This is an optimization exercise on Yosys and OpenROAD, whose aim is small area and few clock cycles per item, not a production implementation. Only simulation tests tie the RTL to the original design; equivalence was not proved. The series may have gaps, and a smaller design here may also do less where the tests do not look. Power is estimated from default activity; no workload was simulated.

==> flow/design.v <==
module AxiPeriph(
  input         clock,
  input         reset,
  input  [4:0]  io_axi_s0_aw_awaddr,
  input  [2:0]  io_axi_s0_aw_awprot,
  input         io_axi_s0_aw_awvalid,
  output        io_axi_s0_aw_awready,
  input  [11:0] io_axi_s0_aw_awid,
  input  [31:0] io_axi_s0_w_wdata,
  input  [3:0]  io_axi_s0_w_wstrb,
  input         io_axi_s0_w_wvalid,
  output        io_axi_s0_w_wready,
  input  [11:0] io_axi_s0_w_wid,
  output [1:0]  io_axi_s0_b_bresp,
  output        io_axi_s0_b_bvalid,
  input         io_axi_s0_b_bready,
  output [11:0] io_axi_s0_b_bid,
  input  [4:0]  io_axi_s0_ar_araddr,
  input  [2:0]  io_axi_s0_ar_arprot,
  input         io_axi_s0_ar_arvalid,
  output        io_axi_s0_ar_arready,
  input  [11:0] io_axi_s0_ar_arid,
  output [31:0] io_axi_s0_r_rdata,
  output [1:0]  io_axi_s0_r_rresp,
  output        io_axi_s0_r_rvalid,
  input         io_axi_s0_r_rready,
  output [11:0] io_axi_s0_r_rid,
  output [1:0]  io_leds,
  output        io_irqOut
);
  reg  [31:0] regs [0:7];
  reg         bvalid;
  reg  [11:0] bid;
  reg         rvalid;
  reg  [11:0] rid;
  reg  [7:0]  rsel;    
  wire bfree = ~bvalid | io_axi_s0_b_bready;
  wire rfree = ~rvalid | io_axi_s0_r_rready;
  wire wacc  = io_axi_s0_aw_awvalid & io_axi_s0_w_wvalid & bfree;
  wire racc  = io_axi_s0_ar_arvalid & rfree;
  wire [31:0] wd = io_axi_s0_w_wdata & {32{~reset}};
  integer k;
  always @(posedge clock) begin
    for (k = 0; k < 8; k = k + 1)
      if (reset | (wacc & (io_axi_s0_aw_awaddr[4:2] == k)))
        regs[k] <= wd;
  end
  always @(posedge clock) begin
    if (reset) begin
      bvalid <= 1'b0;
      rvalid <= 1'b0;
    end else begin
      if (wacc) bvalid <= 1'b1;
      else if (io_axi_s0_b_bready) bvalid <= 1'b0;
      if (racc) rvalid <= 1'b1;
      else if (io_axi_s0_r_rready) rvalid <= 1'b0;
    end
    if (wacc) bid <= io_axi_s0_aw_awid;
    if (racc) begin
      rid <= io_axi_s0_ar_arid;
      for (k = 0; k < 8; k = k + 1)
        rsel[k] <= (io_axi_s0_ar_araddr[4:2] == k);
    end
  end
  reg [31:0] rdata;
  always @(*) begin
    rdata = 32'd0;
    for (k = 0; k < 8; k = k + 1)
      rdata = rdata | (regs[k] & {32{rsel[k]}});
  end
  assign io_axi_s0_aw_awready = io_axi_s0_w_wvalid & bfree;
  assign io_axi_s0_w_wready   = io_axi_s0_aw_awvalid & bfree;
  assign io_axi_s0_b_bvalid   = bvalid;
  assign io_axi_s0_b_bid      = bid;
  assign io_axi_s0_b_bresp    = 2'b00;
  assign io_axi_s0_ar_arready = rfree;
  assign io_axi_s0_r_rvalid   = rvalid;
  assign io_axi_s0_r_rid      = rid;
  assign io_axi_s0_r_rdata    = rdata;
  assign io_axi_s0_r_rresp    = 2'b00;
  assign io_leds   = regs[0][1:0];
  assign io_irqOut = regs[0][4];
endmodule
==> flow/run.sh <==
#!/bin/bash
# synth_recipe.tcl (not shown) runs the flow's synth.tcl, then flattens the netlist and writes it again
# the make line also repeats each setting of config.mk as NAME=value (left out here)
make -C /OpenROAD-flow-scripts/flow DESIGN_CONFIG=/design/flow/config.mk WORK_HOME=/design/flow/orfs CLKGATE_MAP_FILE= SYNTH_SCRIPT=/design/flow/synth_recipe.tcl finish
==> flow/config.mk <==
export PLATFORM = sky130hd
export DESIGN_NAME = AxiPeriph
export DESIGN_NICKNAME = AxiPeriph
export VERILOG_FILES = /design/flow/design.v
export SDC_FILE = /design/flow/constraint.sdc
export NUM_CORES = 4
export LEC_CHECK = 0
export CAP_MARGIN = 20
export CORE_MARGIN = 2
export CORE_UTILIZATION = 40
export SLEW_MARGIN = 20
==> flow/constraint.sdc <==
create_clock -name core_clock -period 5.0 [get_ports {clock}]
set_input_delay 1.0000 -clock core_clock [delete_from_list [all_inputs] [get_ports {clock}]]
set_output_delay 1.0000 -clock core_clock [all_outputs]
set_load 0.01 [all_outputs]
run_1/layer_met1.png
The bar under the picture is 50 microns long.
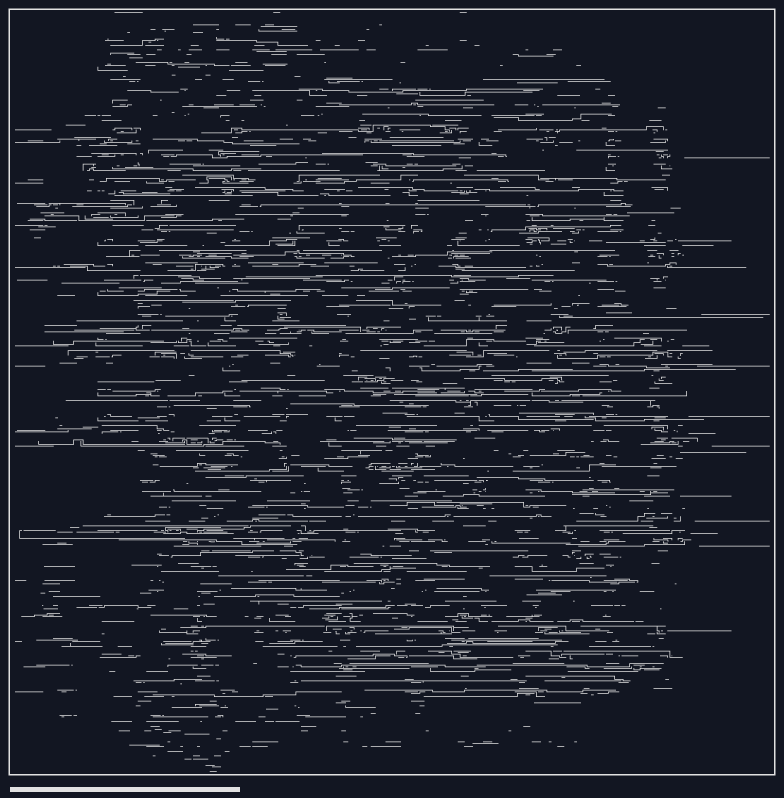
share of all routed wire: 41%
nets with wire on the layer: 703
longest straight run: 57.5 microns
wire length on this layer: 9900 microns

run_1/layer_met2.png
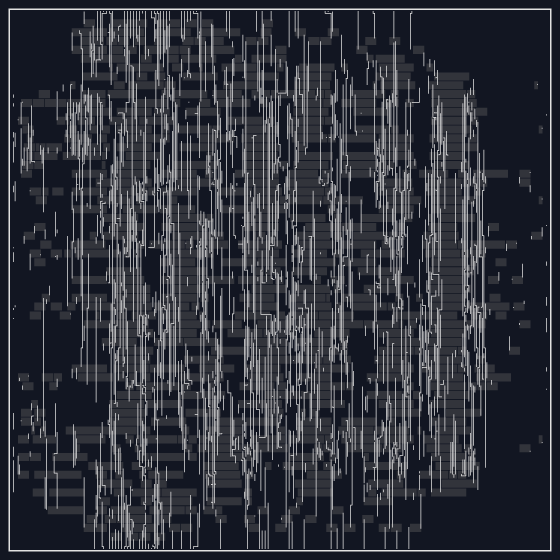
longest straight run: 69.7 microns
nets with wire on the layer: 662
wire length on this layer: 12500 microns

run_1/layer_met3.png
The bar under the picture is 50 microns long.
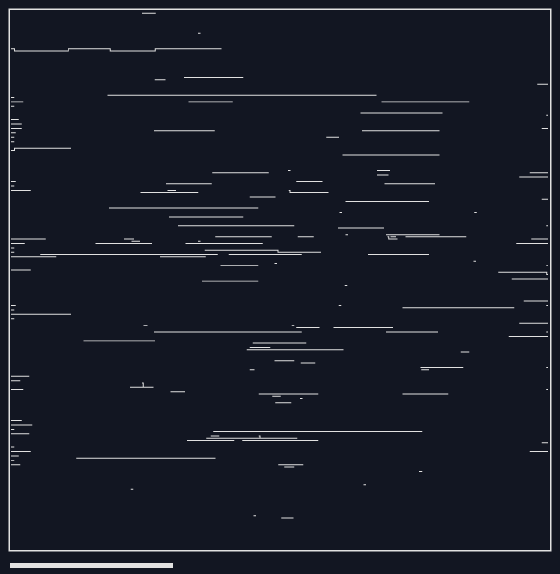
wire length on this layer: 1530 microns
main direction: horizontal

==> out/metrics.cfg, run 1 <==
[clock_network]
cts_buffers=28
path_clk_slew_ps=60
worstSkewPairLatency_ps=530
clockBufferDepth=3
cts_tree=built

[hold_path]
hold-path-cell-count=2
min_from=rvalid
holdPathEnd=rvalid

[outcome]
outcome=finished clean

[final_layout]
drive_above_1_share=0.0850
multiInputGateArea_sq_um=1680
clkCellAreaFrac=0.0611
buf_share=0.111
regMostFlops=regs
multi_input_area_share=0.129
dominant_cells=sequential cells

[run]
maxCapViolCount=0

[yosys]
synth-adder-area-share=0
synth_top_cell_by_area=edfxtp_1
synth-compound-area-share=0.0991
synth-simple-area-share=0.0531
synth_area_sq_um=10500
yosysMostFrequentCell=edfxtp_1
synth_top_family_by_area=compound AO/OA/AOI/OAI gates
yosys_warnings=2
postSynthCellCount=552

[worst_setup_path]
crit_path_max_fanout=19
worstSetupPathType=reg -> out
reg2reg_slack_ps=3230
worst_ep_required_time_ps=4000

[floorplanning]
ioPinCount=163
coreArea_sq_um=25900

[global_route]
grt_pass1_wl_mm=36.0
grt_max_degree=35
first_global_vias=6076

[power]
power_leader=sequential cells
p_int_mw=4.14
pwr-share-clk=0.351
power.total_mw=5.27
swShare=0.214
p_seq_frac=0.562

[drt]
drt-initial-drc-count=561
wire_per_inst_microns=23.1

[sta]
finalCriticalPeriod_ps=3700
finalSetupTns_ps=0
max_freq_ghz=0.270

Testbench counts for the RTL of run 1, summed over its fixed seeds: cycles 2,531, txns 3,200.
[run 1: worst max-delay path, stage by stage (launching register included)]
cell and delay, ps:
edfxtp_1 990, buf_4 350, a22oi_1 110, nand4_1 160, clkdlybuf4s50_1 550
[run 1: per-stage QoR]
step | std cells | util | instance area (sq um)
finish | 1053 | 0.503 | 13000
global route | 1053 | 0.503 | 13000
CTS | 1053 | 0.503 | 13000
detailed placement | 1006 | 0.473 | 12200
global placement | 1006 | 0.473 | 12200
floorplan | 555 | - | 10500
[run 1: routing by layer]
metal,vias up,track usage,part of all wire
met5,-,0,0
li1,2583,-,-
met3,35,0.0279,0.063
met1,2975,0.230,0.41
met4,0,0.0450,0.018
met2,223,0.299,0.51
[run 1: cell usage in the layout (no fill, tap or decap), types with 2 or more instances in the layout]
master and n:
a21oi_1 2, a22oi_1 128, and2_1 3, and2b_1 10
and3b_1 2, buf_4 18, clkbuf_1 4, clkbuf_16 29
clkdlybuf4s50_1 131, clkinv_1 11, clkinv_2 3, conb_1 4
dfxtp_1 2, edfxtp_1 288, inv_1 3, nand2_1 3
nand4_1 32, nor2_1 2, nor2b_1 22, nor3b_1 3
o41ai_2 7, or2b_1 2
--- run 2 (diff from run 1) ---
--- a/flow/config.mk
+++ b/flow/config.mk
@@ -10,2 +10,3 @@
 export CORE_UTILIZATION = 40
+export CTS_BUF_LIST = sky130_fd_sc_hd__clkbuf_4
 export SLEW_MARGIN = 20
run_2/layer_met1.png
The bar under the picture is 50 microns long.
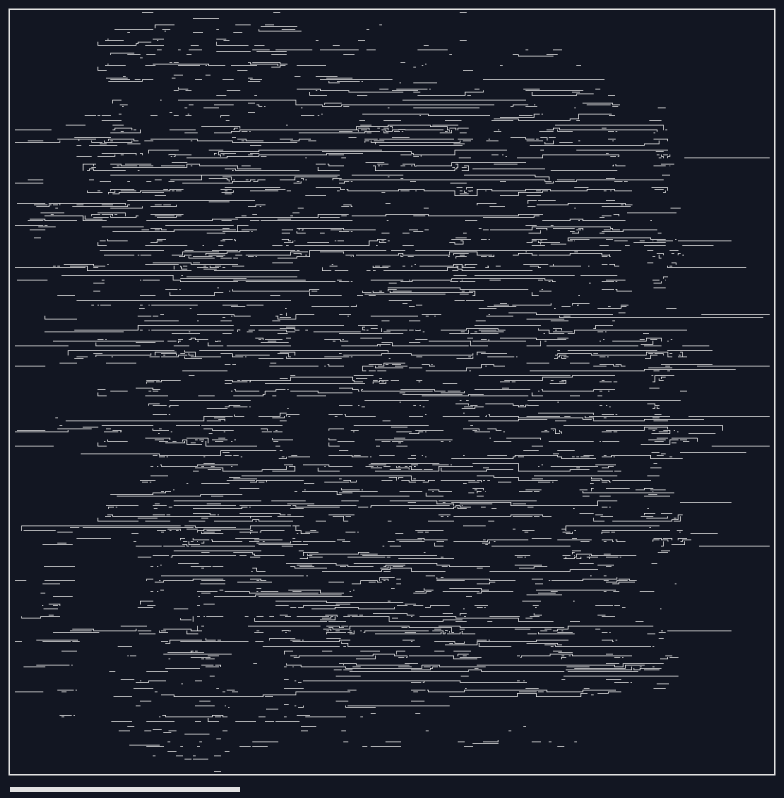
main direction: horizontal
nets with wire on the layer: 748
share of all routed wire: 40%
wire length on this layer: 9890 microns

run_2/layer_met2.png
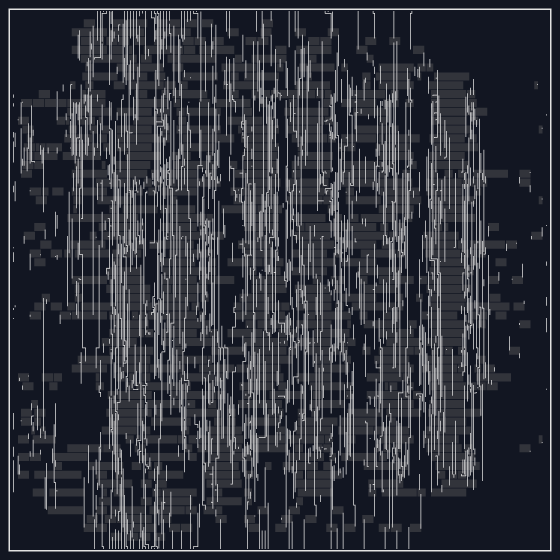
nets with wire on the layer: 704
main direction: vertical
wire length on this layer: 12800 microns
longest straight run: 69.7 microns

==> run 2 against run 1 <==
Compared with the run above: largest cell class unchanged; via count increased by 4.0%; non-clock buffer count unchanged; wire length increased by 2.0%; fmax decreased by 3.6%; clock power about the same; synthesized cell count unchanged; flip-flop and latch count unchanged; combinational power about the same; area after synthesis unchanged.
==> out/metrics.cfg, run 2 <==
[outcome]
outcome=finished clean  ; unchanged

[floorplanning]
coreArea_sq_um=25900  ; unchanged
ioPinCount=163  ; unchanged

[place]
placed_area_sq_um=12200  ; unchanged
place_inst=1006  ; unchanged
dpl.hpwl_mm=12.4  ; unchanged
io_buffers=132  ; unchanged

[global_route]
antenna_found_initial=1  ; was 0
grt_max_degree=35  ; unchanged
first_global_vias=6496  ; was 6076
gr-total-overflow=0  ; unchanged
grt_pass1_wl_mm=36.5  ; was 36.0 mm

[power]
power.total_mw=5.28  ; was 5.27 mW

[yosys]
synth_top_family_by_area=compound AO/OA/AOI/OAI gates  ; unchanged
yosysMostFrequentCell=edfxtp_1  ; unchanged
syn_avg_cell_area_sq_um=19.0  ; unchanged
synth_top_cell_by_area=edfxtp_1  ; unchanged
synth-simple-area-share=0.0531  ; unchanged
yosys_warnings=2  ; unchanged
synth_area_sq_um=10500  ; unchanged
synth-adder-area-share=0  ; unchanged
postSynthCellCount=552  ; unchanged

[final_layout]
final_common_cell=edfxtp_1  ; unchanged
design_area_sq_um=13100  ; was 13000 sq um
final_cell_count_no_fill=1136  ; was 1053
fin_util=0.507  ; was 0.503
drive_above_1_share=0.169  ; was 0.0850
fin_nets=841  ; was 796
regMostFlops=regs  ; unchanged
final_cell_mix=288 x edfxtp_1, 131 x clkdlybuf4s50_1, 128 x a22oi_1, 101 x clkbuf_4, 32 x nand4_1  ; was 288 x edfxtp_1, 131 x clkdlybuf4s50_1, 128 x a22oi_1, 32 x nand4_1, 29 x clkbuf_16

[worst_setup_path]
cpMaxStageDelayCell=edfxtp_1  ; unchanged
path_buf_inv=2  ; unchanged
crit_chain=buf_4 -> a22oi_1 -> nand4_1 -> clkdlybuf4s50_1  ; unchanged
worst-path-stages=4  ; unchanged
path_delay_family=flip-flops  ; unchanged
crit_path_max_fanout=19  ; unchanged
worstSetupPathType=reg -> out  ; unchanged
crit_arrival_ps=2840  ; was 2700 ps
cp_slowest_stage_delay_ps=1020  ; was 990 ps
worst_ep_required_time_ps=4000  ; about the same

[clock_network]
cts_buffers=73  ; was 28
cts_tree=built  ; unchanged
worstSkewPairLatency_ps=640  ; was 530 ps
cts.hold.buffers_added=0  ; unchanged
clockBufferDepth=3  ; unchanged
cts_htree_levels=3  ; was 1
path_clk_slew_ps=70  ; was 60 ps

[drt]
wire_per_inst_microns=21.8  ; was 23.1 microns
drc=0  ; unchanged
drt-initial-drc-count=525  ; was 561

[sta]
max_freq_ghz=0.260  ; was 0.270 GHz
finalCriticalPeriod_ps=3840  ; was 3700 ps
finalSetupTns_ps=0  ; unchanged

[hold_path]
holdPathEnd=rvalid  ; unchanged

[run]
maxCapViolCount=0  ; unchanged

[run 2: changes by cell type in the layout (fill, tap and decap cells not counted)]
cell	before	now
clkbuf_4	0	101
clkbuf_16	29	0
clkinv_1	11	23
clkbuf_1	4	0
bufinv_16	0	1
diode_2	0	1
inv_2	0	1
[run 2: routing by layer]
layer,part of all wire,global-route usage,up-vias
li1,-,-,2732
met1,0.40,0.222,3022
met2,0.51,0.303,249
met3,0.066,0.0391,44
met4,0.021,0.0711,0
met5,0,0,-
[run 2: logic make-up after synthesis]
kind of cell,Yosys count
AO/OA/AOI/OAI,138
other,1
buffers and inverters,37
flip-flops,290
AND/OR/NAND/NOR,86
[run 2: cell type report]
class                           count  area (sq um)
Fill cell                        2139         12800
Inverter                            3          11.3
Multi-Input combinational cell    228          1680
Antenna cell                        1          2.50
Sequential cell                   290          8690
Clock inverter                     28           135
Clock buffer                      101           758
Tap cell                          335           419
Timing Repair Buffer              150          1450
[run 2: power breakdown]
group	internal (mW)	switching (mW)
clock	0.989	0.872
sequential	2.90	0.0608
combinational	0.198	0.259
total	4.09	1.19
--- run 3 (diff from run 2) ---
==> flow/flow/run.sh (new file) <==
#!/bin/bash
# Standard ORFS layout, with two changes: port buffers use the smallest
# buffer cell, and clock tree synthesis uses clkbuf_4 without dummy loads.
set -euo pipefail
export BUFFER_PORTS_ARGS="-buffer_cell sky130_fd_sc_hd__buf_1"
export CTS_ARGS="-sink_clustering_enable -repair_clock_nets -buf_list sky130_fd_sc_hd__clkbuf_4 -dont_use_dummy_load"
bash standard.sh > standard_flow.log 2>&1
==> flow/standard.sh (new file) <==
#!/bin/bash
# synth_recipe.tcl (not shown) runs the flow's synth.tcl, then flattens the netlist and writes it again
# the make line also repeats each setting of config.mk as NAME=value (left out here)
make -C /OpenROAD-flow-scripts/flow DESIGN_CONFIG=/design/flow/config.mk WORK_HOME=/design/flow/orfs CLKGATE_MAP_FILE= SYNTH_SCRIPT=/design/flow/synth_recipe.tcl "${@:-finish}"
--- a/flow/config.mk
+++ b/flow/config.mk
@@ -10,3 +10,2 @@
 export CORE_UTILIZATION = 40
-export CTS_BUF_LIST = sky130_fd_sc_hd__clkbuf_4
 export SLEW_MARGIN = 20
removed: flow/run.sh
run_3/layer_met2.png
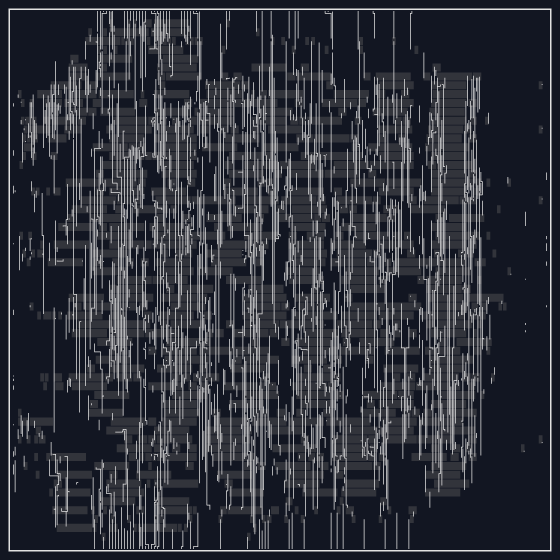
nets with wire on the layer: 708
share of all routed wire: 52%
main direction: vertical

run_3/layer_met3.png
The bar under the picture is 50 microns long.
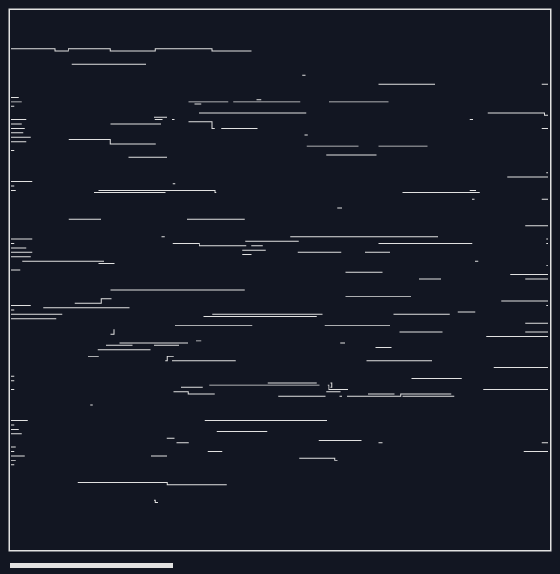
share of all routed wire: 6.5%
main direction: horizontal

==> run 3 against run 2 <==
Compared with the run above: global-route usage decreased by 0.30 points; total power decreased by 11%; via count decreased by 1.7%; critical path depth unchanged; core utilization decreased by 4.5 points; first-iteration DRC count decreased by 27%; final cell count decreased by 5.0%; area after synthesis unchanged; fmax increased by 7.2%; die area unchanged; sequential power about the same; highest routed layer unchanged.
==> out/metrics.cfg, run 3 <==
[yosys]
syn_avg_cell_area_sq_um=19.0  ; unchanged
synth_top_cell_by_area=edfxtp_1  ; unchanged
yosysMostFrequentCell=edfxtp_1  ; unchanged
synth_area_sq_um=10500  ; unchanged
postSynthCellCount=552  ; unchanged

[worst_setup_path]
worstSetupPathType=reg -> out  ; unchanged
crit_path_max_fanout=19  ; unchanged
worst_ep_required_time_ps=4000  ; about the same

[final_layout]
fin_util=0.462  ; was 0.507
fillers=2258  ; was 2139
final_common_cell=edfxtp_1  ; unchanged
regMostFlops=regs  ; unchanged
final_cell_count_no_fill=1079  ; was 1136
design_area_sq_um=12000  ; was 13100 sq um

[drt]
highest_layer=met4  ; unchanged
wire_per_inst_microns=22.4  ; was 21.8 microns
drc=0  ; unchanged
met1_length_mm=9.62  ; was 9.89 mm

[clock_network]
clockBufferDepth=3  ; unchanged
cts.hold.buffers_added=0  ; unchanged
cts_buffers=72  ; was 73
cts_tree=built  ; unchanged
path_clk_slew_ps=60  ; was 70 ps
cts_htree_levels=3  ; unchanged

[place]
io_buffers=132  ; unchanged
placed_area_sq_um=11400  ; was 12200 sq um
place_inst=1005  ; was 1006

[run]
maxCapViolCount=0  ; unchanged

[global_route]
grt_max_degree=36  ; was 35
met3_usage=0.0405  ; was 0.0391
busiest_layer=met2  ; unchanged
grt_pass1_wl_mm=36.0  ; was 36.5 mm
first_global_vias=6293  ; was 6496

[hold_path]
holdPathEnd=rvalid  ; unchanged
min_from=rvalid  ; unchanged

[power]
pwr-share-comb=0.075  ; was 0.087
seq-power_mw=2.98  ; was 2.96 mW
p_seq_frac=0.631  ; was 0.561
pwr-share-clk=0.294  ; was 0.352
pg_comb_uw=353  ; was 457 uW
power_leader=sequential cells  ; unchanged
p_int_mw=3.67  ; was 4.09 mW

[outcome]
outcome=finished clean  ; unchanged

[sta]
finalCriticalPeriod_ps=3580  ; was 3840 ps
max_freq_ghz=0.279  ; was 0.260 GHz

[floorplanning]
coreArea_sq_um=25900  ; unchanged
ioPinCount=163  ; unchanged

## run 3: cell types whose count changed in the layout (fill, tap and decap cells not counted), sizes merged
cell           change
clkbuf            -28
clkinv            -26
bufinv             -1
inv                -1
buf              +130
clkdlybuf4s50    -131
## run 3: kinds of logic (layout without fill, tap and decap cells)
kind of cell / Yosys count / count (layout) / share of synthesized area
AO/OA/AOI/OAI: 138 / 138 / 0.0991
buffers and inverters: 37 / 225 / 0.0191
flip-flops: 290 / 290 / 0.828
other: 1 / 5 / 0.000358
AND/OR/NAND/NOR: 86 / 86 / 0.0531
## run 3: through the flow
stage               power, mW  TNS [ps]  hold WS, ps
floorplan                3.22    -16170          596
detailed placement       3.39         0          518
finish                   4.72         0          527
CTS                      4.79         0          476
global route             4.95         0          484
global placement         3.37         0          497
## run 3: critical path, stage by stage (launching register included)
cell,delay (ps)
edfxtp_1,1020
buf_4,390
a22oi_1,130
nand4_1,220
buf_1,170
## run 3: cell type report
cell class,count,area (sq um),share of cell area
multi-input cells,228,1680,0.140
repair buffers,150,639,0.0534
well taps,335,419,0.0350
clock buffers,72,541,0.0451
flip-flops and latches,290,8690,0.725
diodes,1,2.50,0.000209
inverters,3,11.3,0.000940
--- run 4 (diff from run 3) ---
==> flow/flow/run.sh (replaced) <==
#!/bin/bash
# Standard ORFS layout, with two changes: port buffers use the smallest
# buffer cell, and clock tree synthesis uses clkbuf_4 leaf clusters of about
# ten flip-flops, without dummy loads.
set -euo pipefail
export BUFFER_PORTS_ARGS="-buffer_cell sky130_fd_sc_hd__buf_1"
export CTS_ARGS="-sink_clustering_enable -repair_clock_nets -buf_list sky130_fd_sc_hd__clkbuf_4 -sink_clustering_size 10 -sink_clustering_max_diameter 60 -dont_use_dummy_load"
bash standard.sh > standard_flow.log 2>&1
--- a/flow/config.mk
+++ b/flow/config.mk
@@ -9,3 +9,3 @@
 export CORE_MARGIN = 2
-export CORE_UTILIZATION = 40
+export CORE_UTILIZATION = 65
 export SLEW_MARGIN = 20
run_4/layer_met2.png
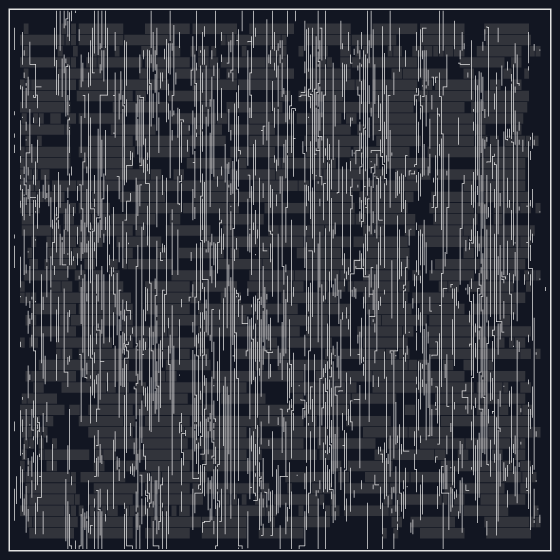
share of all routed wire: 49%
nets with wire on the layer: 658
wire length on this layer: 10800 microns
main direction: vertical
longest straight run: 58.5 microns

run_4/layer_met1.png
The bar under the picture is 50 microns long.
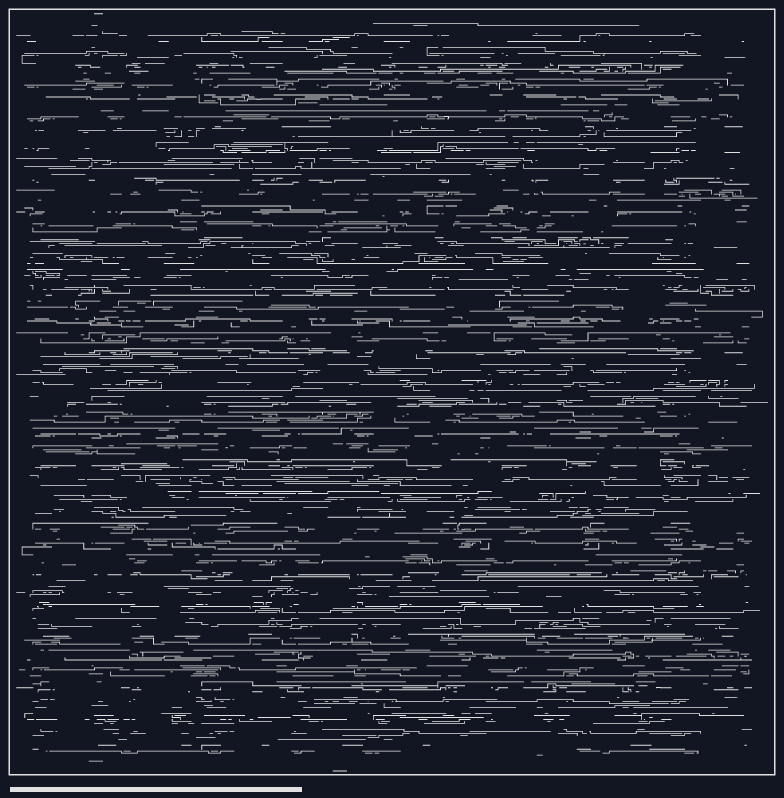
main direction: horizontal
longest straight run: 44.6 microns
share of all routed wire: 42%

==> run 4 against run 3 <==
Compared with the run above: still clean on timing, DRC and antenna; core utilization grew 27 points; non-clock buffer count grew 2; area after synthesis is the same; sequential share of layout area grew 2.6 points; worst hold slack gained 6.8 ps; register-to-register slack lost 260 ps; total power shrank 8.8%; synthesized cell count is the same; combinational power grew 1%; final cell count shrank 14%; critical path type unchanged; largest power group unchanged; highest routed layer unchanged.
==> out/metrics.cfg, run 4 <==
[yosys]
synth_top_cell_by_area=edfxtp_1  ; unchanged
yosysMostFrequentCell=edfxtp_1  ; unchanged
yosys_warnings=2  ; unchanged
syn_avg_cell_area_sq_um=19.0  ; unchanged

[worst_setup_path]
crit_arrival_ps=2470  ; was 2580 ps
cp_slowest_stage_delay_ps=980  ; was 1020 ps
worst_ep_required_time_ps=4000  ; about the same
crit_path_max_fanout=17  ; was 19
worstSetupPathType=reg -> out  ; unchanged

[clock_network]
cts_tree=built  ; unchanged
path_clk_slew_ps=100  ; was 60 ps
clockBufferDepth=3  ; unchanged
cts.hold.buffers_added=0  ; unchanged
cts_htree_levels=2  ; was 3

[final_layout]
fillers=1020  ; was 2258
fin_util=0.730  ; was 0.462
fin_nets=804  ; was 840
num_antenna_cells=0  ; was 1
regMostFlops=regs  ; unchanged

[place]
io_buffers=132  ; unchanged
dpl.hpwl_mm=11.6  ; was 12.9 mm

[hold_path]
min_from=rvalid  ; unchanged

[global_route]
met1_usage=0.377  ; was 0.210
busiest_layer=met2  ; unchanged
gr-total-overflow=0  ; unchanged
first_global_vias=5769  ; was 6293
antenna_found_initial=0  ; was 1
met2_usage=0.427  ; was 0.305

[power]
seq-power_mw=2.96  ; was 2.98 mW
p_int_mw=3.33  ; was 3.67 mW
pg_comb_uw=358  ; was 353 uW
power.total_mw=4.31  ; was 4.72 mW
p_seq_frac=0.687  ; was 0.631
swShare=0.228  ; was 0.223
pwr-share-comb=0.083  ; was 0.075
power_leader=sequential cells  ; unchanged
p_sw_uw=983  ; was 1.05 mW

[floorplanning]
ioPinCount=163  ; unchanged
coreArea_sq_um=15800  ; was 25900 sq um

[outcome]
outcome=finished clean  ; unchanged

[drt]
wire_per_inst_microns=23.7  ; was 22.4 microns
met3WireLength_mm=1.63  ; was 1.57 mm
wl_met2_mm=10.8  ; was 12.6 mm
drc=0  ; unchanged
highest_layer=met4  ; unchanged

[sta]
finalCriticalPeriod_ps=3470  ; was 3580 ps
max_freq_ghz=0.288  ; was 0.279 GHz

[run 4: logic make-up after synthesis]
| logic type | after synthesis | share of synthesized area |
|---|---|---|
| compound gates | 138 | 0.0991 |
| other cells | 1 | 0.000358 |
| simple gates | 86 | 0.0531 |
| buf+inv | 37 | 0.0191 |
| flops | 290 | 0.828 |
[run 4: stage by stage]
stage | area [sq um] | std cells | setup WS (ps) | setup TNS (ps) | hold slack, ps
finish | 11600 | 923 | 1530 | 0 | 534
global route | 11600 | 923 | 1410 | 0 | 519
CTS | 11500 | 922 | 1450 | 0 | 512
detailed placement | 11300 | 888 | 1970 | 0 | 520
global placement | 11300 | 888 | 1990 | 0 | 498
floorplan | 10500 | 555 | -72.5 | -16170 | 596
[run 4: worst max-delay path, delay by kind of cell (launching register included)]
kind | cells | cell delay, ps
and+or+nand+nor | 1 | 160
DFF | 1 | 980
AOI/OAI and AO/OA | 1 | 140
buffers and inverters | 2 | 590
[run 4: final cells by class]
cell class / instances / area [sq um] / share of cell area
inverters: 3 / 11.3 / 0.000974
well taps: 216 / 270 / 0.0234
clock buffers: 34 / 255 / 0.0221
repair buffers: 152 / 654 / 0.0566
multi-input cells: 228 / 1680 / 0.145
flip-flops and latches: 290 / 8690 / 0.752
--- run 5 (diff from run 4) ---
--- a/flow/config.mk
+++ b/flow/config.mk
@@ -9,3 +9,3 @@
 export CORE_MARGIN = 2
-export CORE_UTILIZATION = 65
+export CORE_UTILIZATION = 40
 export SLEW_MARGIN = 20
run_5/layer_met2.png
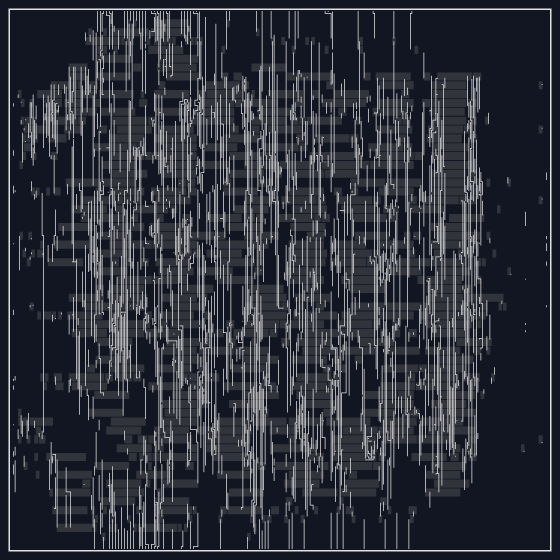
nets with wire on the layer: 672
longest straight run: 96.9 microns
share of all routed wire: 52%

run_5/layer_met1.png
The bar under the picture is 50 microns long.
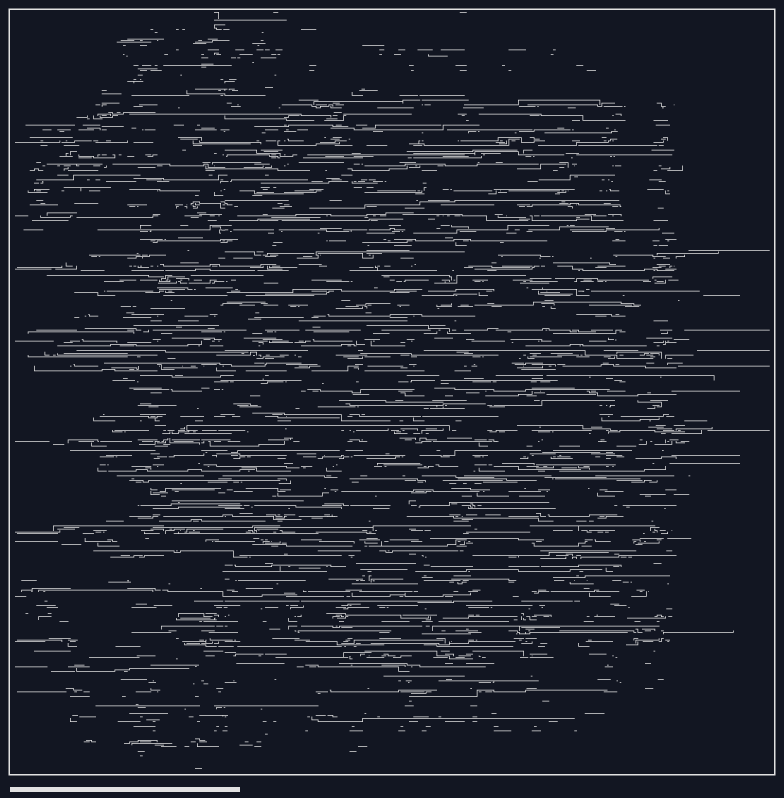
longest straight run: 57.0 microns
main direction: horizontal

==> run 5 against run 4 <==
Compared with the run above: still clean on timing, DRC and antenna; register-to-register slack better by 290 ps; clock power about the same; final cell count up 13%; sequential power about the same; sequential share of layout area down 0.88 points; via count down 0.36%; wire length up 9.5%; die area up 60%.
==> out/metrics.cfg, run 5 <==
[drt]
wire_per_inst_microns=23.0  ; was 23.7 microns
drc=0  ; unchanged
drt-initial-drc-count=356  ; was 551

[global_route]
gr-total-overflow=0  ; unchanged
first_global_vias=6030  ; was 5769
grt_max_degree=36  ; was 35
antenna_found_initial=1  ; was 0
met2_usage=0.302  ; was 0.427
grt_pass1_wl_mm=35.7  ; was 32.4 mm
busiest_layer=met2  ; unchanged
met3_usage=0.0319  ; was 0.0513

[final_layout]
fin_util=0.451  ; was 0.730
final_cell_count_no_fill=1041  ; was 923
design_area_sq_um=11700  ; was 11600 sq um
regMostFlops=regs  ; unchanged
drive_above_1_share=0.0894  ; was 0.0919
final_cell_mix=288 x edfxtp_1, 131 x buf_1, 128 x a22oi_1, 34 x clkbuf_4, 32 x nand4_1  ; unchanged
final_common_cell=edfxtp_1  ; unchanged
fin_nets=802  ; was 804

[place]
dpl.hpwl_mm=12.9  ; was 11.6 mm
place_ws_ps=2020  ; was 1970 ps
place_inst=1005  ; was 888
placed_area_sq_um=11400  ; was 11300 sq um
io_buffers=132  ; unchanged

[sta]
finalCriticalPeriod_ps=3560  ; was 3470 ps
hold-worst-slack_ps=533  ; was 534 ps
worst_slack_ps=1440  ; was 1530 ps
finalSetupTns_ps=0  ; unchanged
rsz0062_at_grt=no  ; unchanged

[clock_network]
cts_tree=built  ; unchanged
cts_buffers=34  ; unchanged
cts.hold.buffers_added=0  ; unchanged
clockBufferDepth=3  ; unchanged
worstSkewPairLatency_ps=610  ; about the same

[power]
pwr-share-clk=0.229  ; was 0.230
power.total_mw=4.31  ; about the same
ir_worst_vdd_mv=0.144  ; was 0.230 mV
p_int_mw=3.33  ; about the same
swShare=0.229  ; was 0.228
pwr-share-comb=0.082  ; was 0.083

[worst_setup_path]
worst_ep_required_time_ps=4000  ; about the same
worstSetupPathType=reg -> out  ; unchanged
crit_path_max_fanout=22  ; was 17
crit_arrival_ps=2560  ; was 2470 ps
reg2reg_slack_ps=3210  ; was 2920 ps

[hold_path]
holdPathEnd=rvalid  ; unchanged
min_from=rvalid  ; unchanged
hold-path-cell-count=2  ; unchanged

[outcome]
outcome=finished clean  ; unchanged

[yosys]
synth_top_cell_by_area=edfxtp_1  ; unchanged
postSynthCellCount=552  ; unchanged
yosysMostFrequentCell=edfxtp_1  ; unchanged
syn_avg_cell_area_sq_um=19.0  ; unchanged
yosys_warnings=2  ; unchanged

[floorplanning]
die_area_sq_um=27500  ; was 17200 sq um
ioPinCount=163  ; unchanged
coreArea_sq_um=25900  ; was 15800 sq um

[run]
maxCapViolCount=0  ; unchanged

## run 5: cell counts after synthesis
Identical to the previous run, type by type.
## run 5: power by group through the flow
stage / clock [mW] / combinational, mW / sequential, mW
floorplan: 0 / 0.212 / 3.01
global placement: 0 / 0.347 / 3.02
detailed placement: 0 / 0.355 / 3.03
CTS: 1.02 / 0.356 / 2.98
global route: 1.11 / 0.389 / 2.99
finish: 0.988 / 0.352 / 2.97
## run 5: area by class of cell
cell class / count / area [sq um]
inverters: 3 / 11.3
clock buffers: 34 / 255
fillers: 2260 / 14200
repair buffers: 150 / 639
diodes: 1 / 2.50
multi-input cells: 228 / 1680
flip-flops and latches: 290 / 8690
well taps: 335 / 419
## run 5: logic make-up after synthesis
kind of cell	after synthesis	synth area share
other	1	0.000358
buffers and inverters	37	0.0191
AO/OA/AOI/OAI	138	0.0991
AND/OR/NAND/NOR	86	0.0531
flip-flops	290	0.828
## run 5: critical path, stage by stage (launching register included)
cell and delay, ps:
edfxtp_1 1120, buf_4 370, a22oi_1 90, nand4_1 170
buf_1 180
## run 5: routing by layer
layer | routed length [microns] | vias up
li1 | - | 2593
met1 | 9710 | 2933
met2 | 12500 | 207
met3 | 1340 | 42
met4 | 466 | 0
met5 | 0 | -
--- run 6 (diff from run 5) ---
--- a/flow/config.mk
+++ b/flow/config.mk
@@ -7,5 +7,5 @@
 export LEC_CHECK = 0
-export CAP_MARGIN = 20
+export CAP_MARGIN = 0
 export CORE_MARGIN = 2
 export CORE_UTILIZATION = 40
-export SLEW_MARGIN = 20
+export SLEW_MARGIN = 0
run_6/layer_met4.png
The bar under the picture is 50 microns long.
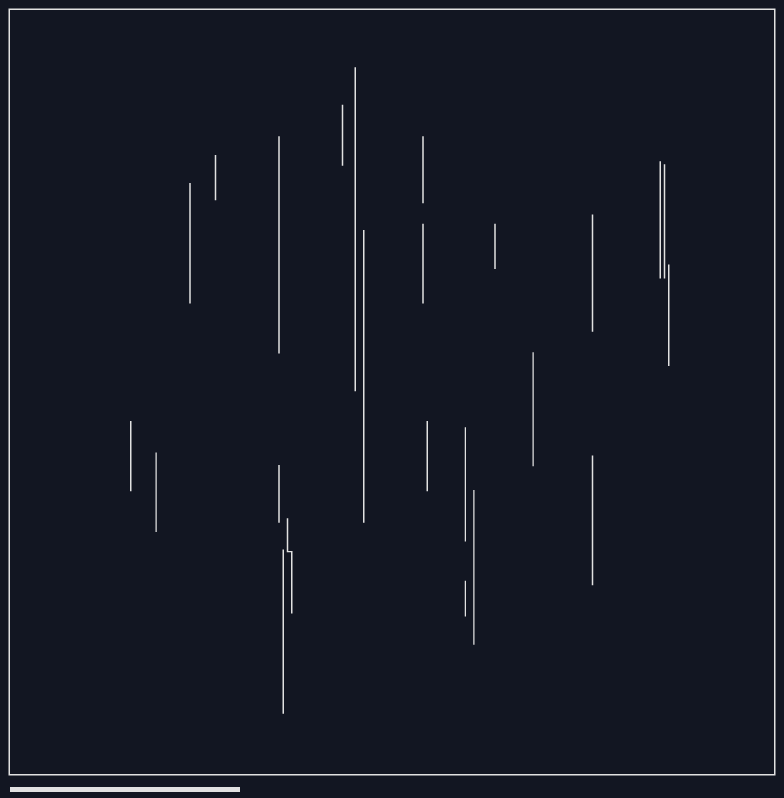
share of all routed wire: 2.5%
main direction: vertical
wire length on this layer: 599 microns
longest straight run: 70.0 microns

run_6/layer_met3.png
The bar under the picture is 50 microns long.
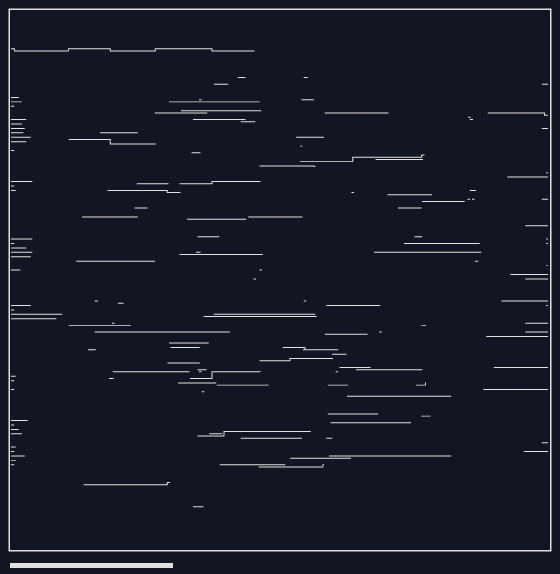
nets with wire on the layer: 88
longest straight run: 41.2 microns

==> run 6 against run 5 <==
Compared with the run above: core utilization fell by 0.058 points; setup slack worse by 12 ps; area after synthesis did not move; critical path type unchanged; highest routed layer unchanged.
==> out/metrics.cfg, run 6 <==
[power]
swShare=0.230  ; was 0.229
ir_worst_vdd_mv=0.144  ; about the same
power.total_mw=4.31  ; about the same
p_int_mw=3.32  ; was 3.33 mW
pwr-share-comb=0.081  ; was 0.082
p_sw_uw=991  ; was 988 uW
pwr-share-clk=0.230  ; was 0.229
p_seq_frac=0.690  ; was 0.689

[global_route]
gr-total-overflow=0  ; unchanged
busiest_layer=met2  ; unchanged
grt_pass1_wl_mm=35.7  ; unchanged
antenna_found_initial=1  ; unchanged
met2_usage=0.302  ; unchanged
first_global_vias=6030  ; unchanged

[clock_network]
cts_htree_levels=2  ; unchanged
cts_buffers=34  ; unchanged
cts.hold.buffers_added=0  ; unchanged
clockBufferDepth=3  ; unchanged
worstSkewPairLatency_ps=630  ; was 610 ps

[floorplanning]
ioPinCount=163  ; unchanged
die_area_sq_um=27500  ; unchanged

[drt]
met3WireLength_mm=1.47  ; was 1.34 mm
drc=0  ; unchanged
highest_layer=met4  ; unchanged
drt-initial-drc-count=356  ; unchanged
wl_met2_mm=12.4  ; was 12.5 mm
wire_per_inst_microns=23.1  ; was 23.0 microns

[final_layout]
regMostFlops=regs  ; unchanged
final_cell_count_no_fill=1040  ; was 1041
drive_above_1_share=0.0881  ; was 0.0894
design_area_sq_um=11700  ; about the same

[outcome]
outcome=finished clean  ; unchanged

[worst_setup_path]
worst_ep_required_time_ps=4000  ; about the same
crit_arrival_ps=2580  ; was 2560 ps
path_delay_family=flip-flops  ; unchanged
crit_chain=buf_4 -> a22oi_1 -> nand4_1 -> buf_1  ; unchanged
worstSetupPathType=reg -> out  ; unchanged
path_buf_inv=2  ; unchanged

[place]
placed_area_sq_um=11400  ; unchanged
place_ws_ps=2020  ; unchanged

[yosys]
yosysMostFrequentCell=edfxtp_1  ; unchanged
postSynthCellCount=552  ; unchanged
syn_avg_cell_area_sq_um=19.0  ; unchanged
synth_top_cell_by_area=edfxtp_1  ; unchanged
yosys_warnings=2  ; unchanged

[sta]
max_freq_ghz=0.280  ; was 0.281 GHz
rsz0062_at_grt=no  ; unchanged

## run 6: logic make-up (layout without fill, tap and decap cells)
logic type | after synthesis | after routing | share of synthesized area
buffers and inverters | 37 | 186 | 0.0191
AO/OA/AOI/OAI | 138 | 138 | 0.0991
AND/OR/NAND/NOR | 86 | 86 | 0.0531
flip-flops | 290 | 290 | 0.828
other | 1 | 5 | 0.000358
## run 6: power groups by stage
stage,clock network [mW],registers [mW],logic [mW]
finish,0.991,2.98,0.348
global route,1.11,3.00,0.384
CTS,1.02,2.98,0.356
detailed placement,0,3.03,0.355
global placement,0,3.02,0.347
floorplan,0,3.01,0.212
## run 6: area by class of cell
class / instances / area [sq um] / area share
timing repair buffer: 149 / 624 / 0.0535
multi-input combinational: 228 / 1680 / 0.144
antenna: 1 / 2.50 / 0.000214
inverter: 3 / 11.3 / 0.000964
clock buffer: 34 / 255 / 0.0219
tap: 335 / 419 / 0.0359
sequential: 290 / 8690 / 0.744
## run 6: final timing paths
path            from                    end  slack, ps  cells after the start
max          rsel[2]  io_axi_s0_r_rdata[27]       1420                      4
min           rvalid                 rvalid        530                      2
max reg2reg   bvalid            regs[5][14]       3210                      3
min reg2reg   rvalid                 rvalid        530                      2
--- run 7 (diff from run 6) ---
--- a/flow/design.v
+++ b/flow/design.v
@@ -35,3 +35,3 @@
   reg  [11:0] rid;
-  reg  [7:0]  rsel;    
+  reg  [2:0]  raddr;   
   wire bfree = ~bvalid | io_axi_s0_b_bready;
@@ -60,12 +60,11 @@
       rid <= io_axi_s0_ar_arid;
-      for (k = 0; k < 8; k = k + 1)
-        rsel[k] <= (io_axi_s0_ar_araddr[4:2] == k);
+      raddr <= io_axi_s0_ar_araddr[4:2];
     end
   end
-  reg [31:0] rdata;
-  always @(*) begin
-    rdata = 32'd0;
-    for (k = 0; k < 8; k = k + 1)
-      rdata = rdata | (regs[k] & {32{rsel[k]}});
-  end
+  wire [7:0]  rsel;
+  wire [31:0] rdata;
+  AxiDec3 dec (.a(raddr), .y(rsel));
+  AxiRdMux mux (.sel(rsel),
+    .r0(regs[0]), .r1(regs[1]), .r2(regs[2]), .r3(regs[3]),
+    .r4(regs[4]), .r5(regs[5]), .r6(regs[6]), .r7(regs[7]), .y(rdata));
   assign io_axi_s0_aw_awready = io_axi_s0_w_wvalid & bfree;
@@ -83 +82,32 @@
 endmodule
+module AxiDec3(
+  input  [2:0] a,
+  output [7:0] y
+);
+  assign y = 8'd1 << a;
+endmodule
+module AxiRdMux(
+  input  [7:0]  sel,
+  input  [31:0] r0, r1, r2, r3, r4, r5, r6, r7,
+  output [31:0] y
+);
+  wire [31:0] na, nb;
+  AxiAoi222 ga [31:0] (.s0(sel[0]), .s1(sel[1]), .s2(sel[2]),
+                       .d0(r0), .d1(r1), .d2(r2), .yn(na));
+  AxiAoi222 gb [31:0] (.s0(sel[3]), .s1(sel[4]), .s2(sel[5]),
+                       .d0(r3), .d1(r4), .d2(r5), .yn(nb));
+  AxiOut    gy [31:0] (.na(na), .nb(nb), .s0(sel[6]), .s1(sel[7]),
+                       .d0(r6), .d1(r7), .y(y));
+endmodule
+module AxiAoi222(
+  input s0, s1, s2, d0, d1, d2,
+  output yn
+);
+  assign yn = ~((s0 & d0) | (s1 & d1) | (s2 & d2));
+endmodule
+module AxiOut(
+  input na, nb, s0, s1, d0, d1,
+  output y
+);
+  assign y = ~(na & nb) | (s0 & d0) | (s1 & d1);
+endmodule
--- a/flow/config.mk
+++ b/flow/config.mk
@@ -11 +11,3 @@
 export SLEW_MARGIN = 0
+export SYNTH_HIERARCHICAL = 1
+export SYNTH_MINIMUM_KEEP_SIZE = 0
run_7/layer_met2.png
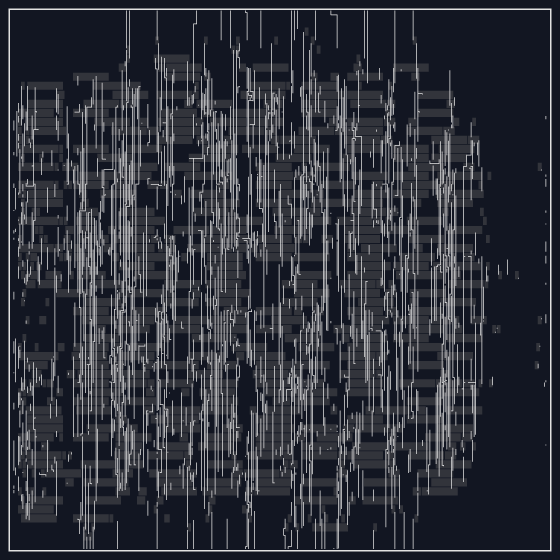
nets with wire on the layer: 632
wire length on this layer: 11500 microns
share of all routed wire: 49%

run_7/clock_tree.png
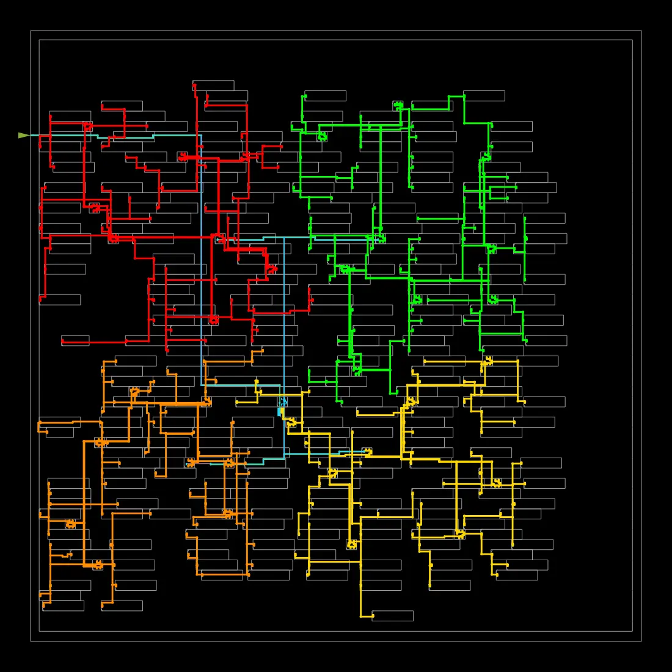
CTS H-Tree Depth: 2
Seq Cell Count: 285
clk root buf: clkbuf_4

==> run 7 against run 6 <==
Compared with the run above: core utilization is 0.62 points higher; count of clock-buffer cells in the layout stayed put; global-route usage is 0.45 points higher; final area is 2.3% lower; largest cell class unchanged; sequential power is 3% lower; still clean on timing, DRC and antenna; non-clock buffer count is 3 lower; die area is 3.6% lower; combinational power hardly changed; register-to-register slack hardly changed; first-iteration DRC count is 69% higher; synthesized cell count is 11% lower.
==> out/metrics.cfg, run 7 <==
[outcome]
outcome=finished clean  ; unchanged

[place]
place_ws_ps=1810  ; was 2020 ps
dpl.hpwl_mm=11.9  ; was 12.9 mm
io_buffers=132  ; unchanged
placed_area_sq_um=11100  ; was 11400 sq um

[worst_setup_path]
cp_slowest_stage_delay_ps=770  ; was 1050 ps
cpMaxStageDelayCell=nor3b_2  ; was edfxtp_1
path_buf_inv=2  ; unchanged
worst_ep_required_time_ps=4000  ; about the same
reg2reg_slack_ps=3200  ; was 3210 ps
crit_chain=nor3b_2 -> buf_4 -> a222oi_1 -> nand3_1 -> buf_1  ; was buf_4 -> a22oi_1 -> nand4_1 -> buf_1
crit_path_max_fanout=18  ; was 19
worstSetupPathType=reg -> out  ; unchanged
reg2reg_to=regs[6][27]  ; was regs[5][14]
rr_startpoint=bvalid  ; unchanged
rr_worst_depth=3  ; unchanged
crit_arrival_ps=2770  ; was 2580 ps

[sta]
finalSetupTns_ps=0  ; unchanged
finalCriticalPeriod_ps=3770  ; was 3580 ps
hold-worst-slack_ps=527  ; was 533 ps
rsz0062_at_grt=no  ; unchanged
max_freq_ghz=0.265  ; was 0.280 GHz

[power]
ir_worst_vdd_mv=0.190  ; was 0.144 mV

[final_layout]
multiInputGateArea_sq_um=1580  ; was 1680 sq um
regMostFlops=regs  ; unchanged
num-nonclk-inverters=3  ; unchanged
dominant_cells=sequential cells  ; unchanged
fillers=2192  ; was 2258
nClkBuffers=34  ; unchanged
multi_input_area_share=0.139  ; was 0.144
multi_input_cells=195  ; was 228
fin_util=0.457  ; was 0.451
clkCellAreaFrac=0.0224  ; was 0.0219
register_area_sq_um=8540  ; was 8690 sq um
final_cell_mix=283 x edfxtp_1, 131 x buf_1, 64 x a222oi_1, 34 x clkbuf_4, 33 x nand3_1  ; was 288 x edfxtp_1, 131 x buf_1, 128 x a22oi_1, 34 x clkbuf_4, 32 x nand4_1
final_common_cell=edfxtp_1  ; unchanged
buf_share=0.0528  ; was 0.0535
num_antenna_cells=1  ; unchanged
seq_share=0.749  ; was 0.744

[clock_network]
path_clk_slew_ps=100  ; about the same
cts_tree=built  ; unchanged

[yosys]
yosysMostFrequentCell=edfxtp_1  ; unchanged
synth_area_sq_um=10100  ; was 10500 sq um
postSynthCellCount=490  ; was 552

[drt]
wire_per_inst_microns=23.5  ; was 23.1 microns
drt-initial-drc-count=601  ; was 356
highest_layer=met4  ; unchanged
drc=0  ; unchanged
wl_met2_mm=11.5  ; was 12.4 mm

[floorplanning]
die_area_sq_um=26500  ; was 27500 sq um
ioPinCount=163  ; unchanged

[global_route]
grt_max_degree=35  ; was 36
first_global_vias=5952  ; was 6030
met3_usage=0.0341  ; was 0.0319

[hold_path]
hold-path-cell-count=2  ; unchanged

Testbench counts for the RTL of run 7, summed over its fixed seeds: cycles 2,531, txns 3,200.
-- run 7: worst max path at each step --
stage                                  start                    end  slack (ps)  cells after the start
after floorplan           io_axi_s0_w_wvalid             regs[5][0]         -70                      2
after global placement              raddr[0]  io_axi_s0_r_rdata[31]        1820                      5
after detailed placement            raddr[0]  io_axi_s0_r_rdata[31]        1810                      5
after CTS                           raddr[0]  io_axi_s0_r_rdata[31]        1140                      5
after global routing                raddr[2]  io_axi_s0_r_rdata[31]        1000                      5
final                               raddr[0]  io_axi_s0_r_rdata[31]        1230                      5
-- run 7: power by group --
part           switching [mW]  internal (mW)
clock                   0.673          0.316
sequential             0.0557           2.85
combinational           0.243          0.103
total                   0.972           3.27
-- run 7: Yosys stat by module (local to each module, per instance), excerpt --
module     cell area [sq um]  flops+latches
AxiPeriph               9000            285
AxiDec3                 65.1              0
AxiOut                  12.5              0
AxiAoi222               10.0              0
-- run 7: cell families after synthesis --
family / after synthesis / synth area share
flip-flops: 285 / 0.845
AO/OA/AOI/OAI: 106 / 0.0950
AND/OR/NAND/NOR: 85 / 0.0518
buffers and inverters: 13 / 0.00792
other: 1 / 0.000371
--- run 8 (diff from run 7) ---
--- a/flow/design.v
+++ b/flow/design.v
@@ -41,2 +41,4 @@
   wire [31:0] wd = io_axi_s0_w_wdata & {32{~reset}};
+  wire [7:0] we;
+  AxiWrDec wdec (.reset(reset), .wacc(wacc), .a(io_axi_s0_aw_awaddr[4:2]), .we(we));
   integer k;
@@ -44,3 +46,3 @@
     for (k = 0; k < 8; k = k + 1)
-      if (reset | (wacc & (io_axi_s0_aw_awaddr[4:2] == k)))
+      if (we[k])
         regs[k] <= wd;
@@ -82,2 +84,10 @@
 endmodule
+module AxiWrDec(
+  input        reset,
+  input        wacc,
+  input  [2:0] a,
+  output [7:0] we
+);
+  assign we = {8{reset}} | ({8{wacc}} & (8'd1 << a));
+endmodule
 module AxiDec3(
run_8/layer_met2.png
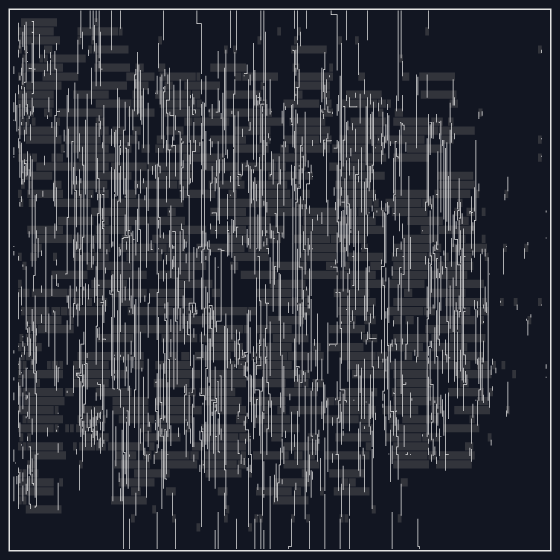
longest straight run: 67.3 microns
nets with wire on the layer: 631
main direction: vertical

run_8/layer_met1.png
The bar under the picture is 50 microns long.
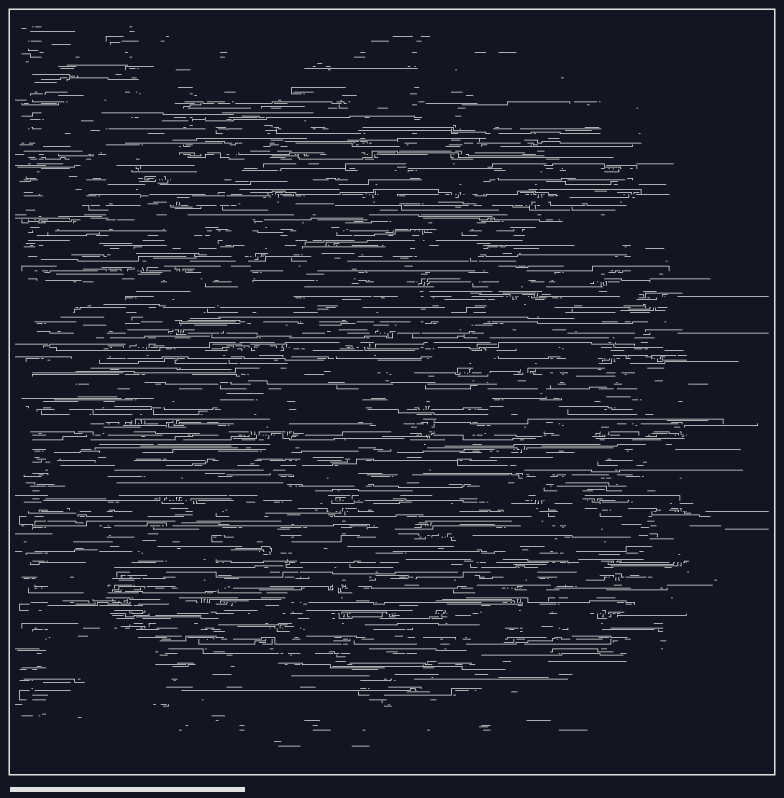
wire length on this layer: 9530 microns
nets with wire on the layer: 643
longest straight run: 66.0 microns

==> run 8 against run 7 <==
Compared with the run above: fmax increased by 4.1%; setup slack improved by 150 ps; area after synthesis about the same; global-route usage fell by 0.38 points; critical path depth shrank 1; final cell count fell by 0.60%; worst hold slack gained 21 ps; sequential power about the same; register-to-register slack worse by 880 ps; largest power group unchanged.
==> out/metrics.cfg, run 8 <==
[outcome]
outcome=finished clean  ; unchanged

[yosys]
synth-compound-area-share=0.0957  ; was 0.0950
synthXorXnorAreaFrac=0  ; unchanged
yosys_warnings=9  ; unchanged
synthMuxAreaShare=0  ; unchanged
synth_top_cell_by_area=edfxtp_1  ; unchanged
postSynthCellCount=486  ; was 490
synth_area_sq_um=10100  ; about the same
synth-simple-area-share=0.0490  ; was 0.0518

[final_layout]
final_common_cell=edfxtp_1  ; unchanged
regMostFlops=regs  ; unchanged
register_area_sq_um=8540  ; unchanged
final_cell_count_no_fill=988  ; was 994
fin_nets=755  ; was 760
drive_above_1_share=0.105  ; was 0.101

[sta]
finalCriticalPeriod_ps=3620  ; was 3770 ps
max_freq_ghz=0.276  ; was 0.265 GHz
finalSetupTns_ps=0  ; unchanged
worst_slack_ps=1380  ; was 1230 ps
hold-worst-slack_ps=548  ; was 527 ps

[clock_network]
path_clk_slew_ps=110  ; was 100 ps
cts.hold.buffers_added=0  ; unchanged
cts_htree_levels=2  ; unchanged
worstSkewPairLatency_ps=600  ; about the same
cts_root_buf=clkbuf_4  ; unchanged

[worst_setup_path]
cp-endpoint=io_axi_s0_r_rdata[29]  ; was io_axi_s0_r_rdata[31]
reg2reg_slack_ps=2320  ; was 3200 ps
rr_startpoint=bvalid  ; unchanged
crit_path_max_fanout=32  ; was 18
cpMaxStageDelayCell=and3b_2  ; was nor3b_2
path_buf_inv=1  ; was 2
crit_arrival_ps=2620  ; was 2770 ps
worst-path-stages=4  ; was 5

[power]
swShare=0.226  ; was 0.229
ir_worst_vdd_mv=0.232  ; was 0.190 mV
powerClk_uw=977  ; was 989 uW
power.total_mw=4.22  ; was 4.24 mW
p_int_mw=3.26  ; was 3.27 mW
p_sw_uw=954  ; was 972 uW
seq-power_mw=2.90  ; about the same
pwr-share-comb=0.081  ; was 0.082
pwr-share-clk=0.232  ; was 0.233

[place]
io_buffers=132  ; unchanged

[global_route]
first_global_vias=5799  ; was 5952

[floorplanning]
die_area_sq_um=26500  ; about the same
ioPinCount=163  ; unchanged

[hold_path]
holdPathEnd=rvalid  ; unchanged

[run]
maxCapViolCount=0  ; unchanged

[drt]
drc=0  ; unchanged

Testbench counts for the RTL of run 8, summed over its fixed seeds: cycles 2,531, txns 3,200.
run 8: changes by cell type after synthesis, sizes merged, moves of 2 or more:
cell / previous run / this run
a31o: 0 / 4
a41o: 0 / 3
and2b: 10 / 4
buf: 7 / 9
clkbuf: 3 / 1
nor2b: 23 / 29
o41ai: 7 / 0
or2b: 3 / 0
run 8: per-module statistics from Yosys (local to each module, per instance), excerpt:
| module | copies in the design | cells | flops+latches | cell area, sq um |
|---|---|---|---|---|
| AxiOut | 32 | 2 | 0 | 12.5 |
| AxiAoi222 | 64 | 1 | 0 | 10.0 |
| AxiPeriph | 1 | 337 | 285 | 8890 |
| AxiWrDec | 1 | 13 | 0 | 104 |
| AxiDec3 | 1 | 8 | 0 | 65.1 |
run 8: layer usage:
layer	wire (microns)	part of all wire	GRT usage	up-vias
met5	0	0	0	-
met4	345	0.015	0.0398	0
met3	1920	0.084	0.0374	29
met2	11000	0.48	0.288	273
met1	9530	0.42	0.234	2779
li1	-	-	-	2477
run 8: area by class of cell:
type                       count  area share
sequential                   285       0.755
inverter                       3    0.000996
timing repair buffer         145      0.0526
clock buffer                  34      0.0226
multi-input combinational    191       0.132
tap                          330      0.0365

==> layout pictures side by side <==
The metal 1 layer.
The bar under the picture is 50 microns long.
shot_01.png
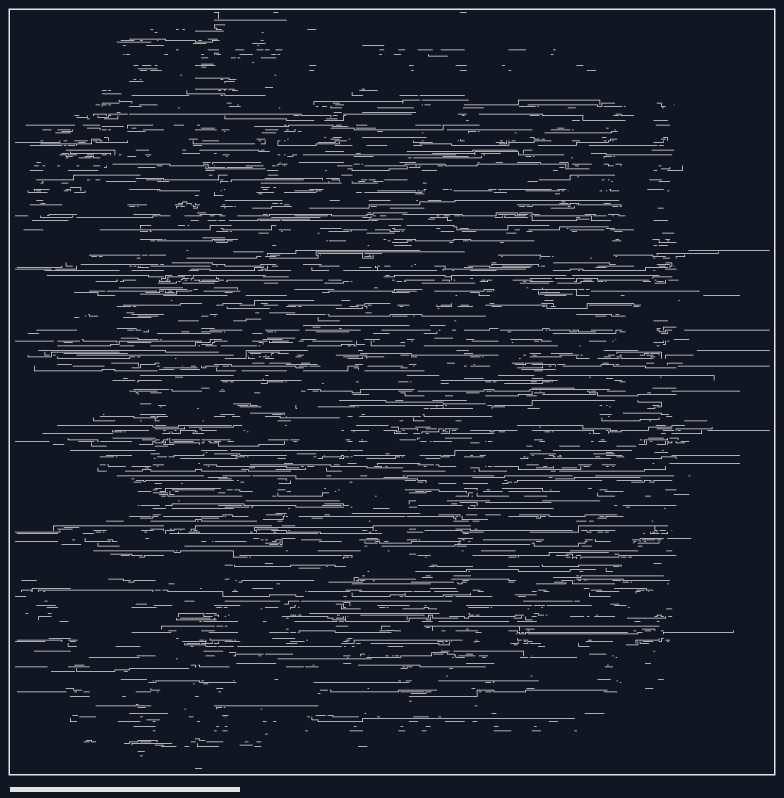
shot_02.png
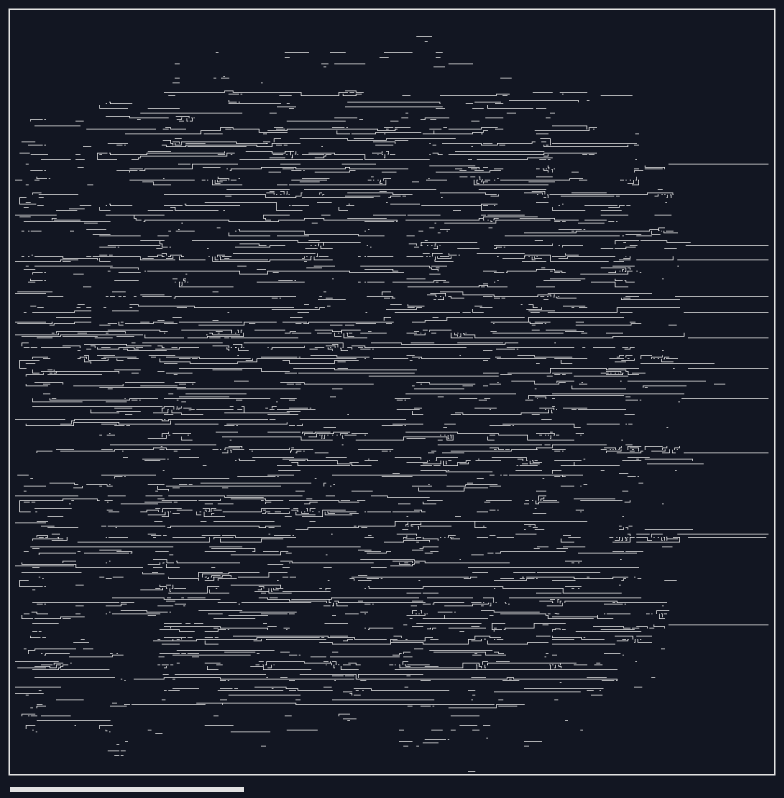
shot_01.png is run 6.
shot_02.png is run 7.

Key to shot_01.png:
longest straight run: 51.1 microns
nets with wire on the layer: 703

-- port drivers added, routing unchanged --
Ports are ideal in the flow. The routed layouts listed here were re-timed in OpenROAD. Step 1 sets driving cells, clkbuf_16 on the clock port and buf_2 on the other inputs (assumed; they add their load-dependent delay and slew). Step 2 times the ports against the registers' clock, not the clock port: input delays grow and output delays shrink by t, the midpoint of the rising clock arrivals with the driver on. Slacks: ideal ports / drivers / drivers and shift; pairs: ideal ports / drivers.
run | shift t [ns] | setup WS [ns] | worst setup path at the end | clock arrival spread, ns | slew at the worst register clock pin (ns)
run 1 | 0.574 | 1.297 / 1.249 / 1.534 | input to output | 0.018 / 0.018 | 0.06 / 0.06
run 2 | 0.673 | 1.159 / 1.116 / 1.534 | input to output | 0.042 / 0.042 | 0.08 / 0.08
run 3 | 0.654 | 1.416 / 1.374 / 2.028 | register to output | 0.056 / 0.056 | 0.07 / 0.07
run 4 | 0.641 | 1.530 / 1.495 / 1.977 | input to register | 0.055 / 0.055 | 0.11 / 0.11
run 5 | 0.647 | 1.435 / 1.392 / 2.039 | register to output | 0.035 / 0.035 | 0.11 / 0.11
run 6 | 0.651 | 1.423 / 1.381 / 2.032 | register to output | 0.034 / 0.034 | 0.11 / 0.11
run 7 | 0.633 | 1.232 / 1.190 / 1.823 | register to output | 0.074 / 0.075 | 0.11 / 0.11
run 8 | 0.615 | 1.382 / 1.350 / 1.564 | input to register | 0.042 / 0.042 | 0.11 / 0.11
After both steps every run listed still meets setup and hold.
